What follows belongs to an exercise in optimizing a design on an open flow for small area; a production flow would make more cautious choices. Where RTL was checked, it was by simulation tests only, not by an equivalence proof against the original. Not every run is shown, and edits may drop behaviour that the tests do not exercise. Only the layout flow was run in run 5; the RTL was not checked for function there. No driver is modelled on the clock port, so clocking that relies on it looks cheaper here than on a real chip.

## design/flow/run.sh

```bash
#!/bin/bash
# synth_recipe.tcl (not shown) runs the flow's synth.tcl, then flattens the netlist and writes it again
# the make line also repeats each setting of config.mk as NAME=value (left out here)
make -C /OpenROAD-flow-scripts/flow DESIGN_CONFIG=/design/flow/config.mk WORK_HOME=/design/flow/orfs CLKGATE_MAP_FILE= SYNTH_SCRIPT=/design/flow/synth_recipe.tcl finish
```

## design/flow/config.mk

```make
export PLATFORM = sky130hd
export DESIGN_NAME = Rs232_Controller
export DESIGN_NICKNAME = Rs232_Controller
export VERILOG_FILES = /design/flow/design.v
export SDC_FILE = /design/flow/constraint.sdc
export NUM_CORES = 4
export LEC_CHECK = 0
export CAP_MARGIN = 20
export CORE_MARGIN = 2
export CORE_UTILIZATION = 40
export SLEW_MARGIN = 20
```

## design/flow/constraint.sdc

```tcl
create_clock -name core_clock -period 10.0 [get_ports {clk}]
set_input_delay 2.0000 -clock core_clock [delete_from_list [all_inputs] [get_ports {clk}]]
set_output_delay 2.0000 -clock core_clock [all_outputs]
set_load 0.01 [all_outputs]
```

## design/flow/design.v

```verilog
`timescale 1ns / 1ps
module Rs232_Tx_nbytes(clk,reset,tx_start_flag,data_in,tx_done_flag,Rs232_Txd,rx_sample);
  parameter n = 8;  
  parameter N = 8;  
  parameter BAUD_RATE = 16'h28B0;  
  input clk;
  input reset;
  input [(N*n)-1:0] data_in;
  output tx_start_flag;
  output reg tx_done_flag;
  output Rs232_Txd;
  output rx_sample;
  reg [13:0] clk_count;
  reg [3:0] phase;
  reg [3:0] byte_count;
  reg [N-1:0] data;
  wire [2:0] sel = ~byte_count[2:0];
  wire stop      = phase[3] & phase[0];
  wire end_data  = clk_count[13] & clk_count[11] & clk_count[7] & clk_count[5] &
                   clk_count[3] & clk_count[2] & clk_count[1] & clk_count[0];   
  wire past_b    = clk_count[13] & clk_count[11] & clk_count[7] & clk_count[5] &
                   clk_count[4];                                                
  wire load      = stop & past_b & ~clk_count[0];                               
  wire end_stop  = past_b & clk_count[0];                                       
  wire bit_end   = stop ? end_stop : end_data;
  wire rx_window = clk_count[13] & clk_count[11] & clk_count[7] & clk_count[5];   
  always @(posedge clk) begin
    if (reset == 1'b0) begin
      clk_count    <= BAUD_RATE;
      phase        <= 4'b1111;
      byte_count   <= 4'd0;
      tx_done_flag <= 1'b0;
    end else begin
      if (bit_end) begin
        clk_count <= 14'd0;
        phase     <= stop ? 4'b1000 : phase - 4'd1;
      end else begin
        clk_count <= clk_count + 14'd1;
      end
      if (load) begin
        byte_count   <= byte_count + 4'd1;
        tx_done_flag <= tx_done_flag | byte_count[3];
      end
    end
  end
  always @(posedge clk)
    if (load)
      data <= data_in[sel*N +: N];
  assign Rs232_Txd     = tx_done_flag | (phase[3] ? phase[0] : data[phase[2:0]]);
  assign tx_start_flag = ~tx_done_flag & phase[3] & ~phase[0];
  assign rx_sample     = ~tx_done_flag & ~phase[3] & rx_window &
                         (clk_count[3:0] == ~byte_count);
endmodule
`timescale 1ns / 1ps
module Rs232_Rx_nbytes(clk,sample,Rs232_Rxd,data_out);
  parameter n = 8;  
  parameter N = 8;  
  input clk;
  input sample;
  input Rs232_Rxd;
  output reg [(N*n)-1:0] data_out;
  always @(posedge clk)
    if (sample)
      data_out <= {data_out[(N*n)-2:0], Rs232_Rxd};
endmodule
`timescale 1ns / 1ps
module Rs232_Controller(clk,reset,data_in,Rs232_Rxd,start_flag,data_out,done_flag,Rs232_Txd);
parameter N=8;
parameter n=8;
  input clk;   
  input reset; 
  input [(N*n)-1:0] data_in;  
  output start_flag;
  output [(N*n)-1:0] data_out; 
  output done_flag;
  input Rs232_Rxd;   
  output Rs232_Txd;  
  wire sample;  
 Rs232_Tx_nbytes tx(.clk(clk),
                    .reset(reset),
                    .tx_start_flag(start_flag),
                    .data_in(data_in),
                    .tx_done_flag(done_flag),
                    .Rs232_Txd(Rs232_Txd),
                    .rx_sample(sample));
 Rs232_Rx_nbytes Rx(.clk(clk),
                    .sample(sample),
                    .Rs232_Rxd(Rs232_Rxd),
                    .data_out(data_out));
endmodule  
```

run_1/m1.png
Bar = 20 um. Supply wires on this layer in gray.
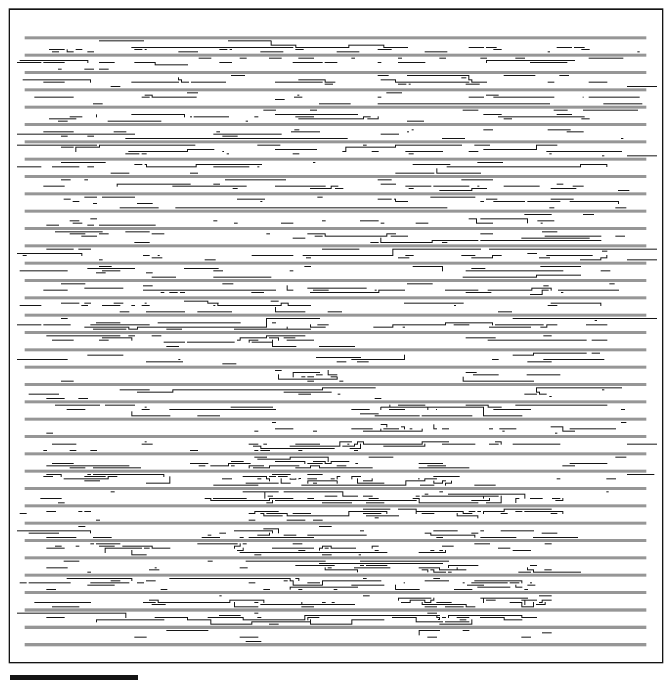
nets with wire on the layer = 369
main direction = horizontal
Vias: 2452
met1 Use GR: 20.0%
final wirelength: 8.08 mm

run_1/m2.png
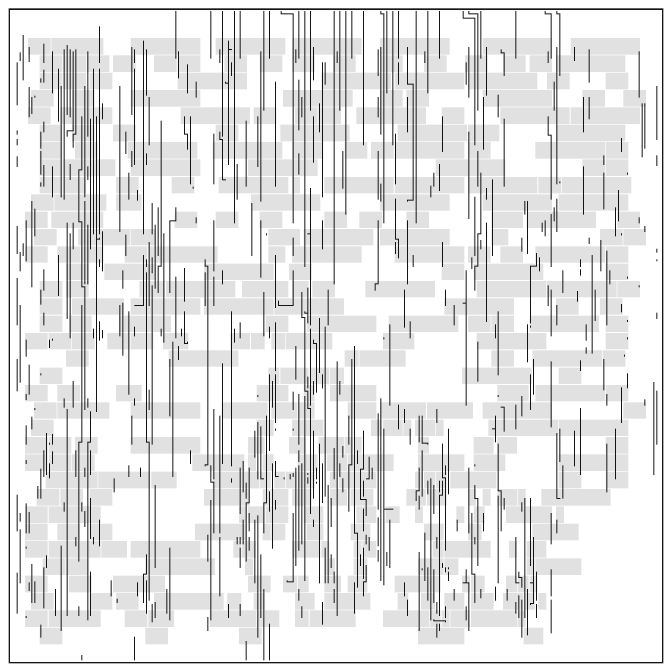
wire length on this layer = 3930 um
longest straight run = 46.2 um
share of all routed wire = 49%
main direction = vertical
nets with wire on the layer = 389
GR Layer Usage met2: 25.9%

==> flow_metrics.env, run 1 <==
export IMPL_reg2reg_depth=4
export IMPL_final_cell_mix="clkdlybuf4s50_1 (133), edfxtp_1 (72), dfxtp_1 (23)"
export IMPL_critPathKind="reg -> out"
export IMPL_worstPathMaxFanout=8
export IMPL_synthesis_area_um2=3860
export IMPL_nets=439
export IMPL_synth_compound_area_share_pct=2.85
export IMPL_netlist_top_cells_area="edfxtp_1 (56%), dfxtp_1 (12%), mux4_2 (10%)"
export IMPL_synthArstFlopShare_pct=0
export IMPL_timing_slew_headroom_pct=39.2
export IMPL_muxShareOfSynthArea_pct=13.1
export IMPL_yosysWarnings=2
export IMPL_fmax_mhz=247
export IMPL_drive_above_1_share_pct=14.2
export IMPL_regMostFlops="Rx.data_out"
export IMPL_finClkSkew_ns=0.0128
export IMPL_r2r_end="Rx.data_out[12]"
export IMPL_num_fill_cells=785
export IMPL_crit_end="Rs232_Txd"
export IMPL_maxSlewViolCount=0
export IMPL_r2r_slack_ns=7.45
export IMPL_ys_flop_type="edfxtp_1"
export IMPL_clock_latency_ns=0.36
export IMPL_synth_fa_ha_area_share_pct=0.972
export IMPL_cp_startpoint="tx.phase[0]"
export IMPL_cts_tree="done"
export IMPL_ioPinCount=134
export IMPL_first_global_vias=2461
export IMPL_pre_cts_slack_ns=6.33
export IMPL_cts_buffer_depth=2
export IMPL_status="no timing/DRC/antenna violations"
export IMPL_post_route_period_util_pct=40.4
export IMPL_die_h_um=102
export IMPL_setup_ws_ns=5.96
export IMPL_initial_core_util_pct=41.6
export IMPL_reg_top3="Rx.data_out (64), tx.clk_count (14), tx.data (8)"
export IMPL_synthTopCellsByCount="edfxtp_1 (72), dfxtp_1 (23), mux4_2 (18)"
export IMPL_multi_input_area_um2=1130
export IMPL_synthSimpleGateAreaFrac_pct=8.13
export IMPL_dr_wl_met3_um=654
export IMPL_cap_violations=0
export IMPL_syn_num_nets=303
export IMPL_synth_top_family_by_area="multiplexers"
export IMPL_worstHoldStart="Rx.data_out[38]"
export IMPL_cts_sinks=95
export IMPL_synth_most_common_cell="edfxtp_1"
export IMPL_port_buffers=133
export IMPL_tns_ns=0
export IMPL_dieArea_um2=10500
export IMPL_tightestPinTransition_ns=0.910
export IMPL_drtIter0Drc=123
export IMPL_worstReg2RegStart="tx.byte_count[1]"
export IMPL_rsz0062_at_grt="no"
export IMPL_grt_pass1_wl_mm=12.4
export IMPL_rows=35
export IMPL_cts_buffers=9
export IMPL_hold_viol_final=0
export IMPL_worstSetupStartpointType="flop"
export IMPL_cts_max_level=3
export IMPL_ctsRootBufferMaster="clkbuf_8"
export IMPL_largest_reg_flops=64
export IMPL_post_cts_buffers=0
export IMPL_dieWidth_um=102
export IMPL_overflow=0
export IMPL_synth_xor_area_share_pct=4.08
export IMPL_cp_required_ns=8.00
export IMPL_synth_area_leader_cell="edfxtp_1"
export IMPL_hold_path_class="reg -> reg"
export IMPL_endpoint_kind="output port"
export IMPL_antenna_found_initial=0
export IMPL_core_area_um2=9280
export IMPL_synthDistinctLibCells=42
export IMPL_setup_viol=0
export IMPL_postCtsHoldBufs=0
export IMPL_mostFrequentLayoutCell="clkdlybuf4s50_1"
export IMPL_top_layer="met4"
export IMPL_synth_edf_count=72
export IMPL_yosysSeqAreaShare_pct=67.9
export IMPL_area_growth_pct=41.5
export IMPL_period_needed_ns=4.04
export IMPL_yosys_register_bits=95
export IMPL_drc=0
export IMPL_ant_nets=0
export IMPL_postSynthCellCount=233
export IMPL_min_delay_path_depth=0
export IMPL_min_to="Rx.data_out[39]"
export IMPL_cts_resized=0
export IMPL_grt_max_degree=65
export IMPL_wl_met2_mm=3.93
export IMPL_path_clk_slew_ns=0.09
export IMPL_drtPass1Iterations=4
export IMPL_avgSynthCellArea_um2=16.6
export IMPL_viasPerCell=4.87
export IMPL_worstPathArrival_ns=2.04
export IMPL_dp_hpwl_mm=5.99
export IMPL_gp_congestion=0.831
export IMPL_detail_route_wirelength_met1_mm=3.39
export IMPL_seq_area_um2=2620
export IMPL_antenna_cells=0
export IMPL_synth_top_cell_area_share_pct=56.0
run_1/m3.png
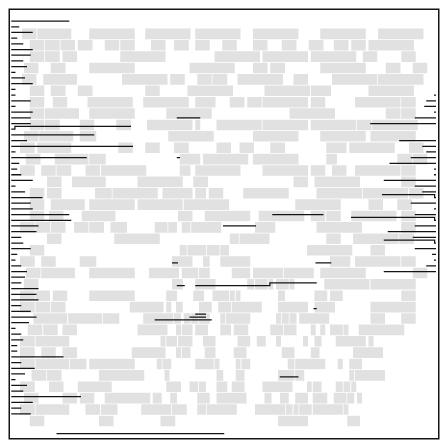
share of all routed wire = 8.1%
wire length on this layer = 655 um
nets with wire on the layer = 106
longest straight run = 39.8 um
GRT met3 Usage: 4.99%

run_1/congestion_map.png
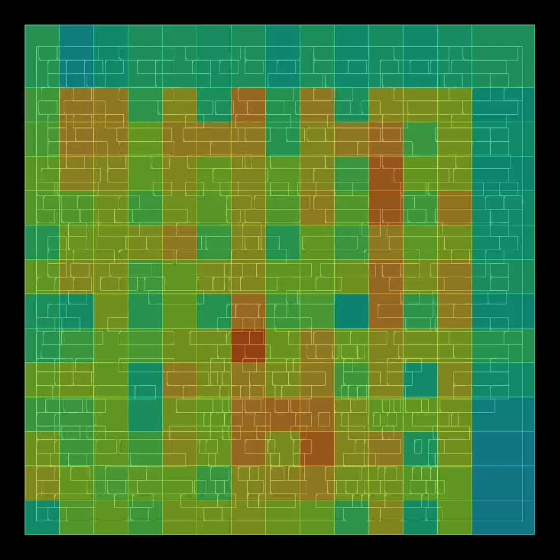
Tot GR Track Use: 16.0%
busiest grt layer: met2
DR WL/cell: 16.1 um

run 1: final cells by class:
| class | instances | share of cell area [%] |
|---|---|---|
| Clock inverter | 6 | 0.961 |
| Timing Repair Buffer | 135 | 24.6 |
| Multi-Input combinational cell | 120 | 20.6 |
| Clock buffer | 10 | 2.33 |
| Inverter | 8 | 0.549 |
| Sequential cell | 95 | 48.0 |
| Tap cell | 129 | 2.95 |
run 1: worst max-delay path, cell delays in order (launching register included):
cell	delay, ns
dfxtp_1	0.50
mux4_2	0.54
nand2_1	0.08
a31oi_1	0.08
clkdlybuf4s50_1	0.49
run 1: per-stage QoR:
step,area [um2],util (%),std cells,hold WS (ns)
6_report,5470,58.9,503,0.452
3_5_place_dp,5290,56.9,487,0.434
3_3_place_gp,5290,56.9,487,0.429
4_1_cts,5470,58.9,503,0.453
5_1_grt,5470,58.9,503,0.469
2_1_floorplan,3860,-,233,0.484
## Run 2: what changed since run 1
--- a/design/flow/config.mk
+++ b/design/flow/config.mk
@@ -7,2 +7,3 @@
 export LEC_CHECK = 0
+export ABC_AREA = 1
 export CAP_MARGIN = 20
run_2/congestion_map.png
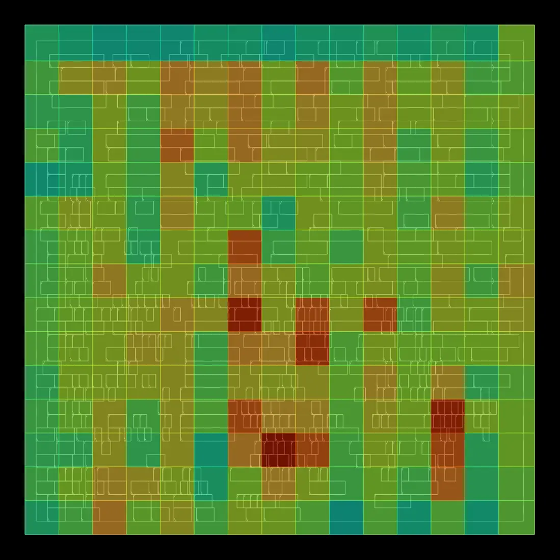
Tot GR Track Use: 17.1%
met1 Use GR: 21.4%
DR WL/cell: 13.7 um

run_2/ir_map.png
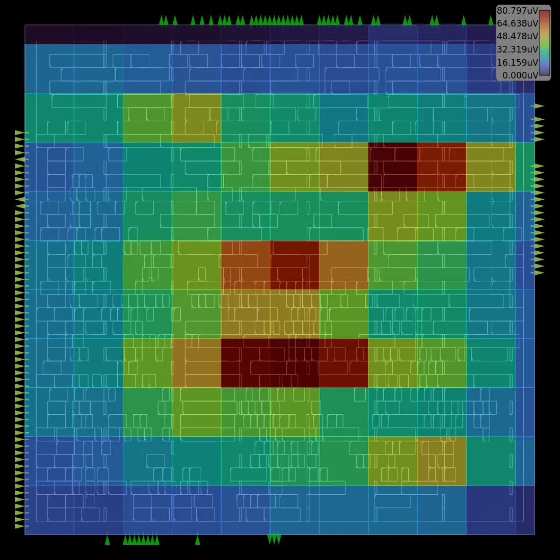

==> run 2 against run 1 <==
  * Synthesized cell count rose by 67%
  * Critical path depth is 4 higher
  * Count of clock-buffer cells in the layout down 1
  * Global-route usage up 1.1 points
  * Die area rose by 3.2%
  * Flip-flop and latch count unchanged
  * Sequential share of layout area down 1.2 points
==> flow_metrics.env, run 2 <==
export IMPL_status="no timing/DRC/antenna violations"
export IMPL_synth_top_cell_area_share_pct=54.2
export IMPL_timing_slew_headroom_pct=48.1
export IMPL_ctsRootBufferMaster="clkbuf_8"
export IMPL_drc=0
export IMPL_antenna_found_initial=0
export IMPL_tightestPinTransition_ns=0.778
export IMPL_cts_max_level=3
export IMPL_detail_route_wirelength_met1_mm=4.07
export IMPL_largest_reg_flops=64
export IMPL_synthDistinctLibCells=28
export IMPL_dieWidth_um=104
export IMPL_stdcell_area_um2=5610
export IMPL_netlist_top_cells_area="edfxtp_1 (54%), dfxtp_1 (12%), nand2_1 (8.0%)"
export IMPL_ys_flop_type="edfxtp_1"
export IMPL_finClkSkew_ns=0.00676
export IMPL_regMostFlops="Rx.data_out"
export IMPL_clock_latency_ns=0.36
export IMPL_die_h_um=104
export IMPL_cp_required_ns=8.00
export IMPL_wl_met2_mm=4.18
export IMPL_worstPathArrival_ns=2.00
export IMPL_postCtsHoldBufs=0
export IMPL_busiest_layer="met2"
export IMPL_dr_wl_met3_um=607
export IMPL_place_area_um2=5430
export IMPL_cap_violations=0
export IMPL_synth_edf_count=72
export IMPL_grt_max_degree=65
export IMPL_yosysWarnings=2
export IMPL_synthTopCellsByCount="nand2_1 (85), edfxtp_1 (72), nor2_1 (52)"
export IMPL_ant_nets=0
export IMPL_hold_viol_final=0
export IMPL_endpoint_kind="output port"
export IMPL_first_global_vias=3023
export IMPL_maxSlewViolCount=0
export IMPL_rows=36
export IMPL_postSynthCellCount=390
export IMPL_cts_resized=0
export IMPL_dieArea_um2=10800
export IMPL_final_cell_mix="clkdlybuf4s50_1 (133), nand2_1 (85), edfxtp_1 (72)"
export IMPL_grtUsageMet3_pct=4.01
export IMPL_antenna_cells=0
export IMPL_yosys_register_bits=95
export IMPL_drtPass1Iterations=4
export IMPL_port_buffers=133
export IMPL_cts_buffers=9
export IMPL_utilization_pct=57.7
export IMPL_core_area_um2=9730
export IMPL_setup_viol=0
export IMPL_dp_cells=642
export IMPL_period_needed_ns=4.00
export IMPL_setup_ws_ns=6.00
export IMPL_hold_worst_slack_ns=0.452
export IMPL_reg_top3="Rx.data_out (64), tx.clk_count (14), tx.data (8)"
export IMPL_fmax_mhz=250
export IMPL_area_growth_pct=40.6
export IMPL_hold_path_class="reg -> reg"
export IMPL_cts_tree="done"
export IMPL_synth_most_common_cell="nand2_1"
export IMPL_synthArstFlopShare_pct=0
export IMPL_fin_cells=658
export IMPL_worstSetupStartpointType="flop"
export IMPL_yosysSeqAreaShare_pct=65.7
export IMPL_cts_buffer_depth=2
export IMPL_path_clk_slew_ns=0.10
export IMPL_ioPinCount=134
run_2/m2.png
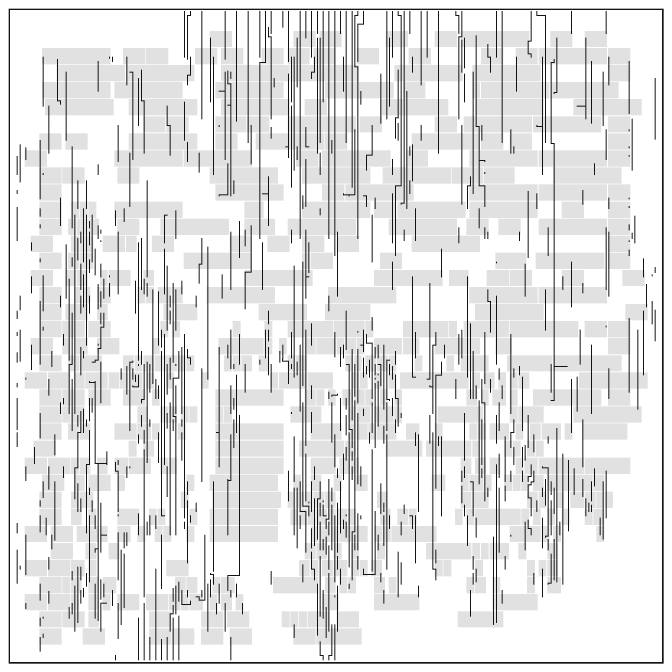
wire length on this layer = 4180 um
main direction = vertical
Vias: 3166
final wirelength: 9.03 mm
GR Layer Usage met2: 28.3%

## run 2: worst max-delay path, stage by stage (launching register included)
cell	delay, ns
dfxtp_1	0.47
clkinv_1	0.25
nand2_1	0.12
nand3_1	0.07
nand3_1	0.09
nand3_1	0.08
nand2_1	0.07
inv_1	0.03
clkdlybuf4s50_1	0.46
## run 2: final cells by class
class	count	area, um2	share of cell area, %
multi-input cells	253	1200	21.3
inverters	27	101	1.81
clock inverters	7	62.6	1.11
clock buffers	9	124	2.21
well taps	133	166	2.96
flip-flops and latches	95	2620	46.7
repair buffers	134	1340	23.9
## run 2: worst paths after layout
path                    startpoint         endpoint  slack, ns  cells after the start
setup / recovery       tx.phase[0]        Rs232_Txd       6.00                      8
hold / removal     Rx.data_out[46]  Rx.data_out[47]       0.45                      0
setup reg to reg  tx.byte_count[0]  Rx.data_out[44]       7.39                      5
hold reg to reg    Rx.data_out[46]  Rx.data_out[47]       0.45                      0
## run 2: cells by family after synthesis
group	after synthesis	share of synthesized area, %
simple gates	180	18.9
flops	95	65.7
compound gates	65	8.87
buf+inv	42	4.51
xor+xnor	5	1.10
fa+ha+maj	3	0.940
## Run 3: what changed since run 2
==> design/flow/flow/run.sh (new file) <==
#!/bin/bash
# Standard layout, with the smallest buffer (buf_1) on each input and output port.
set -euo pipefail
bash standard.sh "BUFFER_PORTS_ARGS=-buffer_cell sky130_fd_sc_hd__buf_1" finish > standard.log 2>&1
==> design/flow/standard.sh (new file) <==
#!/bin/bash
# synth_recipe.tcl (not shown) runs the flow's synth.tcl, then flattens the netlist and writes it again
# the make line also repeats each setting of config.mk as NAME=value (left out here)
make -C /OpenROAD-flow-scripts/flow DESIGN_CONFIG=/design/flow/config.mk WORK_HOME=/design/flow/orfs CLKGATE_MAP_FILE= SYNTH_SCRIPT=/design/flow/synth_recipe.tcl "${@:-finish}"
--- a/design/flow/config.mk
+++ b/design/flow/config.mk
@@ -7,3 +7,2 @@
 export LEC_CHECK = 0
-export ABC_AREA = 1
 export CAP_MARGIN = 20
removed: design/flow/run.sh
run_3/ir_map.png
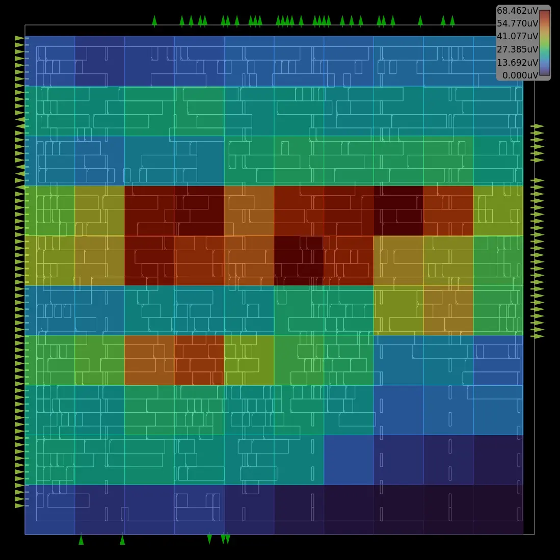

run_3/closeup.png
Bar = 10 um. Window x 39 to 64, y 18 to 43 um. Cells in gray, sequential cells in the stronger gray; small squares are vias.
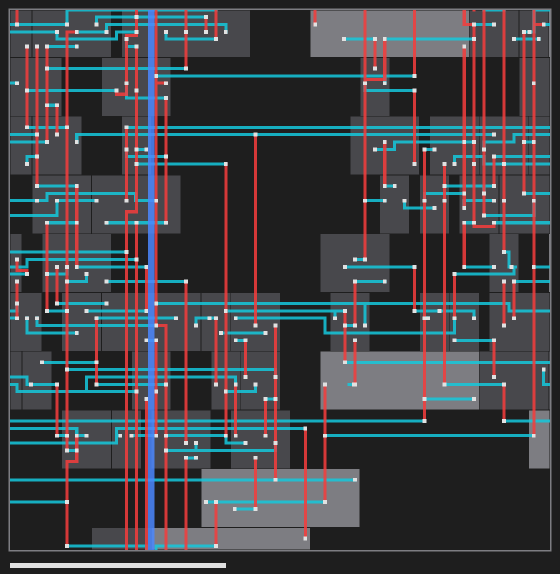
blue -> M4
cyan -> M1
red -> M2
cells with their middle in the window = 42
most frequent = nor2_1 (6), inv_1 (5), xnor2_1 (5)
netlist names of flops here include = tx.clk_count (2), tx.phase (1)
sequential cells in the window = 3

==> run 3 against run 2 <==
  * First-iteration DRC count fell by 34%
  * Critical path type unchanged
  * Critical endpoint unchanged
  * Count of clock-buffer cells in the layout did not move
  * Hold slack barely moved
  * Sequential share of layout area rose by 9.7 points
==> flow_metrics.env, run 3 <==
export IMPL_critPathKind="reg -> out"
export IMPL_cts_max_level=3
export IMPL_cts_buffers=9
export IMPL_tightestPinTransition_ns=0.809
export IMPL_min_to="Rx.data_out[43]"
export IMPL_cts_resized=0
export IMPL_crit_end="Rs232_Txd"
export IMPL_fin_cells=502
export IMPL_tns_ns=0
export IMPL_cpPeakStageDelay_ns=0.54
export IMPL_dp_cells=486
export IMPL_final_cell_mix="buf_1 (133), edfxtp_1 (72), dfxtp_1 (22)"
export IMPL_grt_pass1_wl_mm=11.2
export IMPL_cp_num_buf_inv=1
export IMPL_r2r_slack_ns=7.50
export IMPL_wl_met2_mm=3.50
export IMPL_hold_path_class="reg -> reg"
export IMPL_synthArstFlopShare_pct=0
export IMPL_worstHoldStart="Rx.data_out[42]"
export IMPL_drc=0
export IMPL_synth_edf_count=72
export IMPL_yosys_register_bits=95
export IMPL_port_buffers=133
export IMPL_synth_most_common_cell="edfxtp_1"
export IMPL_cp_depth=4
export IMPL_yosysSeqAreaShare_pct=67.9
export IMPL_rows=35
export IMPL_die_h_um=102
export IMPL_ioPinCount=134
export IMPL_cp_slowest_cell="mux4_2"
export IMPL_synth_area_leader_cell="edfxtp_1"
export IMPL_drtPass1Iterations=4
export IMPL_drive_above_1_share_pct=14.5
export IMPL_clock_latency_ns=0.35
export IMPL_finClkSkew_ns=0.0140
export IMPL_post_route_period_util_pct=37.0
export IMPL_cp_top_family="multiplexers"
export IMPL_track_usage_pct=14.2
export IMPL_worstPathArrival_ns=1.70
export IMPL_syn_num_nets=303
export IMPL_synthesis_area_um2=3860
export IMPL_status="no timing/DRC/antenna violations"
export IMPL_dp_hpwl_mm=5.37
export IMPL_cts_buffer_depth=2
export IMPL_core_area_um2=9280
export IMPL_reg_top3="Rx.data_out (64), tx.clk_count (14), tx.data (8)"
export IMPL_area_growth_pct=20.3
export IMPL_overflow=0
export IMPL_postCtsHoldBufs=0
export IMPL_initial_core_util_pct=41.6
export IMPL_avgSynthCellArea_um2=16.6
run_3/m1.png
Bar = 20 um. Supply wires on this layer in gray.
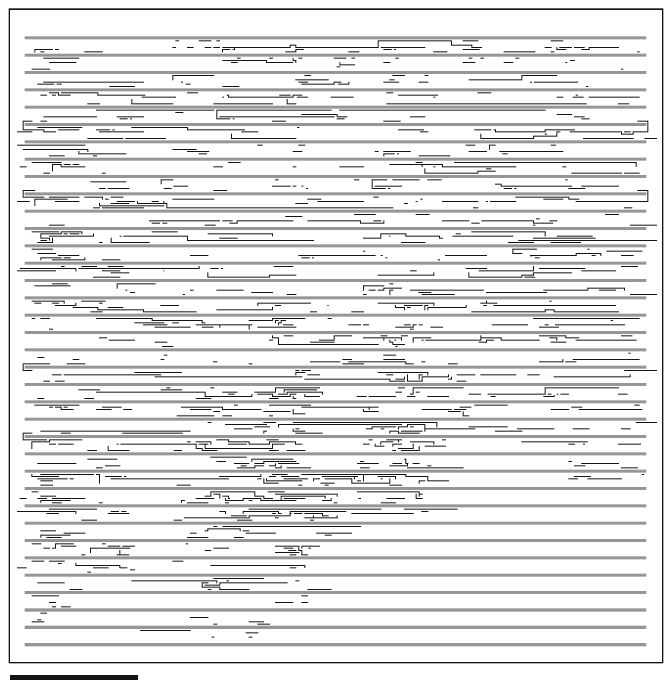
nets with wire on the layer = 353
longest straight run = 35.4 um
main direction = horizontal
Vias: 2414
met1 Use GR: 17.9%

-- run 3: kinds of logic (layout without fill, tap and decap cells) --
logic type | Yosys count | count (layout) | synth area share [%]
AO/OA/AOI/OAI | 16 | 16 | 2.85
AND/OR/NAND/NOR | 56 | 56 | 8.13
XOR/XNOR | 18 | 18 | 4.08
buffers and inverters | 18 | 158 | 2.98
flip-flops | 95 | 95 | 67.9
adder cells (fa/ha/maj) | 3 | 3 | 0.972
multiplexers | 27 | 27 | 13.1
-- run 3: metrics by stage --
| step | cell area [um2] | worst slack, ns | util, % |
|---|---|---|---|
| global route | 4650 | 6.18 | 50.0 |
| detailed placement | 4450 | 6.67 | 47.9 |
| finish | 4650 | 6.30 | 50.0 |
| floorplan | 3860 | 6.90 | - |
| CTS | 4640 | 6.28 | 50.0 |
| global placement | 4450 | 6.69 | 47.9 |
-- run 3: final cells by class --
class,instances,area (um2)
clock buffer,9,124
sequential,95,2620
timing repair buffer,134,507
clock inverter,7,73.8
tap,129,161
inverter,8,30.0
multi-input combinational,120,1130
fill,846,4640
## Run 4: what changed since run 3
--- a/design/flow/config.mk
+++ b/design/flow/config.mk
@@ -7,5 +7,5 @@
 export LEC_CHECK = 0
-export CAP_MARGIN = 20
+export CAP_MARGIN = 0
 export CORE_MARGIN = 2
 export CORE_UTILIZATION = 40
-export SLEW_MARGIN = 20
+export SLEW_MARGIN = 0
run_4/ir_map.png
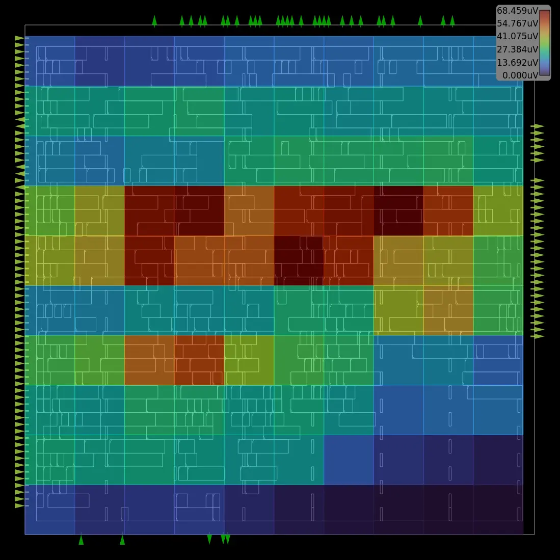

run_4/congestion_map.png
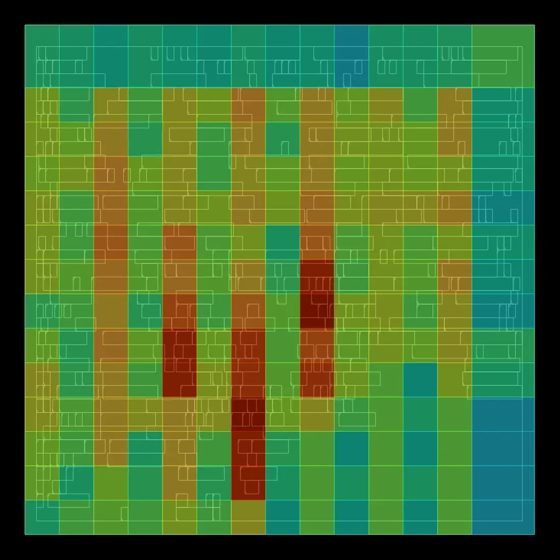
DR WL/cell: 14.5 um
GR Layer Usage met2: 23.5%
Tot GR Track Use: 14.2%
GRT met3 Usage: 4.17%

==> run 4 against run 3 <==
  * Utilization hardly changed
  * Register-to-register slack worse by 0.02 ns
  * Synthesized cell count stayed put
  * Flip-flop and latch count stayed put
  * Design area hardly changed
  * Sequential share of layout area hardly changed
  * Non-clock buffer count stayed put
  * Setup slack stayed put
  * First-iteration DRC count stayed put
  * Critical endpoint unchanged
  * Largest cell class unchanged
==> flow_metrics.env, run 4 <==
export IMPL_largest_reg_flops=64
export IMPL_grt_max_degree=65
export IMPL_gp_congestion=0.761
export IMPL_mostFrequentLayoutCell="buf_1"
export IMPL_reg2reg_depth=3
export IMPL_fmax_mhz=271
export IMPL_drive_above_1_share_pct=14.2
export IMPL_synthesis_area_um2=3860
export IMPL_pre_cts_slack_ns=6.67
export IMPL_overflow=0
export IMPL_setup_viol=0
export IMPL_hold_viol_final=0
export IMPL_detail_route_wirelength_met1_mm=3.17
export IMPL_ioPinCount=134
export IMPL_largest_class="sequential cells"
export IMPL_drc=0
export IMPL_num_vias=2414
export IMPL_num_fill_cells=847
export IMPL_seq_share_pct=56.5
export IMPL_tns_ns=0
export IMPL_buffers=134
export IMPL_seq_area_um2=2620
export IMPL_fin_cells=502
export IMPL_worstPathArrival_ns=1.70
export IMPL_tap_cells=129
export IMPL_ant_nets=0
export IMPL_ys_flop_type="edfxtp_1"
export IMPL_dieArea_um2=10500
export IMPL_synth_compound_area_share_pct=2.85
export IMPL_synthDistinctLibCells=42
export IMPL_critPathKind="reg -> out"
export IMPL_cpPeakStageDelay_ns=0.54
export IMPL_clkbuf_count=9
export IMPL_nets=438
export IMPL_dieWidth_um=102
export IMPL_worstSetupStartpointType="flop"
export IMPL_synth_most_common_cell="edfxtp_1"
export IMPL_multi_input_area_um2=1130
export IMPL_tightestPinTransition_ns=1.20
export IMPL_synth_top_family_by_area="multiplexers"
export IMPL_netlist_top_cells_area="edfxtp_1 (56%), dfxtp_1 (12%), mux4_2 (10%)"
export IMPL_buf_share_pct=10.9
export IMPL_dp_cells=486
export IMPL_busiest_layer="met2"
export IMPL_status="no timing/DRC/antenna violations"
export IMPL_reg_top3="Rx.data_out (64), tx.clk_count (14), tx.data (8)"
export IMPL_postSynthCellCount=233
export IMPL_cp_required_ns=8.00
export IMPL_antenna_cells=0
export IMPL_cts_buffer_depth=2
export IMPL_cts_max_level=3
export IMPL_cap_violations=0
export IMPL_hold_path_class="reg -> reg"
export IMPL_comb_multi_input_count=120
export IMPL_cp_slowest_cell="mux4_2"
export IMPL_synthArstFlopShare_pct=0
export IMPL_area_growth_pct=20.2
export IMPL_syn_num_nets=303
export IMPL_maxSlewViolCount=0
export IMPL_utilization_pct=50.0
export IMPL_cp_startpoint="tx.phase[0]"
export IMPL_r2r_end="Rx.data_out[43]"
export IMPL_clock_latency_ns=0.35
export IMPL_viasPerCell=4.81
export IMPL_post_cts_buffers=0
export IMPL_cts_buffers=9
export IMPL_synth_area_leader_cell="edfxtp_1"
export IMPL_muxShareOfSynthArea_pct=13.1
export IMPL_cts_tree="done"
export IMPL_synthSimpleGateAreaFrac_pct=8.13
export IMPL_ctsRootBufferMaster="clkbuf_8"
export IMPL_stdcell_area_um2=4640
export IMPL_core_area_um2=9280
export IMPL_dr_wl_met3_um=551
export IMPL_worstPathMaxFanout=8
export IMPL_final_cell_mix="buf_1 (133), edfxtp_1 (72), dfxtp_1 (23)"
export IMPL_timing_slew_headroom_pct=19.7
export IMPL_drtPass1Iterations=4
export IMPL_multi_input_area_share_pct=24.2
export IMPL_die_h_um=102
export IMPL_grt_use_met1_pct=17.9
export IMPL_finClkSkew_ns=0.0140
export IMPL_port_buffers=133
export IMPL_synth_fa_ha_area_share_pct=0.972
export IMPL_rows=35
export IMPL_synth_top_cell_area_share_pct=56.0
export IMPL_postCtsHoldBufs=0
export IMPL_antenna_found_initial=0
export IMPL_place_area_um2=4450
export IMPL_synthTopCellsByCount="edfxtp_1 (72), dfxtp_1 (23), mux4_2 (18)"
run_4/m2.png
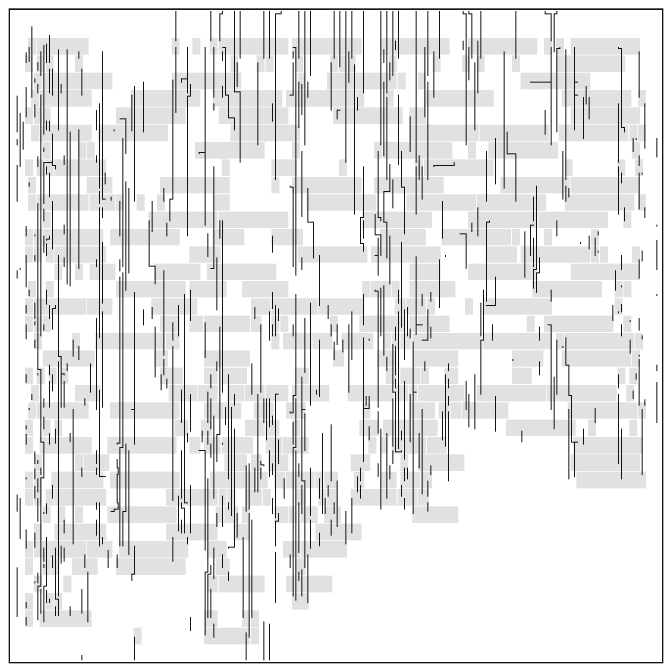
nets with wire on the layer = 391
share of all routed wire = 48%
main direction = vertical
final wirelength: 7.29 mm

run 4: cells by family after synthesis:
group,after synthesis
buf+inv,18
compound gates,16
fa+ha+maj,3
flops,95
mux,27
simple gates,56
xor+xnor,18
run 4: how the worst min path moves through the flow:
stage / to / cells past startpoint / slack [ns] / from
after floorplan: tx.clk_count[10] / 2 / 0.48 / tx.clk_count[10]
after global placement: Rx.data_out[16] / 0 / 0.43 / Rx.data_out[15]
after detailed placement: Rx.data_out[43] / 0 / 0.43 / Rx.data_out[42]
after CTS: Rx.data_out[15] / 0 / 0.45 / Rx.data_out[14]
after global routing: Rx.data_out[15] / 0 / 0.46 / Rx.data_out[14]
final: Rx.data_out[43] / 0 / 0.45 / Rx.data_out[42]
run 4: worst max-delay path: cells and delay by family, from the launching register on:
family	cells	cell delay, ns
compound gates	1	0.09
buf+inv	1	0.14
flops	1	0.51
mux	1	0.54
simple gates	1	0.07
## Run 5: what changed since run 4
--- a/design/flow/design.v
+++ b/design/flow/design.v
@@ -1,3 +1,3 @@
 `timescale 1ns / 1ps
-module Rs232_Tx_nbytes(clk,reset,tx_start_flag,data_in,tx_done_flag,Rs232_Txd,rx_sample);
+module Rs232_Tx_nbytes(clk,reset,tx_start_flag,tx_bit,tx_done_flag,Rs232_Txd,rx_sample,load,byte_sel);
   parameter n = 8;  
@@ -7,7 +7,9 @@
   input reset;
-  input [(N*n)-1:0] data_in;
+  input tx_bit;               
   output tx_start_flag;
   output reg tx_done_flag;
-  output Rs232_Txd;
+  output reg Rs232_Txd;
   output rx_sample;
+  output load;
+  output [2:0] byte_sel;
   reg [13:0] clk_count;
@@ -15,4 +17,2 @@
   reg [3:0] byte_count;
-  reg [N-1:0] data;
-  wire [2:0] sel = ~byte_count[2:0];
   wire stop      = phase[3] & phase[0];
@@ -22,3 +22,3 @@
                    clk_count[4];                                                
-  wire load      = stop & past_b & ~clk_count[0];                               
+  wire at_load   = stop & past_b & ~clk_count[0];                               
   wire end_stop  = past_b & clk_count[0];                                       
@@ -32,2 +32,3 @@
       tx_done_flag <= 1'b0;
+      Rs232_Txd    <= 1'b1;
     end else begin
@@ -36,2 +37,3 @@
         phase     <= stop ? 4'b1000 : phase - 4'd1;
+        Rs232_Txd <= tx_done_flag | (stop ? 1'b0 : (phase == 4'd0) ? 1'b1 : tx_bit);
       end else begin
@@ -39,4 +41,5 @@
       end
-      if (load) begin
-        byte_count   <= byte_count + 4'd1;
+      if (at_load) begin
+        if (!byte_count[3])
+          byte_count <= byte_count + 4'd1;
         tx_done_flag <= tx_done_flag | byte_count[3];
@@ -45,6 +48,4 @@
   end
-  always @(posedge clk)
-    if (load)
-      data <= data_in[sel*N +: N];
-  assign Rs232_Txd     = tx_done_flag | (phase[3] ? phase[0] : data[phase[2:0]]);
+  assign load          = at_load & ~byte_count[3];
+  assign byte_sel      = ~byte_count[2:0];    
   assign tx_start_flag = ~tx_done_flag & phase[3] & ~phase[0];
@@ -54,3 +55,3 @@
 `timescale 1ns / 1ps
-module Rs232_Rx_nbytes(clk,sample,Rs232_Rxd,data_out);
+module Rs232_Rx_nbytes(clk,sample,Rs232_Rxd,load,byte_sel,data_in,data_out);
   parameter n = 8;  
@@ -60,6 +61,12 @@
   input Rs232_Rxd;
+  input load;
+  input [2:0] byte_sel;
+  input [(N*n)-1:0] data_in;
   output reg [(N*n)-1:0] data_out;
-  always @(posedge clk)
+  always @(posedge clk) begin
     if (sample)
       data_out <= {data_out[(N*n)-2:0], Rs232_Rxd};
+    if (load)
+      data_out[(N*n)-1 -: N] <= data_in[byte_sel*N +: N];
+  end
 endmodule
@@ -77,3 +84,5 @@
   output Rs232_Txd;  
-  wire sample;  
+  wire       sample;    
+  wire       load;      
+  wire [2:0] byte_sel;  
  Rs232_Tx_nbytes tx(.clk(clk),
@@ -81,6 +90,8 @@
                     .tx_start_flag(start_flag),
-                    .data_in(data_in),
+                    .tx_bit(data_out[(N*n)-1]),
                     .tx_done_flag(done_flag),
                     .Rs232_Txd(Rs232_Txd),
-                    .rx_sample(sample));
+                    .rx_sample(sample),
+                    .load(load),
+                    .byte_sel(byte_sel));
  Rs232_Rx_nbytes Rx(.clk(clk),
@@ -88,2 +99,5 @@
                     .Rs232_Rxd(Rs232_Rxd),
+                    .load(load),
+                    .byte_sel(byte_sel),
+                    .data_in(data_in),
                     .data_out(data_out));
--- a/design/flow/config.mk
+++ b/design/flow/config.mk
@@ -7,5 +7,5 @@
 export LEC_CHECK = 0
-export CAP_MARGIN = 0
+export CAP_MARGIN = 20
 export CORE_MARGIN = 2
 export CORE_UTILIZATION = 40
-export SLEW_MARGIN = 0
+export SLEW_MARGIN = 20
run_5/m3.png
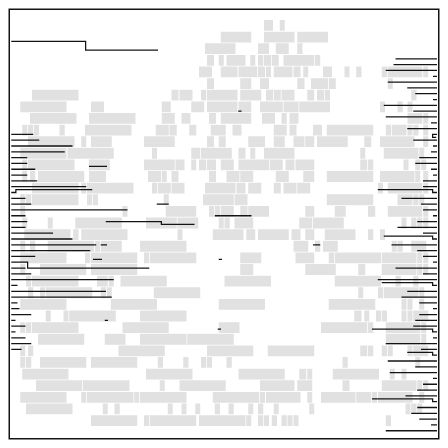
longest straight run = 28.3 um
share of all routed wire = 11%
main direction = horizontal
nets with wire on the layer = 107
wire length on this layer = 806 um
Vias: 2559
final wirelength: 7.56 mm
GRT met3 Usage: 5.50%

run_5/ir_map.png
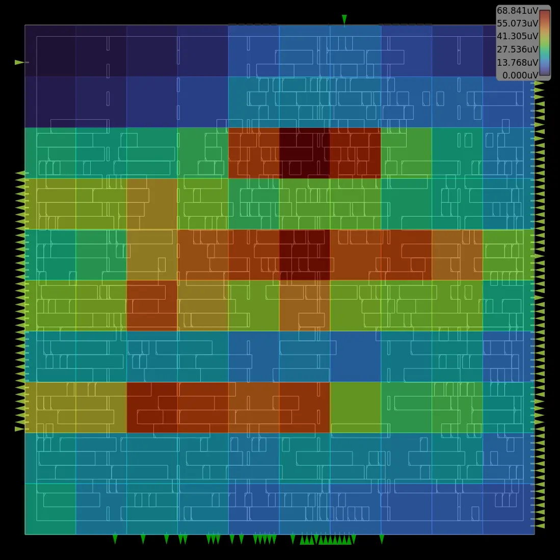

==> run 5 against run 4 <==
  * Still clean on timing, DRC and antenna
  * Critical path depth down 1
  * First-iteration DRC count increased by 3.3%
  * Hold slack lost 0.0022 ns
  * Maximum frequency grew 13%
  * Design area fell by 3.4%
  * Clock skew down 0.00052 ns
  * Utilization down 0.80 points
  * Setup slack better by 0.43 ns
  * Sequential share of layout area shrank 2.9 points
  * Synthesized cell count increased by 5.6%
  * Critical endpoint is now start_flag
==> flow_metrics.env, run 5 <==
export IMPL_period_needed_ns=3.27
export IMPL_netlist_top_cells_area="edfxtp_1 (52%), dfxtp_1 (13%), mux4_2 (9.7%)"
export IMPL_path_clk_slew_ns=0.10
export IMPL_stdcell_area_um2=4480
export IMPL_worstReg2RegStart="tx.byte_count[1]"
export IMPL_detail_route_wirelength_met1_mm=3.21
export IMPL_worstPathMaxFanout=7
export IMPL_final_cell_mix="buf_1 (133), edfxtp_1 (64), dfxtp_1 (24)"
export IMPL_synth_xor_area_share_pct=3.79
export IMPL_area_growth_pct=21.2
export IMPL_synthTopCellsByCount="edfxtp_1 (64), dfxtp_1 (24), nor2_1 (20)"
export IMPL_cts_resized=0
export IMPL_synth_fa_ha_area_share_pct=1.35
export IMPL_pre_cts_slack_ns=6.91
export IMPL_dp_hpwl_mm=5.38
export IMPL_reg_top3="Rx.data_out (64), tx.clk_count (14)"
export IMPL_tns_ns=0
export IMPL_dieWidth_um=100
export IMPL_synthesis_area_um2=3700
export IMPL_rows=35
export IMPL_worstHoldStart="Rx.data_out[40]"
export IMPL_tightestPinTransition_ns=0.834
export IMPL_largest_reg_flops=64
export IMPL_yosysSeqAreaShare_pct=64.9
export IMPL_gp_congestion=0.804
export IMPL_mostFrequentLayoutCell="buf_1"
export IMPL_antenna_cells=0
export IMPL_status="no timing/DRC/antenna violations"
export IMPL_port_buffers=133
export IMPL_die_h_um=100
export IMPL_postCtsHoldBufs=0
export IMPL_finClkSkew_ns=0.0135
export IMPL_grt_max_degree=58
export IMPL_ant_nets=0
export IMPL_yosys_register_bits=88
export IMPL_setup_viol=0
export IMPL_worstPathArrival_ns=1.27
export IMPL_grt_pass1_wl_mm=11.9
export IMPL_setup_ws_ns=6.73
run_5/m1.png
Bar = 20 um. Supply wires on this layer in gray.
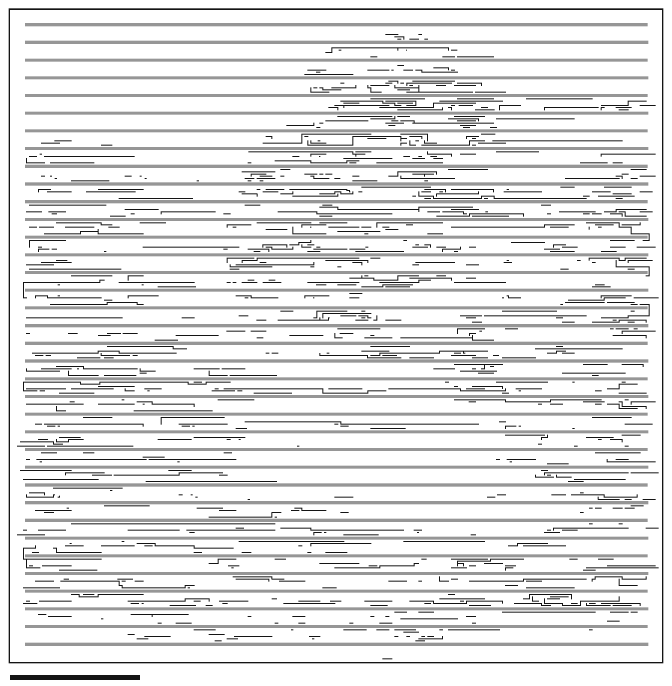
wire length on this layer = 3210 um
longest straight run = 31.3 um
share of all routed wire = 42%
met1 Use GR: 18.7%

-- run 5: cell types whose count changed after synthesis, moves of 4 or more --
cell and change:
nor2_1 +5, mux2_2 -8, inv_1 -4, and4_1 +5, a21oi_1 +12, xor2_1 +10
edfxtp_1 -8, mux2i_1 +9, xnor2_1 -12
-- run 5: worst paths after layout --
check / cells past startpoint / endpoint / slack, ns
worst min-delay path: 0 / Rx.data_out[41] / 0.45
worst max-delay path: 3 / start_flag / 6.73
worst min register to register: 0 / Rx.data_out[41] / 0.45
worst max register to register: 5 / Rx.data_out[59] / 7.27
-- run 5: worst max-delay path: stages (launching register included) --
cell	delay [ns]
dfxtp_1	0.46
inv_1	0.13
and3_1	0.20
buf_1	0.13
-- run 5: area by class of cell --
| class | count | area [um2] | area share, % |
|---|---|---|---|
| Sequential cell | 88 | 2400 | 53.6 |
| Multi-Input combinational cell | 141 | 1200 | 26.7 |
| Timing Repair Buffer | 136 | 522 | 11.6 |
| Tap cell | 111 | 139 | 3.10 |
| Clock buffer | 9 | 124 | 2.76 |
| Clock inverter | 7 | 85.1 | 1.90 |
| Inverter | 4 | 15.0 | 0.335 |
## Run 6: what changed since run 5
--- a/design/flow/design.v
+++ b/design/flow/design.v
@@ -9,3 +9,3 @@
   output tx_start_flag;
-  output reg tx_done_flag;
+  output tx_done_flag;
   output reg Rs232_Txd;
@@ -17,17 +17,14 @@
   reg [3:0] byte_count;
-  wire stop      = phase[3] & phase[0];
-  wire end_data  = clk_count[13] & clk_count[11] & clk_count[7] & clk_count[5] &
+  wire tail      = phase[3] & phase[1] & ~phase[0];                            
+  wire end_bit   = clk_count[13] & clk_count[11] & clk_count[7] & clk_count[5] &
                    clk_count[3] & clk_count[2] & clk_count[1] & clk_count[0];   
-  wire past_b    = clk_count[13] & clk_count[11] & clk_count[7] & clk_count[5] &
-                   clk_count[4];                                                
-  wire at_load   = stop & past_b & ~clk_count[0];                               
-  wire end_stop  = past_b & clk_count[0];                                       
-  wire bit_end   = stop ? end_stop : end_data;
+  wire bit_end   = tail ? clk_count[0] : end_bit;
+  wire at_load   = tail & ~clk_count[0];
   wire rx_window = clk_count[13] & clk_count[11] & clk_count[7] & clk_count[5];   
+  wire done      = byte_count[3] & byte_count[0];
   always @(posedge clk) begin
     if (reset == 1'b0) begin
-      clk_count    <= BAUD_RATE;
-      phase        <= 4'b1111;
+      clk_count    <= 14'd0;
+      phase        <= 4'b1110;
       byte_count   <= 4'd0;
-      tx_done_flag <= 1'b0;
       Rs232_Txd    <= 1'b1;
@@ -36,4 +33,5 @@
         clk_count <= 14'd0;
-        phase     <= stop ? 4'b1000 : phase - 4'd1;
-        Rs232_Txd <= tx_done_flag | (stop ? 1'b0 : (phase == 4'd0) ? 1'b1 : tx_bit);
+        phase     <= tail ? 4'b1000 : phase - 4'd1;
+        Rs232_Txd <= done | (phase[3] ? phase[0] | (~phase[1] & tx_bit)
+                                        : (phase[2:0] == 3'd0) | tx_bit);
       end else begin
@@ -41,7 +39,4 @@
       end
-      if (at_load) begin
-        if (!byte_count[3])
-          byte_count <= byte_count + 4'd1;
-        tx_done_flag <= tx_done_flag | byte_count[3];
-      end
+      if (at_load & ~done)
+        byte_count <= byte_count + 4'd1;
     end
@@ -50,4 +45,5 @@
   assign byte_sel      = ~byte_count[2:0];    
-  assign tx_start_flag = ~tx_done_flag & phase[3] & ~phase[0];
-  assign rx_sample     = ~tx_done_flag & ~phase[3] & rx_window &
+  assign tx_done_flag  = done;
+  assign tx_start_flag = ~done & phase[3] & ~phase[1];
+  assign rx_sample     = ~done & ~phase[3] & rx_window &
                          (clk_count[3:0] == ~byte_count);
@@ -65,2 +61,9 @@
   output reg [(N*n)-1:0] data_out;
+  reg [N-1:0] byte_in;
+  integer k;
+  always @(*) begin
+    byte_in = {N{1'b0}};
+    for (k = 0; k < n; k = k + 1)
+      byte_in = byte_in | (data_in[k*N +: N] & {N{byte_sel == k}});
+  end
   always @(posedge clk) begin
@@ -69,3 +72,3 @@
     if (load)
-      data_out[(N*n)-1 -: N] <= data_in[byte_sel*N +: N];
+      data_out[(N*n)-1 -: N] <= byte_in;
   end
run_6/congestion_map.png
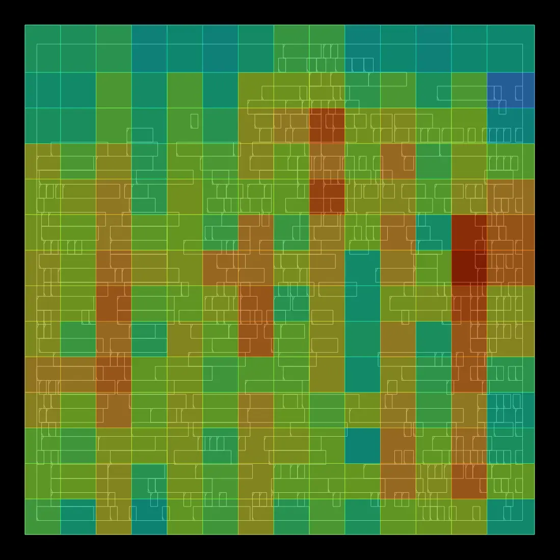
GR Layer Usage met2: 25.6%
Tot GR Track Use: 16.0%
GRT met3 Usage: 4.82%
met1 Use GR: 20.0%
Core Util, Final: 50.4%

run_6/m2.png
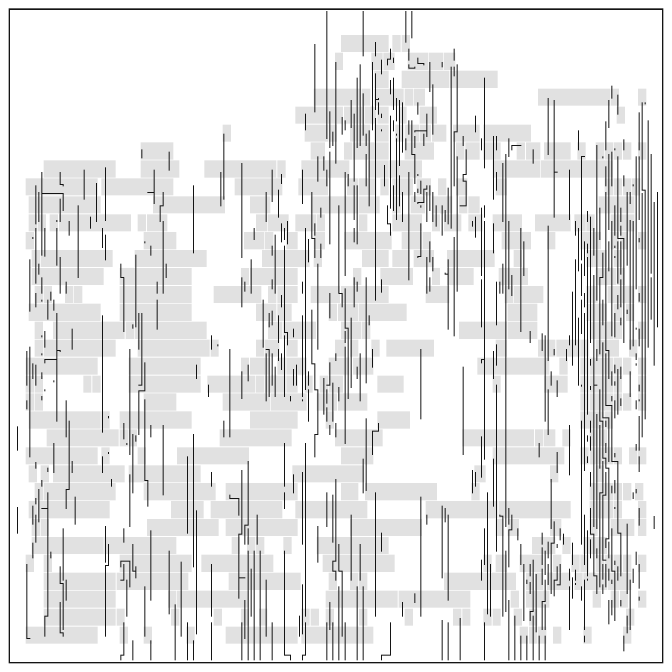
nets with wire on the layer = 406
share of all routed wire = 46%
Vias: 2671
final wirelength: 7.97 mm

==> run 6 against run 5 <==
  * Die area down 2.5%
  * Critical path type unchanged
  * Non-clock buffer count down 1
  * Still clean on timing, DRC and antenna
  * First-iteration DRC count up 100%
  * Flip-flop and latch count down 1
  * Via count up 4.4%
  * Design area down 2.0%
  * Critical path depth unchanged
  * Cell count up 3.2%
  * Sequential share of layout area up 0.61 points
  * Highest routed layer unchanged
==> flow_metrics.env, run 6 <==
export IMPL_synth_most_common_cell="edfxtp_1"
export IMPL_nNonClkInverters=10
export IMPL_cp_slowest_cell="dfxtp_1"
export IMPL_worstReg2RegStart="tx.byte_count[2]"
export IMPL_cp_top_family="simple AND/OR/NAND/NOR gates"
export IMPL_post_route_period_util_pct=34.3
export IMPL_r2r_slack_ns=7.55
export IMPL_fin_cells=512
export IMPL_dp_hpwl_mm=5.73
export IMPL_overflow=0
export IMPL_cts_tree="done"
export IMPL_postCtsHoldBufs=0
export IMPL_cp_required_ns=8.00
export IMPL_tap_cells=108
export IMPL_clock_latency_ns=0.36
export IMPL_finClkSkew_ns=0.0161
export IMPL_buffers=135
export IMPL_dieArea_um2=9780
export IMPL_cp_depth=3
export IMPL_ctsRootBufferMaster="clkbuf_8"
export IMPL_dieWidth_um=98.9
export IMPL_synth_top_cell_area_share_pct=53.3
export IMPL_grt_max_degree=57
export IMPL_pre_cts_slack_ns=6.72
export IMPL_antenna_found_initial=0
export IMPL_worstHoldStart="Rx.data_out[51]"
export IMPL_clkbuf_count=9
export IMPL_setup_viol=0
export IMPL_syn_num_nets=344
export IMPL_area_growth_pct=22.0
export IMPL_crit_end="start_flag"
export IMPL_reg2reg_depth=5
export IMPL_wl_per_cell_um=15.6
export IMPL_first_global_vias=2512
export IMPL_stdcell_area_um2=4400
export IMPL_tightestPinTransition_ns=0.694
export IMPL_cts_sinks=87
export IMPL_postSynthCellCount=268
export IMPL_nets=475
export IMPL_comb_multi_input_count=156
export IMPL_avgSynthCellArea_um2=13.4
export IMPL_status="no timing/DRC/antenna violations"
export IMPL_multi_input_area_um2=1110
export IMPL_cts_max_level=3
export IMPL_maxSlewViolCount=0
export IMPL_fmax_mhz=292
export IMPL_path_clk_slew_ns=0.10
export IMPL_yosys_register_bits=87
export IMPL_netlist_top_cells_area="edfxtp_1 (53%), dfxtp_1 (13%), a222oi_1 (5.6%)"
export IMPL_gp_congestion=0.862
export IMPL_cts_buffer_depth=2
export IMPL_antenna_cells=0
export IMPL_seq_share_pct=54.2
export IMPL_yosysSeqAreaShare_pct=66.1
export IMPL_seq_cell_count=87
export IMPL_drc=0
run_6/closeup.png
Bar = 10 um. Window x 37 to 62, y 17 to 42 um. Cells in gray, sequential cells in the stronger gray; small squares are vias.
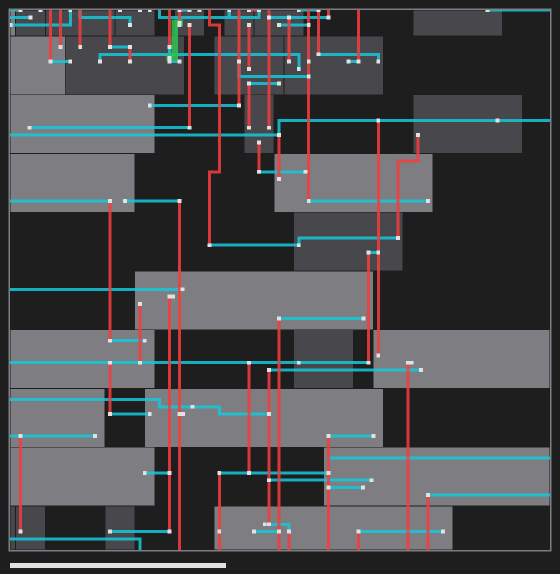
green -> M3
cyan -> M1
red -> M2
netlist names of flops here include = Rx.data_out (8), tx.clk_count (2)
cells with their middle in the window = 19
sequential cells in the window = 10
most frequent = edfxtp_1 (8)

==> run 6: changes by cell type in the layout (fill, tap and decap cells not counted), sizes merged, moves of 5 or more <==
cell	change
a222oi	+20
mux4	-16
nand2	+14
mux2i	-8
inv	+6
ha	+5
nand3	-5
nor2	+5
xor2	-5
==> run 6: kinds of logic (layout without fill, tap and decap cells) <==
logic type               Yosys count  count (layout)  share of synthesized area [%]
XOR/XNOR                          15              15                           3.65
AND/OR/NAND/NOR                   78              78                           11.3
multiplexers                       6               6                           2.01
adder cells (fa/ha/maj)            9               9                           3.13
buffers and inverters             25             161                           3.26
AO/OA/AOI/OAI                     48              48                           10.6
flip-flops                        87              87                           66.1
==> run 6: routing by layer <==
metal / vias to the layer above / share of wire, % / global-route usage [%]
met5: - / 0 / 0
met4: 0 / 0.97 / 7.06
met3: 6 / 10 / 4.82
met2: 138 / 46 / 25.6
met1: 1230 / 43 / 20.0
li1: 1297 / - / -
## Run 7: what changed since run 6
==> design/flow/flow/run.sh (replaced) <==
#!/bin/bash
# Standard layout, with the smallest buffer (buf_1) on each input and output port
# and clock tree synthesis without dummy loads.
set -euo pipefail
bash standard.sh "BUFFER_PORTS_ARGS=-buffer_cell sky130_fd_sc_hd__buf_1" \
  "CTS_ARGS=-sink_clustering_enable -repair_clock_nets -dont_use_dummy_load -sink_clustering_size 30 -sink_clustering_max_diameter 300" finish > standard.log 2>&1
run_7/m1.png
Bar = 20 um. Supply wires on this layer in gray.
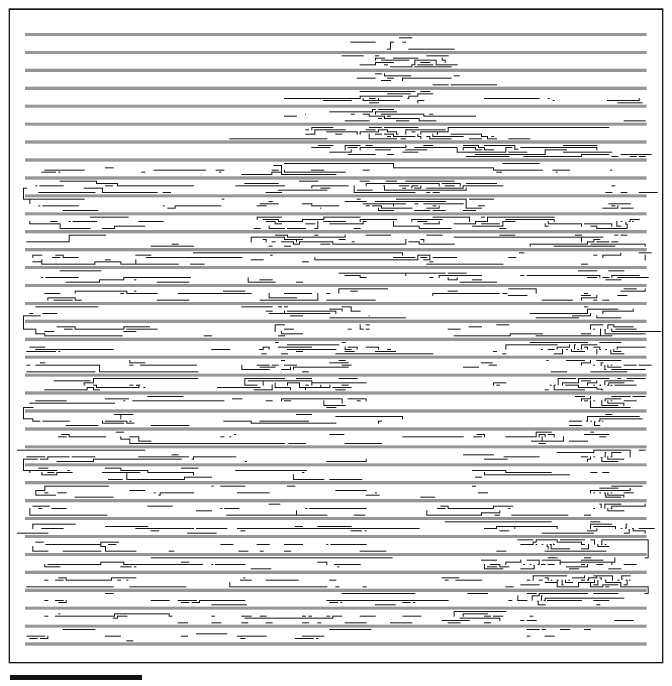
wire length on this layer = 3440 um
main direction = horizontal
Vias: 2662
final wirelength: 7.95 mm
met1 Use GR: 19.8%

run_7/m3.png
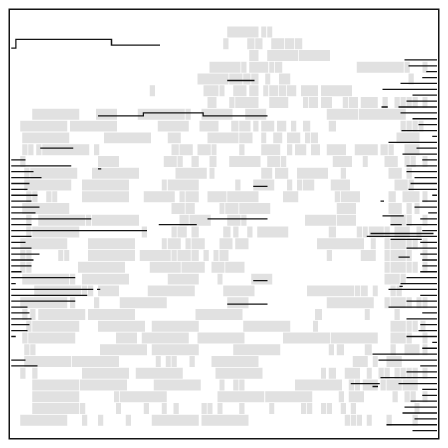
share of all routed wire = 9.9%
nets with wire on the layer = 107
main direction = horizontal
GRT met3 Usage: 5.32%

==> run 7 against run 6 <==
  * Synthesized cell count stayed put
  * First-iteration DRC count down 2.6%
  * Global-route usage hardly changed
  * Critical path depth stayed put
  * Maximum frequency increased by 0.79%
  * Hold slack got worse by 0.0069 ns
  * Via count shrank 0.34%
  * Register-to-register slack better by 0.02 ns
  * Utilization down 1.1 points
  * Flip-flop and latch count did not move
==> flow_metrics.env, run 7 <==
export IMPL_post_cts_buffers=0
export IMPL_antenna_found_initial=0
export IMPL_finClkSkew_ns=0.0345
export IMPL_status="no timing/DRC/antenna violations"
export IMPL_postSynthCellCount=268
export IMPL_buffers=135
export IMPL_rows=34
export IMPL_grt_pass1_wl_mm=12.2
export IMPL_ys_flop_type="edfxtp_1"
export IMPL_cts_max_level=3
export IMPL_cts_resized=0
export IMPL_synth_most_common_cell="edfxtp_1"
export IMPL_drtIter0Drc=187
export IMPL_hold_worst_slack_ns=0.441
export IMPL_cap_violations=0
export IMPL_cts_tree="done"
export IMPL_antenna_cells=0
export IMPL_avgSynthCellArea_um2=13.4
export IMPL_nNonClkInverters=10
export IMPL_buf_share_pct=12.0
export IMPL_gp_congestion=0.862
export IMPL_regMostFlops="Rx.data_out"
export IMPL_worstHoldStart="Rx.data_out[54]"
export IMPL_path_clk_slew_ns=0.09
export IMPL_drtPass1Iterations=5
export IMPL_largest_class="sequential cells"
export IMPL_comb_multi_input_count=156
export IMPL_area_growth_pct=19.4
export IMPL_crit_end="start_flag"
export IMPL_tap_cells=108
export IMPL_synth_top_cell_area_share_pct=53.3
export IMPL_cp_startpoint="tx.byte_count[0]"
export IMPL_post_route_period_util_pct=34.0
export IMPL_dieWidth_um=98.9
export IMPL_worstPathArrival_ns=1.40
export IMPL_seq_share_pct=55.4
export IMPL_rsz0062_at_grt="no"
export IMPL_clk_share_pct=2.88
export IMPL_core_area_um2=8720
export IMPL_r2r_slack_ns=7.57
export IMPL_yosysWarnings=2
export IMPL_synthArstFlopShare_pct=0
export IMPL_drive_above_1_share_pct=6.05
export IMPL_synthDistinctLibCells=43
run_7/congestion_map.png
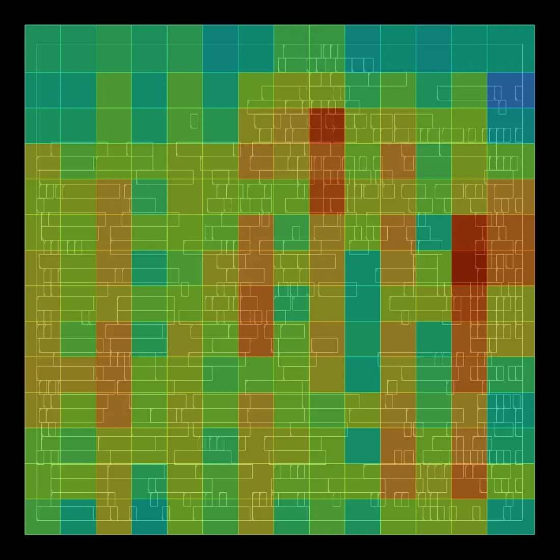
DR WL/cell: 15.7 um
Core Util, Final: 49.3%
GR Layer Usage met2: 25.4%

run 7: worst min path at each step:
stage / to / cells after the start
5_1_grt: Rx.data_out[17] / 0
6_report: Rx.data_out[55] / 0
2_1_floorplan: tx.phase[2] / 1
4_1_cts: Rx.data_out[16] / 0
3_5_place_dp: Rx.data_out[38] / 0
3_3_place_gp: Rx.data_out[46] / 0
run 7: kinds of logic after synthesis:
group | after synthesis | share of synthesized area (%)
compound gates | 48 | 10.6
xor+xnor | 15 | 3.65
fa+ha+maj | 9 | 3.13
buf+inv | 25 | 3.26
flops | 87 | 66.1
mux | 6 | 2.01
simple gates | 78 | 11.3
run 7: per-layer routing:
metal	global-route usage, %	routed length [um]	share of wire (%)	vias up
met5	0	0	0	-
met4	6.95	170	2.1	0
met3	5.32	789	9.9	13
met2	25.4	3550	45	126
met1	19.8	3440	43	1235
li1	-	-	-	1288
run 7: critical path: stages, from the launching register on:
cell and delay, ns:
dfxtp_1 0.41, and2_1 0.25, nor3b_1 0.19, buf_1 0.21
## Run 8: what changed since run 7
==> design/flow/flow/run.sh (replaced) <==
#!/bin/bash
# Standard layout, with the smallest buffer (buf_1) on each input and output port
# and clock tree synthesis without dummy loads.
set -euo pipefail
bash standard.sh "BUFFER_PORTS_ARGS=-buffer_cell sky130_fd_sc_hd__buf_1" \
  "CTS_ARGS=-sink_clustering_enable -repair_clock_nets -dont_use_dummy_load" finish > standard.log 2>&1
--- a/design/flow/config.mk
+++ b/design/flow/config.mk
@@ -9,3 +9,3 @@
 export CORE_MARGIN = 2
-export CORE_UTILIZATION = 40
+export CORE_UTILIZATION = 60
 export SLEW_MARGIN = 20
run_8/closeup.png
Bar = 10 um. Window x 28 to 53, y 12 to 37 um. Cells in gray, sequential cells in the stronger gray; small squares are vias.
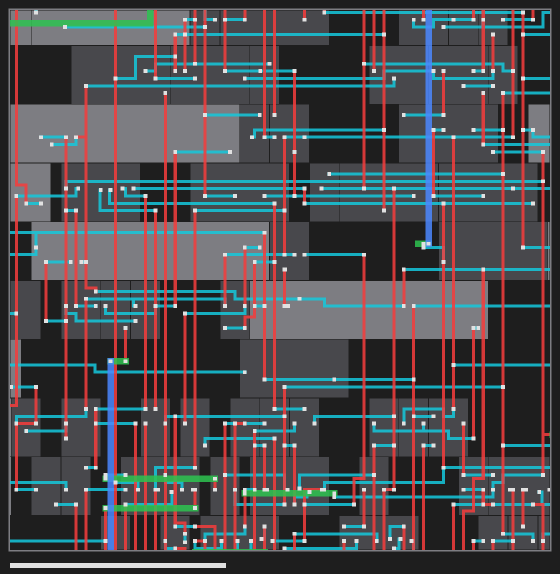
green -> M3
red -> M2
cyan -> M1
blue -> M4
most frequent = buf_1 (10), nor2_1 (7)
cells with their middle in the window = 54
sequential cells in the window = 4
netlist names of flops here include = Rx.data_out (3), tx.byte_count (1)

run_8/m1.png
Bar = 20 um. Supply wires on this layer in gray.
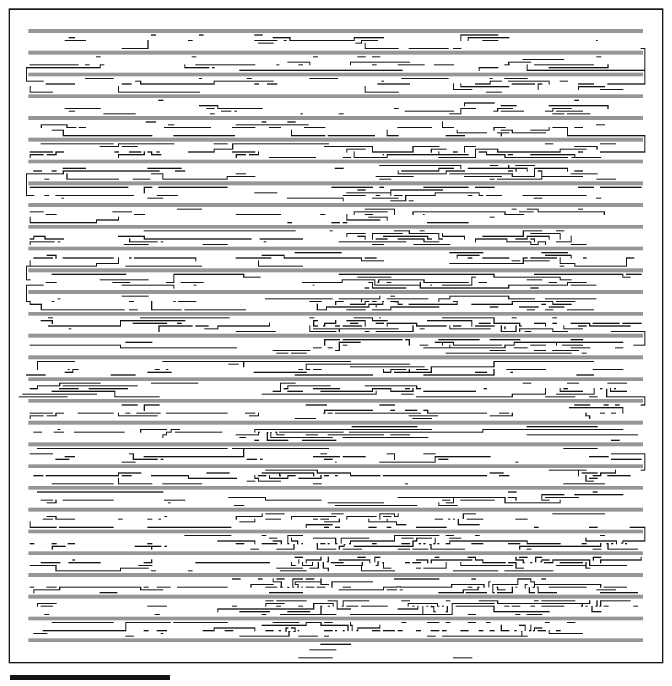
main direction = horizontal
longest straight run = 23.7 um
share of all routed wire = 45%
final wirelength: 7.67 mm
Vias: 2686
met1 Use GR: 32.7%

==> run 8 against run 7 <==
  * Highest routed layer unchanged
  * Critical path depth unchanged
  * Global-route usage up 7.7 points
  * Non-clock buffer count unchanged
  * Setup slack better by 0.054 ns
  * Wire length down 3.5%
  * Die area down 32%
  * Utilization up 24 points
  * Critical path type unchanged
  * Flip-flop and latch count unchanged
==> flow_metrics.env, run 8 <==
export IMPL_status="no timing/DRC/antenna violations"
export IMPL_maxSlewViolCount=0
export IMPL_regMostFlops="Rx.data_out"
export IMPL_r2r_slack_ns=7.53
export IMPL_worstSetupStartpointType="flop"
export IMPL_cp_required_ns=8.00
export IMPL_dr_wl_met3_um=546
export IMPL_min_delay_path_depth=0
export IMPL_nets=475
export IMPL_wl_met2_mm=3.60
export IMPL_syn_num_nets=344
export IMPL_path_clk_slew_ns=0.09
export IMPL_num_fill_cells=415
export IMPL_finClkSkew_ns=0.0317
export IMPL_multi_input_area_um2=1110
export IMPL_first_global_vias=2399
export IMPL_antenna_cells=0
export IMPL_place_area_um2=4140
export IMPL_hold_viol_final=0
export IMPL_rsz0062_at_grt="no"
export IMPL_ctsRootBufferMaster="clkbuf_8"
export IMPL_yosysWarnings=2
export IMPL_final_cell_mix="buf_1 (133), edfxtp_1 (64), nor2_1 (24)"
export IMPL_utilization_pct=72.8
export IMPL_die_h_um=81.5
export IMPL_ioPinCount=134
export IMPL_postSynthCellCount=268
export IMPL_core_area_um2=5850
export IMPL_cts_sinks=87
export IMPL_drtIter0Drc=286
export IMPL_largest_reg_flops=64
export IMPL_viasPerCell=5.69
export IMPL_pre_cts_slack_ns=6.74
export IMPL_ys_flop_type="edfxtp_1"
export IMPL_synth_area_leader_cell="edfxtp_1"
export IMPL_ant_nets=0
export IMPL_dp_hpwl_mm=5.22
export IMPL_reg_top3="Rx.data_out (64), tx.clk_count (14)"
export IMPL_r2r_end="Rx.data_out[63]"
export IMPL_drc=0
export IMPL_drive_above_1_share_pct=6.05
export IMPL_worstPathArrival_ns=1.35
export IMPL_grt_max_degree=57
export IMPL_clock_latency_ns=0.35
export IMPL_overflow=0
export IMPL_setup_ws_ns=6.65
export IMPL_synth_edf_count=64
export IMPL_timing_slew_headroom_pct=56.4
export IMPL_post_route_period_util_pct=33.5
export IMPL_mostFrequentLayoutCell="buf_1"
export IMPL_stdcell_area_um2=4260
export IMPL_synthDistinctLibCells=43
export IMPL_cts_resized=0
export IMPL_rows=28
export IMPL_tightestPinTransition_ns=0.654
run_8/congestion_map.png
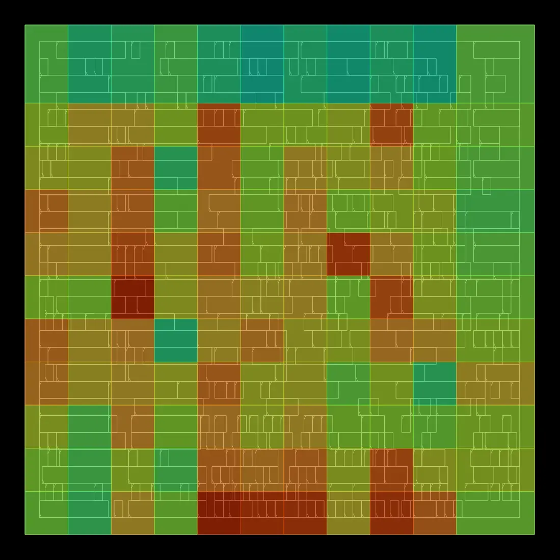
Tot GR Track Use: 23.7%
DR WL/cell: 16.3 um
GR Layer Usage met2: 35.7%

-- run 8: cell type report --
class                           instances  area share (%)
Clock buffer                            9            2.91
Inverter                               10           0.881
Multi-Input combinational cell        156            26.0
Sequential cell                        87            55.9
Tap cell                               75            2.20
Timing Repair Buffer                  135            12.1
-- run 8: worst max-delay path by stage --
| stage | from | endpoint | cells after the start |
|---|---|---|---|
| 2_1_floorplan | tx.clk_count[0] | Rx.data_out[0] | 5 |
| 3_3_place_gp | data_in[54] | Rx.data_out[62] | 5 |
| 3_5_place_dp | data_in[54] | Rx.data_out[62] | 5 |
| 4_1_cts | tx.byte_count[0] | start_flag | 3 |
| 5_1_grt | tx.byte_count[0] | start_flag | 3 |
| 6_report | tx.byte_count[0] | start_flag | 3 |
-- run 8: kinds of logic (layout without fill, tap and decap cells) --
kind of cell    Yosys count  after routing  share of synthesized area, %
mux                       6              6                          2.01
buf+inv                  25            154                          3.26
simple gates             78             78                          11.3
xor+xnor                 15             15                          3.65
fa+ha+maj                 9              9                          3.13
flops                    87             87                          66.1
compound gates           48             48                          10.6
-- run 8: critical path, stage by stage, from the launching register on --
cell     delay (ns)
dfxtp_1        0.40
and2_1         0.25
nor3b_1        0.20
buf_1          0.17
## Run 9: what changed since run 8
--- a/design/flow/config.mk
+++ b/design/flow/config.mk
@@ -9,3 +9,3 @@
 export CORE_MARGIN = 2
-export CORE_UTILIZATION = 60
+export CORE_UTILIZATION = 80
 export SLEW_MARGIN = 20
==> run 9 against run 8 <==
  * The flow now stops in global routing (5_1_grt)
  * Synthesized cell count is the same
  * Synthesized area unchanged
==> flow_metrics.env, run 9 <==
export IMPL_status="aborted with a tool error"
export IMPL_haltStage="global routing (5_1_grt)"
export IMPL_toolErrorMsg="[ERROR GRT-0232] Routing congestion too high. Check the congestion heatmap in the GUI."
export IMPL_antenna_found_initial=3
export IMPL_cts_sinks=87
export IMPL_gp_congestion=0.909
export IMPL_pre_cts_slack_ns=6.56
export IMPL_cts_buffer_depth=2
export IMPL_yosysWarnings=2
export IMPL_grt_max_degree=57
export IMPL_overflow=15
export IMPL_synth_edf_count=64
export IMPL_dp_hpwl_mm=8.59
export IMPL_cts_max_level=3
export IMPL_synth_most_common_cell="edfxtp_1"
export IMPL_ioPinCount=134
export IMPL_yosysSeqAreaShare_pct=66.1
export IMPL_track_usage_pct=77.2
export IMPL_rows=24
export IMPL_postSynthCellCount=268
export IMPL_initial_core_util_pct=82.8
export IMPL_ys_flop_type="edfxtp_1"
export IMPL_ctsRootBufferMaster="clkbuf_8"
export IMPL_synthDistinctLibCells=43
export IMPL_cts_buffers=9
export IMPL_cts_resized=0
export IMPL_synthArstFlopShare_pct=0
export IMPL_synthTopCellsByCount="edfxtp_1 (64), nor2_1 (24), dfxtp_1 (23)"
export IMPL_synth_area_leader_cell="edfxtp_1"
export IMPL_post_cts_buffers=0
export IMPL_yosys_register_bits=87
export IMPL_syn_num_nets=344
export IMPL_dieWidth_um=71.1
export IMPL_postCtsHoldBufs=0
export IMPL_netlist_top_cells_area="edfxtp_1 (53%), dfxtp_1 (13%), a222oi_1 (5.6%)"
export IMPL_die_h_um=71.1
export IMPL_synth_top_cell_area_share_pct=53.3
export IMPL_avgSynthCellArea_um2=13.4
export IMPL_synthesis_area_um2=3600
export IMPL_port_buffers=133
==> run 9: cell counts after synthesis <==
Identical to the previous run, type by type.
==> run 9: layer usage <==
layer  GRT usage [%]  overflow
met1            82.8         0
met2            93.4         9
met3            60.8         0
met4            70.4         6
met5            14.1         0
==> run 9: per-stage QoR <==
stage                     area, um2  std cells
after floorplan                3600        268
after global placement         4110        440
after detailed placement       4110        440
after CTS                      4230        449
==> run 9: how the worst max path moves through the flow <==
| stage | endpoint | slack, ns | cells after the start |
|---|---|---|---|
| after global placement | Rx.data_out[63] | 6.73 | 5 |
| after detailed placement | Rx.data_out[57] | 6.56 | 5 |
| after CTS | start_flag | 6.57 | 3 |
| after floorplan | Rx.data_out[0] | 3.25 | 5 |
==> run 9: cell families after synthesis <==
group / share of synthesized area, %
flip-flops: 66.1
buffers and inverters: 3.26
AND/OR/NAND/NOR: 11.3
adder cells (fa/ha/maj): 3.13
AO/OA/AOI/OAI: 10.6
XOR/XNOR: 3.65
multiplexers: 2.01
## Run 10: what changed since run 9
--- a/design/flow/config.mk
+++ b/design/flow/config.mk
@@ -9,3 +9,3 @@
 export CORE_MARGIN = 2
-export CORE_UTILIZATION = 80
+export CORE_UTILIZATION = 40
 export SLEW_MARGIN = 20
run_10/m4.png
Supply wires on this layer in gray.
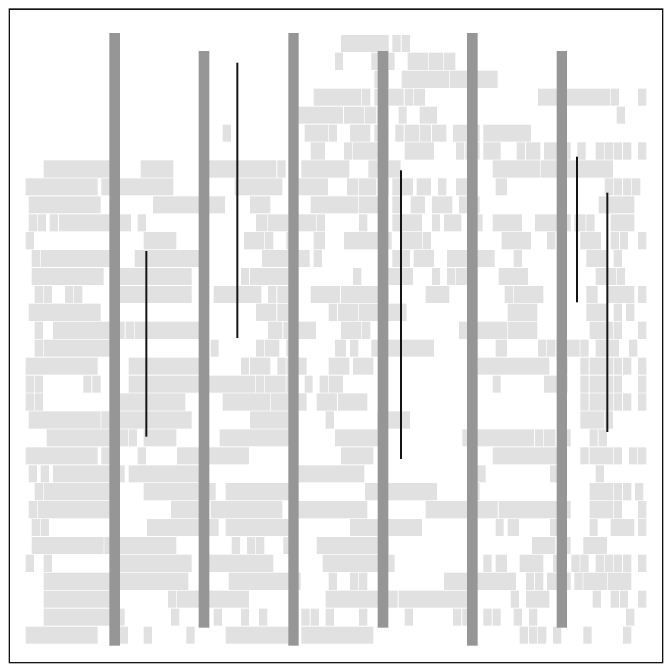
wire length on this layer = 171 um
share of all routed wire = 2.2%
nets with wire on the layer = 4
main direction = vertical
final wirelength: 7.95 mm
Vias: 2662

run_10/m2.png
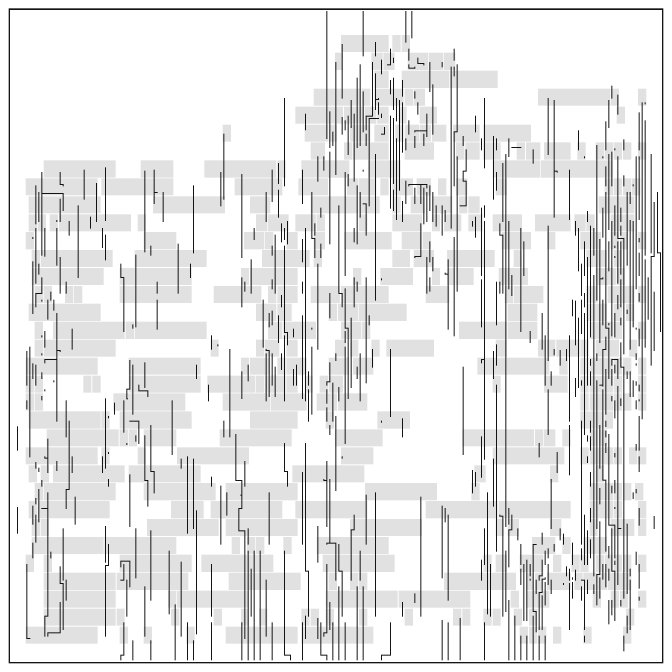
share of all routed wire = 45%
nets with wire on the layer = 410
longest straight run = 56.4 um
main direction = vertical
wire length on this layer = 3550 um
GR Layer Usage met2: 25.4%

==> run 10 against run 9 <==
  * The run now finishes clean
  * Synthesized area stayed put
  * Synthesized cell count stayed put
==> flow_metrics.env, run 10 <==
export IMPL_post_cts_buffers=0
export IMPL_synth_most_common_cell="edfxtp_1"
export IMPL_postCtsHoldBufs=0
export IMPL_cpPeakStageDelay_ns=0.41
export IMPL_synth_top_family_by_area="simple AND/OR/NAND/NOR gates"
export IMPL_grt_use_met1_pct=19.8
export IMPL_ctsRootBufferMaster="clkbuf_8"
export IMPL_synth_edf_count=64
export IMPL_r2r_slack_ns=7.57
export IMPL_grtUsageMet3_pct=5.32
export IMPL_hold_worst_slack_ns=0.441
export IMPL_cts_resized=0
export IMPL_cp_top_family="simple AND/OR/NAND/NOR gates"
export IMPL_core_area_um2=8720
export IMPL_reg2reg_depth=5
export IMPL_fmax_mhz=294
export IMPL_cp_required_ns=8.00
export IMPL_setup_viol=0
export IMPL_clock_latency_ns=0.35
export IMPL_period_needed_ns=3.40
export IMPL_port_buffers=133
export IMPL_worstReg2RegStart="tx.byte_count[2]"
export IMPL_largest_reg_flops=64
export IMPL_synthSimpleGateAreaFrac_pct=11.3
export IMPL_r2r_end="Rx.data_out[63]"
export IMPL_final_cell_mix="buf_1 (133), edfxtp_1 (64), nor2_1 (24)"
export IMPL_antenna_cells=0
export IMPL_synth_xor_area_share_pct=3.65
export IMPL_ant_nets=0
export IMPL_cts_buffer_depth=2
export IMPL_synth_area_leader_cell="edfxtp_1"
export IMPL_multi_input_area_um2=1110
export IMPL_crit_chain="and2_1, nor3b_1, buf_1"
export IMPL_endpoint_kind="output port"
export IMPL_viasPerCell=5.27
export IMPL_dp_cells=496
export IMPL_drtPass1Iterations=5
export IMPL_avgSynthCellArea_um2=13.4
export IMPL_postSynthCellCount=268
export IMPL_first_global_vias=2508
export IMPL_ys_flop_type="edfxtp_1"
export IMPL_drc=0
export IMPL_rows=34
export IMPL_cp_num_buf_inv=1
export IMPL_antenna_found_initial=0
export IMPL_overflow=0
export IMPL_path_clk_slew_ns=0.09
export IMPL_cts_buffers=9
export IMPL_worstSetupStartpointType="flop"
export IMPL_cts_sinks=87
export IMPL_dp_hpwl_mm=5.73
export IMPL_status="no timing/DRC/antenna violations"
export IMPL_min_delay_path_depth=0
export IMPL_busiest_layer="met2"
export IMPL_die_h_um=98.9
export IMPL_drtIter0Drc=187
export IMPL_synthesis_area_um2=3600
export IMPL_tightestPinTransition_ns=0.692
export IMPL_critPathKind="reg -> out"
export IMPL_dieArea_um2=9780
export IMPL_stdcell_area_um2=4300
export IMPL_worstPathMaxFanout=9
export IMPL_initial_core_util_pct=41.3
export IMPL_pre_cts_slack_ns=6.72
export IMPL_fin_cells=505
export IMPL_yosys_register_bits=87
export IMPL_synth_compound_area_share_pct=10.6
export IMPL_cp_slowest_cell="dfxtp_1"
export IMPL_synthArstFlopShare_pct=0
export IMPL_place_area_um2=4180
export IMPL_grt_pass1_wl_mm=12.2
export IMPL_yosysSeqAreaShare_pct=66.1
run_10/ir_map.png
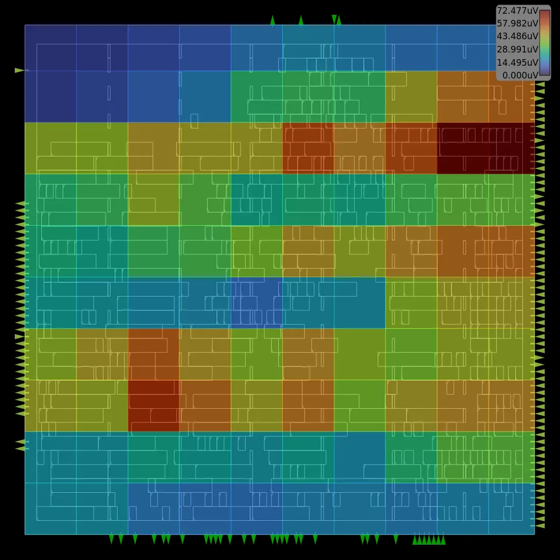

==> run 10: routing by layer <==
layer,up-vias,wire (um)
li1,1288,-
met4,0,170
met2,126,3550
met1,1235,3440
met3,13,789
met5,-,0
==> run 10: area by class of cell <==
class                      instances  share of cell area [%]
sequential                        87                    55.4
multi-input combinational        156                    25.8
timing repair buffer             135                    12.0
tap                              108                    3.14
clock buffer                       9                    2.88
inverter                          10                   0.872
==> run 10: cell families after synthesis <==
kind of cell,Yosys count
compound gates,48
xor+xnor,15
fa+ha+maj,9
buf+inv,25
flops,87
mux,6
simple gates,78
==> run 10: how the worst max path moves through the flow <==
stage	from	to	slack [ns]	cells after the start
finish	tx.byte_count[0]	start_flag	6.60	3
global placement	data_in[54]	Rx.data_out[62]	6.76	5
floorplan	tx.clk_count[0]	Rx.data_out[0]	3.25	5
CTS	tx.byte_count[0]	start_flag	6.59	3
detailed placement	data_in[31]	Rx.data_out[63]	6.72	5
global route	tx.byte_count[0]	start_flag	6.50	3
## Run 11: what changed since run 10
==> design/flow/flow/run.sh (replaced) <==
#!/bin/bash
# Standard layout with three changes:
#  - the combinational logic of the standard synthesis is mapped again for
#    area (resynth.tcl); the registers are kept exactly as synthesised, and
#    equiv.tcl proves the new netlist equal to the standard one;
#  - the smallest buffer (buf_1) on each input and output port;
#  - clock tree synthesis without dummy loads.
set -euo pipefail
ARGS=("BUFFER_PORTS_ARGS=-buffer_cell sky130_fd_sc_hd__buf_1"
      "CTS_ARGS=-sink_clustering_enable -repair_clock_nets -dont_use_dummy_load")
bash standard.sh "${ARGS[@]}" synth > standard_synth.log 2>&1

RES=orfs/results/$FLOW_PLATFORM/Rs232_Controller/base
export LIB=$FLOW_HOME/platforms/sky130hd/lib/sky130_fd_sc_hd__tt_025C_1v80.lib
export TOP=$FLOW_TOP
export IN=$PWD/std_1_2_yosys.v
export OUT=$PWD/resynth_1_2_yosys.v
export ABC_SCRIPT=$PWD/flow/resynth.abc
cp $RES/1_2_yosys.v "$IN"
export SEQ_CELLS="$(grep -oE 'sky130_fd_sc_hd__(e|s|se)?df[a-z0-9_]+|sky130_fd_sc_hd__s?dl[a-z]*[xr][a-z0-9_]*|sky130_fd_sc_hd__s?dlclkp[a-z0-9_]*' "$IN" | sort -u | tr '\n' ' ')"
export DONT_USE="$(sed -n '/^export DONT_USE_CELLS/,/^$/p' $FLOW_HOME/platforms/sky130hd/config.mk | grep -oE 'sky130_fd_sc_hd__[a-z0-9_]+' | sed 's/^/-dont_use /' | tr '\n' ' ')"
yosys -c flow/resynth.tcl > resynth.log 2>&1
yosys -c flow/check.tcl > check.log 2>&1
yosys -c flow/equiv.tcl > equiv.log 2>&1
cp "$OUT" $RES/1_2_yosys.v

bash standard.sh "${ARGS[@]}" finish > standard.log 2>&1
==> design/flow/flow/check.tcl (new file) <==
# Checks the resynthesised netlist with the library cells as black boxes:
# every cell a library cell, no undriven or multiply driven net.
yosys read_liberty -lib $::env(LIB)
yosys read_verilog $::env(OUT)
yosys hierarchy -check -top $::env(TOP)
yosys check -assert -mapped
==> design/flow/flow/equiv.tcl (new file) <==
# Proves the resynthesised netlist equal to the standard one. Both keep the
# same register instances, so the registers are cut out (each one's pins
# become ports named after it) and the combinational logic around them, every
# other cell read as its function in the library, is proven equal by SAT.
yosys read_liberty -ignore_miss_func $::env(LIB)
yosys blackbox {*}$::env(SEQ_CELLS)
yosys read_verilog $::env(IN)
yosys rename $::env(TOP) gold
yosys read_verilog $::env(OUT)
yosys rename $::env(TOP) gate
yosys hierarchy -check
foreach c $::env(SEQ_CELLS) {
  yosys expose -evert gold/t:$c gate/t:$c
}
yosys flatten
yosys opt_clean
yosys miter -equiv -make_assert -flatten gold gate miter
yosys hierarchy -top miter
yosys sat -verify -prove-asserts
==> design/flow/flow/resynth.abc (new file) <==
strash
balance
rewrite
refactor
balance
rewrite
rewrite -z
balance
refactor -z
rewrite -z
balance
balance
rewrite
refactor
balance
rewrite
rewrite -z
balance
refactor -z
rewrite -z
balance
dch -f
amap -m -F 100
topo
dnsize
==> design/flow/flow/resynth.tcl (new file) <==
# Area resynthesis of the combinational logic of the standard synthesis's
# netlist. The registers stay as the standard synthesis made them (same
# instances, names and cell types): their cells are black boxes here, while
# every other cell is read as its logic function, flattened into the top and
# mapped again by ABC with an area-oriented script.
# Environment: LIB, IN (standard netlist), OUT, SEQ_CELLS, ABC_SCRIPT, DONT_USE.
yosys read_liberty -ignore_miss_func $::env(LIB)
yosys blackbox {*}$::env(SEQ_CELLS)
yosys read_verilog $::env(IN)
yosys hierarchy -top $::env(TOP)
yosys flatten
yosys opt_clean -purge
yosys abc -script $::env(ABC_SCRIPT) -liberty $::env(LIB) {*}$::env(DONT_USE)
yosys opt_clean -purge
yosys splitnets
yosys opt_clean -purge
yosys hilomap -singleton -hicell sky130_fd_sc_hd__conb_1 HI -locell sky130_fd_sc_hd__conb_1 LO
yosys insbuf -buf sky130_fd_sc_hd__buf_4 A X
yosys hierarchy -top $::env(TOP)
yosys stat -liberty $::env(LIB)
yosys write_verilog -noattr -nohex -nodec $::env(OUT)
run_11/closeup.png
Bar = 10 um. Window x 35 to 60, y 16 to 41 um. Cells in gray, sequential cells in the stronger gray; small squares are vias.
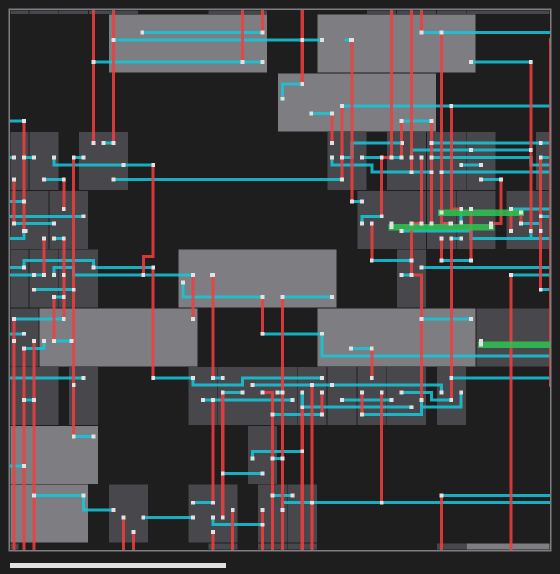
red -> M2
green -> M3
cyan -> M1
sequential cells in the window = 7
netlist names of flops here include = tx.clk_count (6), tx.phase (1)
cells with their middle in the window = 38
most frequent = clkinv_1 (7), dfxtp_1 (7)

run_11/congestion_map.png
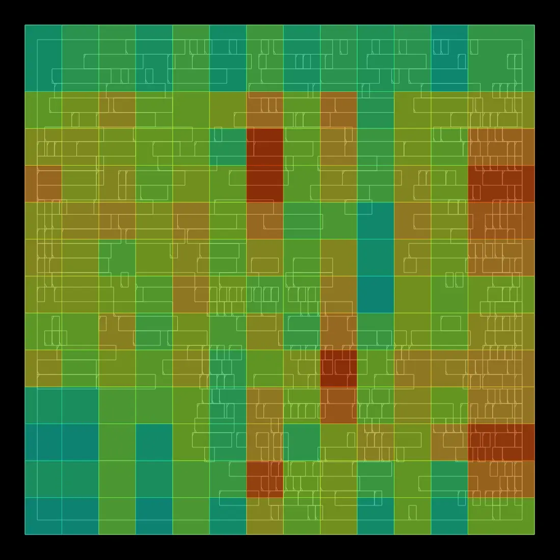
GR Layer Usage met2: 27.1%
Tot GR Track Use: 15.7%
met1 Use GR: 17.7%
Core Util, Final: 49.7%
DR WL/cell: 15.2 um

==> run 11 against run 10 <==
  * Wire length decreased by 5.2%
  * Maximum frequency shrank 2.7%
  * Clock skew shrank 0.0035 ns
  * Via count is 2.0% lower
  * Sequential share of layout area up 3.6 points
  * Die area fell by 7.3%
  * Hold slack got worse by 0.0059 ns
  * Synthesized cell count down 4.9%
==> flow_metrics.env, run 11 <==
export IMPL_status="no timing/DRC/antenna violations"
export IMPL_dp_cells=485
export IMPL_fin_cells=495
export IMPL_yosysWarnings=2
export IMPL_endpoint_kind="output port"
export IMPL_setup_viol=0
export IMPL_postSynthCellCount=255
export IMPL_post_route_period_util_pct=34.9
export IMPL_mostFrequentLayoutCell="buf_1"
export IMPL_largest_reg_flops=64
export IMPL_maxSlewViolCount=0
export IMPL_core_area_um2=8130
export IMPL_drive_above_1_share_pct=3.33
export IMPL_hold_worst_slack_ns=0.435
export IMPL_antenna_found_initial=0
export IMPL_cts_sinks=87
export IMPL_hold_viol_final=0
export IMPL_avgSynthCellArea_um2=13.1
export IMPL_min_delay_path_depth=0
export IMPL_drc=0
export IMPL_ant_nets=0
export IMPL_worstPathArrival_ns=1.49
export IMPL_viasPerCell=5.27
export IMPL_hold_path_class="reg -> reg"
export IMPL_rows=33
export IMPL_regMostFlops="Rx.data_out"
export IMPL_crit_chain="clkinv_1, nor2_1, nor3_1, buf_1"
export IMPL_post_cts_buffers=0
export IMPL_port_buffers=133
export IMPL_worstReg2RegStart="tx.phase[3]"
export IMPL_antenna_cells=0
export IMPL_rsz0062_at_grt="no"
export IMPL_drtIter0Drc=181
export IMPL_reg_top3="Rx.data_out (64), tx.clk_count (14)"
export IMPL_worstHoldStart="Rx.data_out[11]"
export IMPL_place_area_um2=3910
export IMPL_die_h_um=95.2
export IMPL_clock_latency_ns=0.35
export IMPL_cts_tree="done"
export IMPL_critPathKind="reg -> out"
export IMPL_cp_slowest_cell="dfxtp_1"
export IMPL_final_cell_mix="buf_1 (133), edfxtp_1 (64), nor2_1 (27)"
export IMPL_synthesis_area_um2=3330
export IMPL_ctsRootBufferMaster="clkbuf_8"
export IMPL_finClkSkew_ns=0.0311
export IMPL_pre_cts_slack_ns=6.89
export IMPL_worstSetupStartpointType="flop"
export IMPL_tns_ns=0
export IMPL_nets=459
export IMPL_area_growth_pct=21.3
export IMPL_grt_max_degree=58
export IMPL_cts_buffer_depth=2
export IMPL_overflow=0
export IMPL_initial_core_util_pct=40.9
export IMPL_tightestPinTransition_ns=1.09
export IMPL_cts_resized=0
export IMPL_cp_required_ns=8.00
export IMPL_path_clk_slew_ns=0.09
export IMPL_grt_pass1_wl_mm=10.6
export IMPL_reg2reg_depth=8
export IMPL_timing_slew_headroom_pct=27.4
export IMPL_dieArea_um2=9070
export IMPL_syn_num_nets=322
export IMPL_gp_congestion=0.741
export IMPL_cts_max_level=3
export IMPL_drtPass1Iterations=4
export IMPL_ioPinCount=134
export IMPL_period_needed_ns=3.49
export IMPL_cap_violations=0
export IMPL_stdcell_area_um2=4040
export IMPL_fmax_mhz=286
export IMPL_worstPathMaxFanout=7
run_11/m2.png
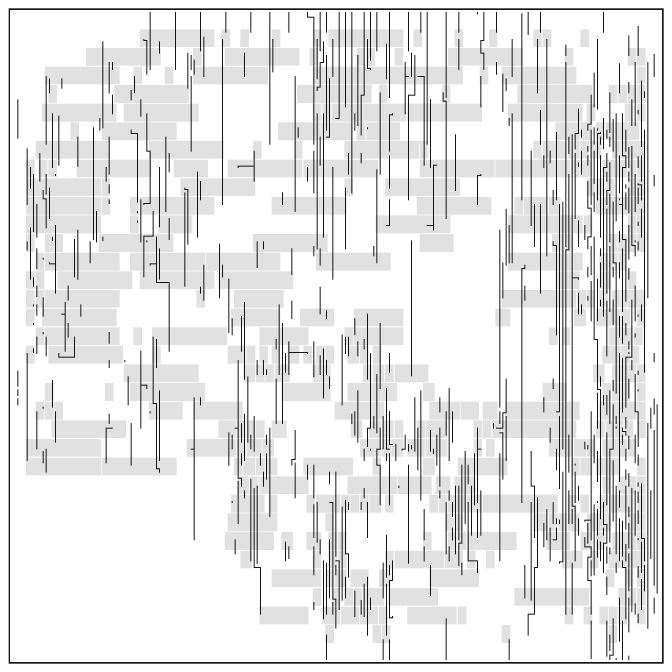
main direction = vertical
share of all routed wire = 47%
nets with wire on the layer = 394
wire length on this layer = 3570 um
longest straight run = 54.2 um
Vias: 2610
final wirelength: 7.54 mm

## run 11: cell type report
type / instances / area [um2]
Fill cell: 738 / 4090
Inverter: 22 / 82.6
Tap cell: 105 / 131
Sequential cell: 87 / 2380
Timing Repair Buffer: 135 / 514
Multi-Input combinational cell: 137 / 806
Clock buffer: 9 / 124
## run 11: layer usage
metal,global-route usage [%],share of wire [%],vias up
met3,4.74,9.2,10
met2,27.1,47,119
met1,17.7,42,1228
li1,-,-,1253
met4,7.25,1.3,0
met5,0,0,-
## run 11: path summary, 6_finish.rpt
path | end | slack (ns)
worst min-delay path | Rx.data_out[12] | 0.44
worst max-delay path | start_flag | 6.51
worst max register to register | Rx.data_out[62] | 7.26
worst min register to register | Rx.data_out[12] | 0.44
## run 11: worst max-delay path, delay by kind of cell (launching register included)
family,cells,cell delay (ns)
flip-flops,1,0.41
buffers and inverters,2,0.34
AND/OR/NAND/NOR,2,0.40
## Run 12: what changed since run 11
--- a/design/flow/flow/run.sh
+++ b/design/flow/flow/run.sh
@@ -6,6 +6,8 @@
 #  - the smallest buffer (buf_1) on each input and output port;
-#  - clock tree synthesis without dummy loads.
+#  - clock tree synthesis without dummy loads, and each leaf clock buffer
+#    downsized while its clock pins' slew stays under 100 ps (post_cts.tcl).
 set -euo pipefail
 ARGS=("BUFFER_PORTS_ARGS=-buffer_cell sky130_fd_sc_hd__buf_1"
-      "CTS_ARGS=-sink_clustering_enable -repair_clock_nets -dont_use_dummy_load")
+      "CTS_ARGS=-sink_clustering_enable -repair_clock_nets -dont_use_dummy_load"
+      "POST_CTS_TCL=$PWD/flow/post_cts.tcl" "CLK_LEAF_SLEW_NS=0.100")
 bash standard.sh "${ARGS[@]}" synth > standard_synth.log 2>&1
==> design/flow/flow/post_cts.tcl (new file) <==
# ORFS POST_CTS_TCL hook: downsize each leaf clock buffer (one that drives
# only flip-flop clock pins) to the smallest clkbuf whose worst slew at those
# clock pins, with placement parasitics, stays at or below CLK_LEAF_SLEW_NS.
set limit [expr {[info exists ::env(CLK_LEAF_SLEW_NS)] ? $::env(CLK_LEAF_SLEW_NS) : 0.100}]
set sizes {sky130_fd_sc_hd__clkbuf_1 sky130_fd_sc_hd__clkbuf_2 sky130_fd_sc_hd__clkbuf_4 sky130_fd_sc_hd__clkbuf_8}
proc leaf_worst_slew {sinks} {
  set w 0
  foreach p $sinks {
    set s [get_property $p slew_max]
    if {$s > $w} { set w $s }
  }
  return $w
}
estimate_parasitics -placement
foreach inst [get_cells -hierarchical *] {
  set ref [get_property $inst ref_name]
  if {![string match sky130_fd_sc_hd__clkbuf_* $ref]} { continue }
  set out [get_pins -of_objects $inst -filter "direction == output"]
  set net [get_nets -of_objects $out]
  set sinks {}
  set leaf 1
  foreach p [get_pins -of_objects $net -filter "direction == input"] {
    if {[get_property $p name] ne "CLK"} { set leaf 0; break }
    lappend sinks $p
  }
  if {!$leaf || [llength $sinks] == 0} { continue }
  set orig_slew [leaf_worst_slew $sinks]
  foreach cell $sizes {
    if {$cell eq $ref} { break }
    replace_cell $inst [get_lib_cells */$cell]
    estimate_parasitics -placement
    set s [leaf_worst_slew $sinks]
    if {$s <= $limit} {
      puts "post_cts: [get_name $inst] $ref -> $cell, worst clock slew [format %.1f [expr {$s * 1e3}]] ps ([llength $sinks] sinks)"
      set ref $cell
      break
    }
    replace_cell $inst [get_lib_cells */$ref]
    estimate_parasitics -placement
  }
}
--- a/design/flow/config.mk
+++ b/design/flow/config.mk
@@ -9,3 +9,3 @@
 export CORE_MARGIN = 2
-export CORE_UTILIZATION = 40
+export CORE_UTILIZATION = 60
 export SLEW_MARGIN = 20
run_12/congestion_map.png
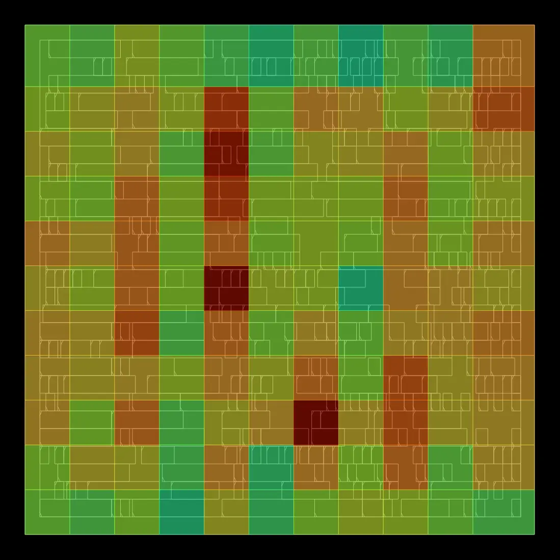
met1 Use GR: 30.9%
Tot GR Track Use: 23.9%
GRT met3 Usage: 5.98%

run_12/m2.png
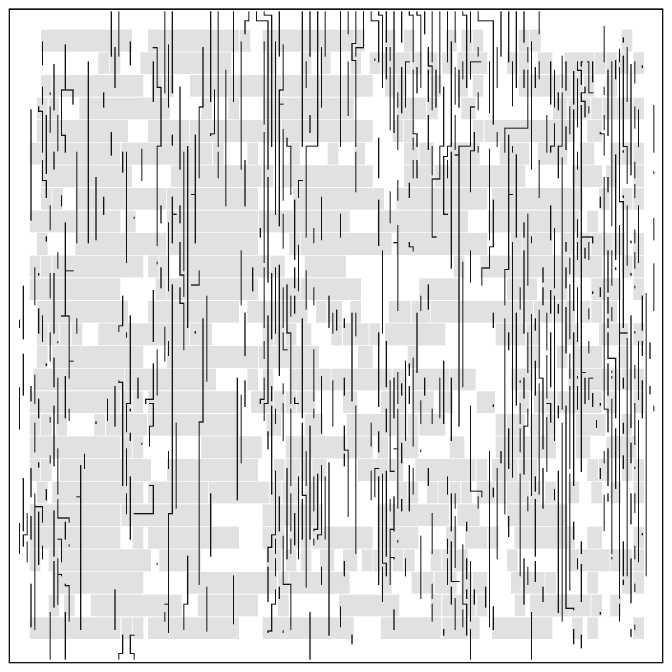
share of all routed wire = 47%
main direction = vertical
longest straight run = 44.9 um
GR Layer Usage met2: 38.9%
final wirelength: 7.40 mm
Vias: 2620

==> run 12 against run 11 <==
  * Still clean
  * Critical path depth unchanged
  * Flip-flop and latch count stayed put
  * Synthesized area did not move
  * Count of clock-buffer cells in the layout is the same
  * Cell count fell by 6.7%
  * Global-route usage up 8.2 points
  * Register-to-register slack better by 0.09 ns
  * Highest routed layer unchanged
==> flow_metrics.env, run 12 <==
export IMPL_status="no timing/DRC/antenna violations"
export IMPL_hold_path_class="reg -> reg"
export IMPL_maxSlewViolCount=0
export IMPL_place_area_um2=3870
export IMPL_worstHoldStart="Rx.data_out[20]"
export IMPL_utilization_pct=73.3
export IMPL_crit_chain="clkinv_1, nor2_1, nor3_1, buf_1"
export IMPL_hold_viol_final=0
export IMPL_clock_latency_ns=0.35
export IMPL_gp_congestion=0.807
export IMPL_critPathKind="reg -> out"
export IMPL_rsz0062_at_grt="no"
export IMPL_yosysWarnings=2
export IMPL_finClkSkew_ns=0.0268
export IMPL_cp_required_ns=8.00
export IMPL_wl_per_cell_um=16.0
export IMPL_worstSetupStartpointType="flop"
export IMPL_reg_top3="Rx.data_out (64), tx.clk_count (14)"
export IMPL_hold_worst_slack_ns=0.448
export IMPL_worstReg2RegStart="tx.phase[3]"
export IMPL_cts_tree="done"
export IMPL_post_route_period_util_pct=35.4
export IMPL_drive_above_1_share_pct=3.59
export IMPL_dieWidth_um=78.5
export IMPL_initial_core_util_pct=61.2
export IMPL_synthesis_area_um2=3330
export IMPL_cp_startpoint="tx.byte_count[0]"
export IMPL_die_h_um=78.5
export IMPL_first_global_vias=2326
export IMPL_syn_num_nets=322
export IMPL_dp_hpwl_mm=5.22
export IMPL_antenna_cells=0
export IMPL_cp_num_buf_inv=2
export IMPL_area_growth_pct=19.8
export IMPL_postSynthCellCount=255
export IMPL_drc=0
export IMPL_setup_ws_ns=6.46
export IMPL_cpPeakStageDelay_ns=0.42
export IMPL_largest_reg_flops=64
export IMPL_grt_max_degree=57
export IMPL_rows=27
export IMPL_fmax_mhz=283
export IMPL_viasPerCell=5.67
export IMPL_fin_cells=462
export IMPL_nets=459
export IMPL_timing_slew_headroom_pct=28.8
export IMPL_regMostFlops="Rx.data_out"
export IMPL_drtIter0Drc=178
export IMPL_worstPathMaxFanout=7
export IMPL_ant_nets=0
export IMPL_cp_top_family="flip-flops"
export IMPL_cap_violations=0
export IMPL_grt_pass1_wl_mm=11.1
export IMPL_core_area_um2=5440
export IMPL_stdcell_area_um2=3990
export IMPL_cts_sinks=87
export IMPL_ioPinCount=134
export IMPL_pre_cts_slack_ns=6.89
export IMPL_path_clk_slew_ns=0.08
export IMPL_tightestPinTransition_ns=1.06
export IMPL_dieArea_um2=6160
export IMPL_overflow=0
export IMPL_cp_slowest_cell="dfxtp_1"
export IMPL_worstPathArrival_ns=1.54
export IMPL_period_needed_ns=3.54
export IMPL_port_buffers=133
export IMPL_avgSynthCellArea_um2=13.1
export IMPL_final_cell_mix="buf_1 (133), edfxtp_1 (64), nor2_1 (26), nand2_1 (26), dfxtp_1 (23)"
export IMPL_mostFrequentLayoutCell="buf_1"
export IMPL_antenna_found_initial=0
export IMPL_tns_ns=0
run_12/ir_map.png
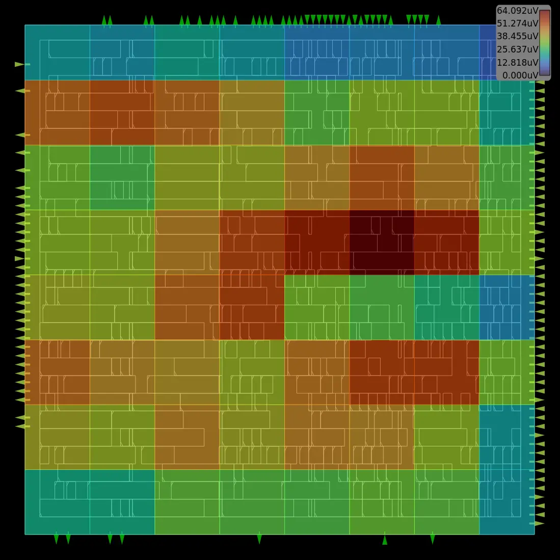

-- run 12: cell type report --
| type | instances | area, um2 |
|---|---|---|
| Inverter | 22 | 82.6 |
| Clock buffer | 9 | 111 |
| Tap cell | 72 | 90.1 |
| Sequential cell | 87 | 2380 |
| Fill cell | 401 | 1450 |
| Multi-Input combinational cell | 137 | 808 |
| Timing Repair Buffer | 135 | 514 |
-- run 12: path summary, 6_finish.rpt --
path / endpoint / slack, ns / cells after the start
worst max-delay path: start_flag / 6.46 / 4
worst max register to register: Rx.data_out[62] / 7.35 / 8
worst min-delay path: Rx.data_out[21] / 0.45 / 0
worst min register to register: Rx.data_out[21] / 0.45 / 0
-- run 12: layer usage --
metal / global-route usage, % / routed length (um) / vias up / part of all wire (%)
met5: 0 / 0 / - / 0
met4: 10.2 / 108 / 0 / 1.5
met3: 5.98 / 643 / 12 / 8.7
met2: 38.9 / 3510 / 139 / 47
met1: 30.9 / 3140 / 1212 / 42
li1: - / - / 1257 / -
## Run 13: what changed since run 12
--- a/design/flow/config.mk
+++ b/design/flow/config.mk
@@ -9,3 +9,3 @@
 export CORE_MARGIN = 2
-export CORE_UTILIZATION = 60
+export CORE_UTILIZATION = 40
 export SLEW_MARGIN = 20
run_13/ir_map.png
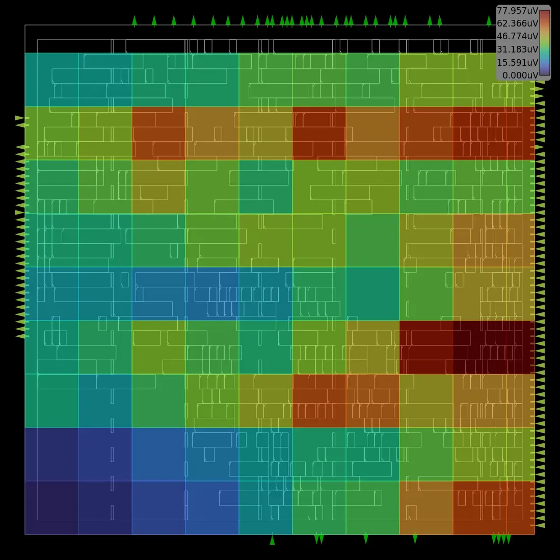

run_13/congestion_map.png
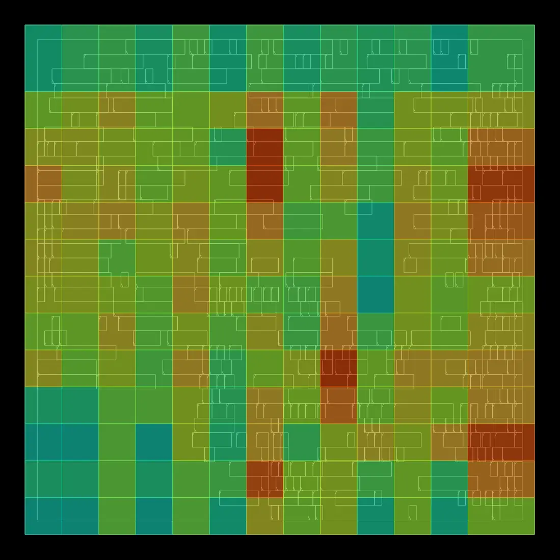
met1 Use GR: 17.8%
GR Layer Usage met2: 27.1%
Tot GR Track Use: 15.7%
DR WL/cell: 15.1 um

==> run 13 against run 12 <==
  * Critical path type unchanged
  * Die area grew 47%
  * Non-clock buffer count is the same
  * Hold slack lost 0.012 ns
  * Wire length grew 1.3%
  * Critical path depth is the same
  * Utilization shrank 24 points
  * Critical endpoint unchanged
  * Setup slack gained 0.067 ns
  * Via count shrank 0.99%
==> flow_metrics.env, run 13 <==
export IMPL_status="no timing/DRC/antenna violations"
export IMPL_grt_max_degree=58
export IMPL_r2r_end="Rx.data_out[62]"
export IMPL_ioPinCount=134
export IMPL_maxSlewViolCount=0
export IMPL_drtPass1Iterations=4
export IMPL_core_area_um2=8130
export IMPL_synthesis_area_um2=3330
export IMPL_pre_cts_slack_ns=6.89
export IMPL_grt_pass1_wl_mm=10.6
export IMPL_postSynthCellCount=255
export IMPL_setup_ws_ns=6.53
export IMPL_fin_cells=495
export IMPL_first_global_vias=2281
export IMPL_hold_worst_slack_ns=0.436
export IMPL_dp_cells=485
export IMPL_cts_sinks=87
export IMPL_r2r_slack_ns=7.26
export IMPL_cp_num_buf_inv=2
export IMPL_critPathKind="reg -> out"
export IMPL_drive_above_1_share_pct=3.33
export IMPL_timing_slew_headroom_pct=27.3
export IMPL_tns_ns=0
export IMPL_hold_path_class="reg -> reg"
export IMPL_viasPerCell=5.24
export IMPL_gp_congestion=0.741
export IMPL_overflow=0
export IMPL_ant_nets=0
export IMPL_largest_reg_flops=64
export IMPL_cap_violations=0
export IMPL_yosysWarnings=2
export IMPL_utilization_pct=49.5
export IMPL_port_buffers=133
export IMPL_worstPathArrival_ns=1.47
export IMPL_mostFrequentLayoutCell="buf_1"
export IMPL_antenna_cells=0
export IMPL_worstPathMaxFanout=7
export IMPL_cp_slowest_cell="dfxtp_1"
export IMPL_nets=459
export IMPL_place_area_um2=3910
export IMPL_min_to="Rx.data_out[12]"
export IMPL_finClkSkew_ns=0.0183
export IMPL_dieWidth_um=95.2
export IMPL_worstReg2RegStart="tx.phase[3]"
export IMPL_cpPeakStageDelay_ns=0.41
export IMPL_tightestPinTransition_ns=1.09
export IMPL_reg2reg_depth=8
export IMPL_rsz0062_at_grt="no"
export IMPL_post_route_period_util_pct=34.7
export IMPL_antenna_found_initial=0
export IMPL_cp_top_family="flip-flops"
export IMPL_drc=0
export IMPL_area_growth_pct=21.0
export IMPL_dieArea_um2=9070
export IMPL_rows=33
export IMPL_die_h_um=95.2
export IMPL_syn_num_nets=322
export IMPL_hold_viol_final=0
export IMPL_drtIter0Drc=173
export IMPL_regMostFlops="Rx.data_out"
export IMPL_clock_latency_ns=0.34
export IMPL_stdcell_area_um2=4030
export IMPL_crit_chain="clkinv_1, nor2_1, nor3_1, buf_1"
export IMPL_reg_top3="Rx.data_out (64), tx.clk_count (14)"
export IMPL_fmax_mhz=288
export IMPL_setup_viol=0
export IMPL_endpoint_kind="output port"
export IMPL_cts_tree="done"
export IMPL_cp_required_ns=8.00
export IMPL_worstHoldStart="Rx.data_out[11]"
run_13/m2.png
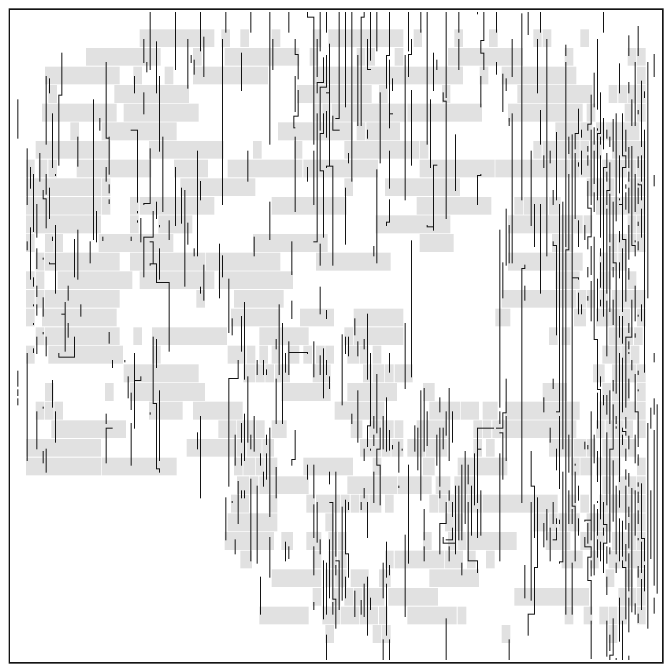
nets with wire on the layer = 393
wire length on this layer = 3570 um
Vias: 2594
final wirelength: 7.50 mm

[run 13: layout make-up]
class	instances	area, um2
Timing Repair Buffer	135	514
Inverter	22	82.6
Clock buffer	9	111
Sequential cell	87	2380
Fill cell	740	4110
Tap cell	105	131
Multi-Input combinational cell	137	806
[run 13: per-layer routing]
layer	wire, um	vias up	track usage (%)
li1	-	1252	-
met1	3130	1211	17.8
met2	3570	121	27.1
met3	699	10	4.74
met4	93	0	7.25
met5	0	-	0
[run 13: worst max path at each step]
stage                           startpoint         endpoint  slack [ns]  cells after the start
final                     tx.byte_count[0]       start_flag        6.53                      4
after detailed placement  tx.byte_count[0]       start_flag        6.89                      4
after floorplan           tx.byte_count[0]  Rx.data_out[56]        2.86                      5
after global routing      tx.byte_count[0]       start_flag        6.40                      4
after global placement    tx.byte_count[0]       start_flag        6.93                      4

==> screenshots <==
Supply voltage drop heat map.
shot_01.png
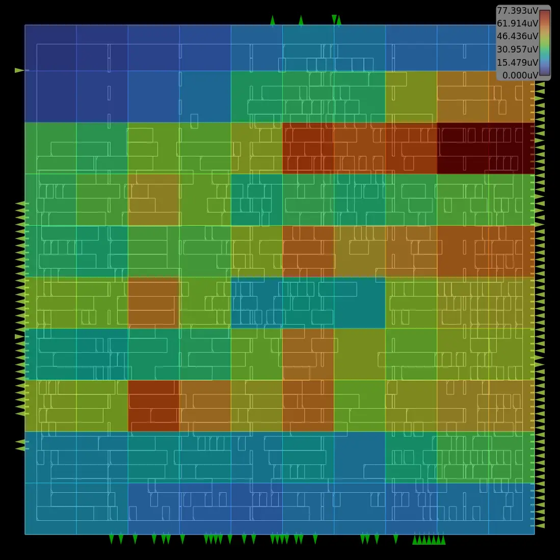
shot_02.png
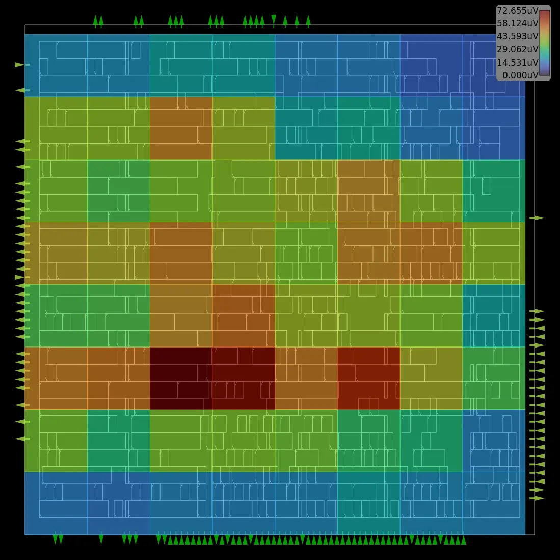
shot_03.png
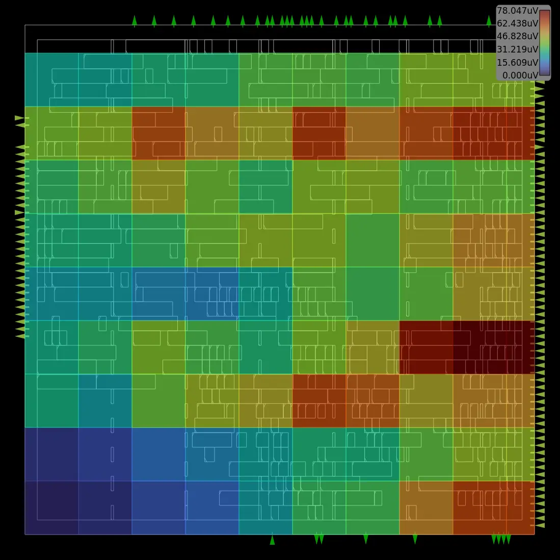
shot_04.png
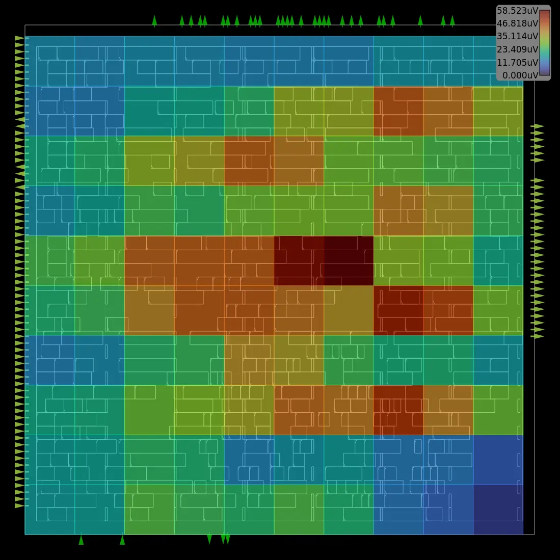
shot_02.png -> run 8
shot_03.png -> run 11
shot_04.png -> run 1
shot_01.png -> run 6


## Gallery

Metal 1.
Bar = 20 um. Supply wires on this layer in gray.
(a)
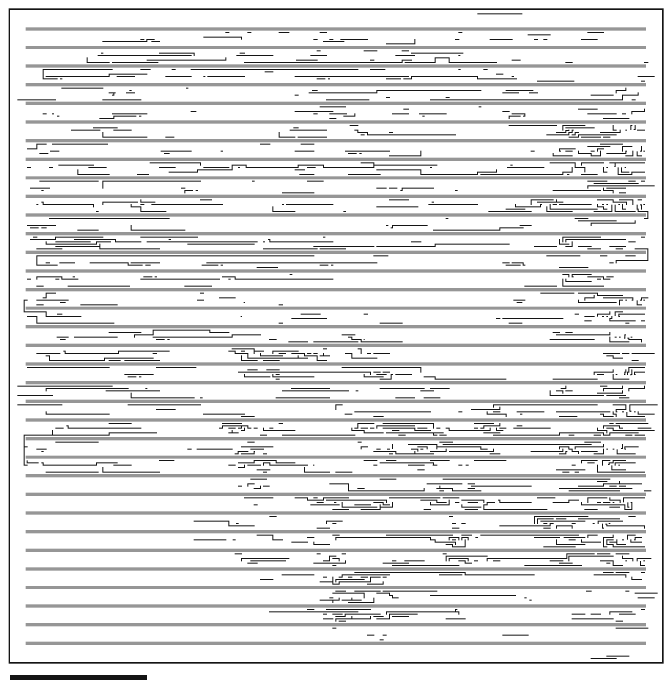
(b)
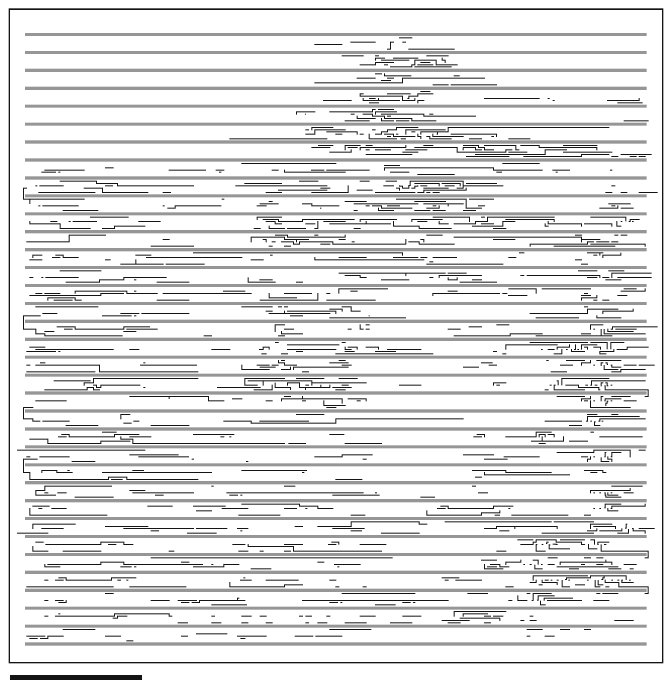
(c)
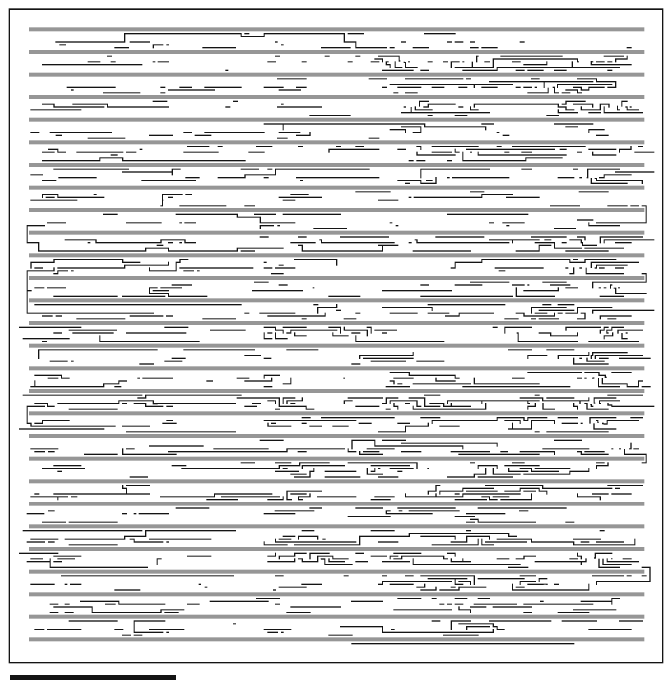
For run 12, see (c).
For run 6, see (b).
For run 11, see (a).

Key to (a):
share of all routed wire = 42%
wire length on this layer = 3170 um

afterwards: timing with drivers on the ports:
No port has a modelled driver above. Below, the same layouts with a new extraction and two added sets of constraints.
Step 1 (the two cells are an assumption about what drives the block):
set clk [get_ports {clk}]
set_driving_cell -lib_cell sky130_fd_sc_hd__clkbuf_16 $clk
set_driving_cell -lib_cell sky130_fd_sc_hd__buf_2 [delete_from_list [all_inputs] $clk]
Step 2 also shifts input and output timing later by t, the mid clock arrival at the registers, as if the neighbouring blocks saw the same clock.
Three values: no drivers, after step 1, after step 2; two values: the first two.
run | shift t [ns] | setup slack, ns | pins driven straight from the clock port
run 1 | 0.382 | 5.957 / 5.925 / 6.306 | 1
run 2 | 0.385 | 6.002 / 5.972 / 6.356 | 1
run 3 | 0.377 | 6.305 / 6.273 / 6.650 | 1
run 4 | 0.377 | 6.305 / 6.273 / 6.650 | 1
run 5 | 0.372 | 6.734 / 6.705 / 6.937 | 1
run 6 | 0.379 | 6.572 / 6.542 / 6.710 | 1
run 7 | 0.366 | 6.599 / 6.569 / 6.702 | 1
run 8 | 0.362 | 6.653 / 6.623 / 6.699 | 1
run 10 | 0.366 | 6.599 / 6.569 / 6.702 | 1
run 11 | 0.365 | 6.506 / 6.476 / 6.842 | 1
run 12 | 0.370 | 6.461 / 6.430 / 6.800 | 1
run 13 | 0.363 | 6.528 / 6.499 / 6.862 | 1
After both steps setup and hold are still met in every run listed.
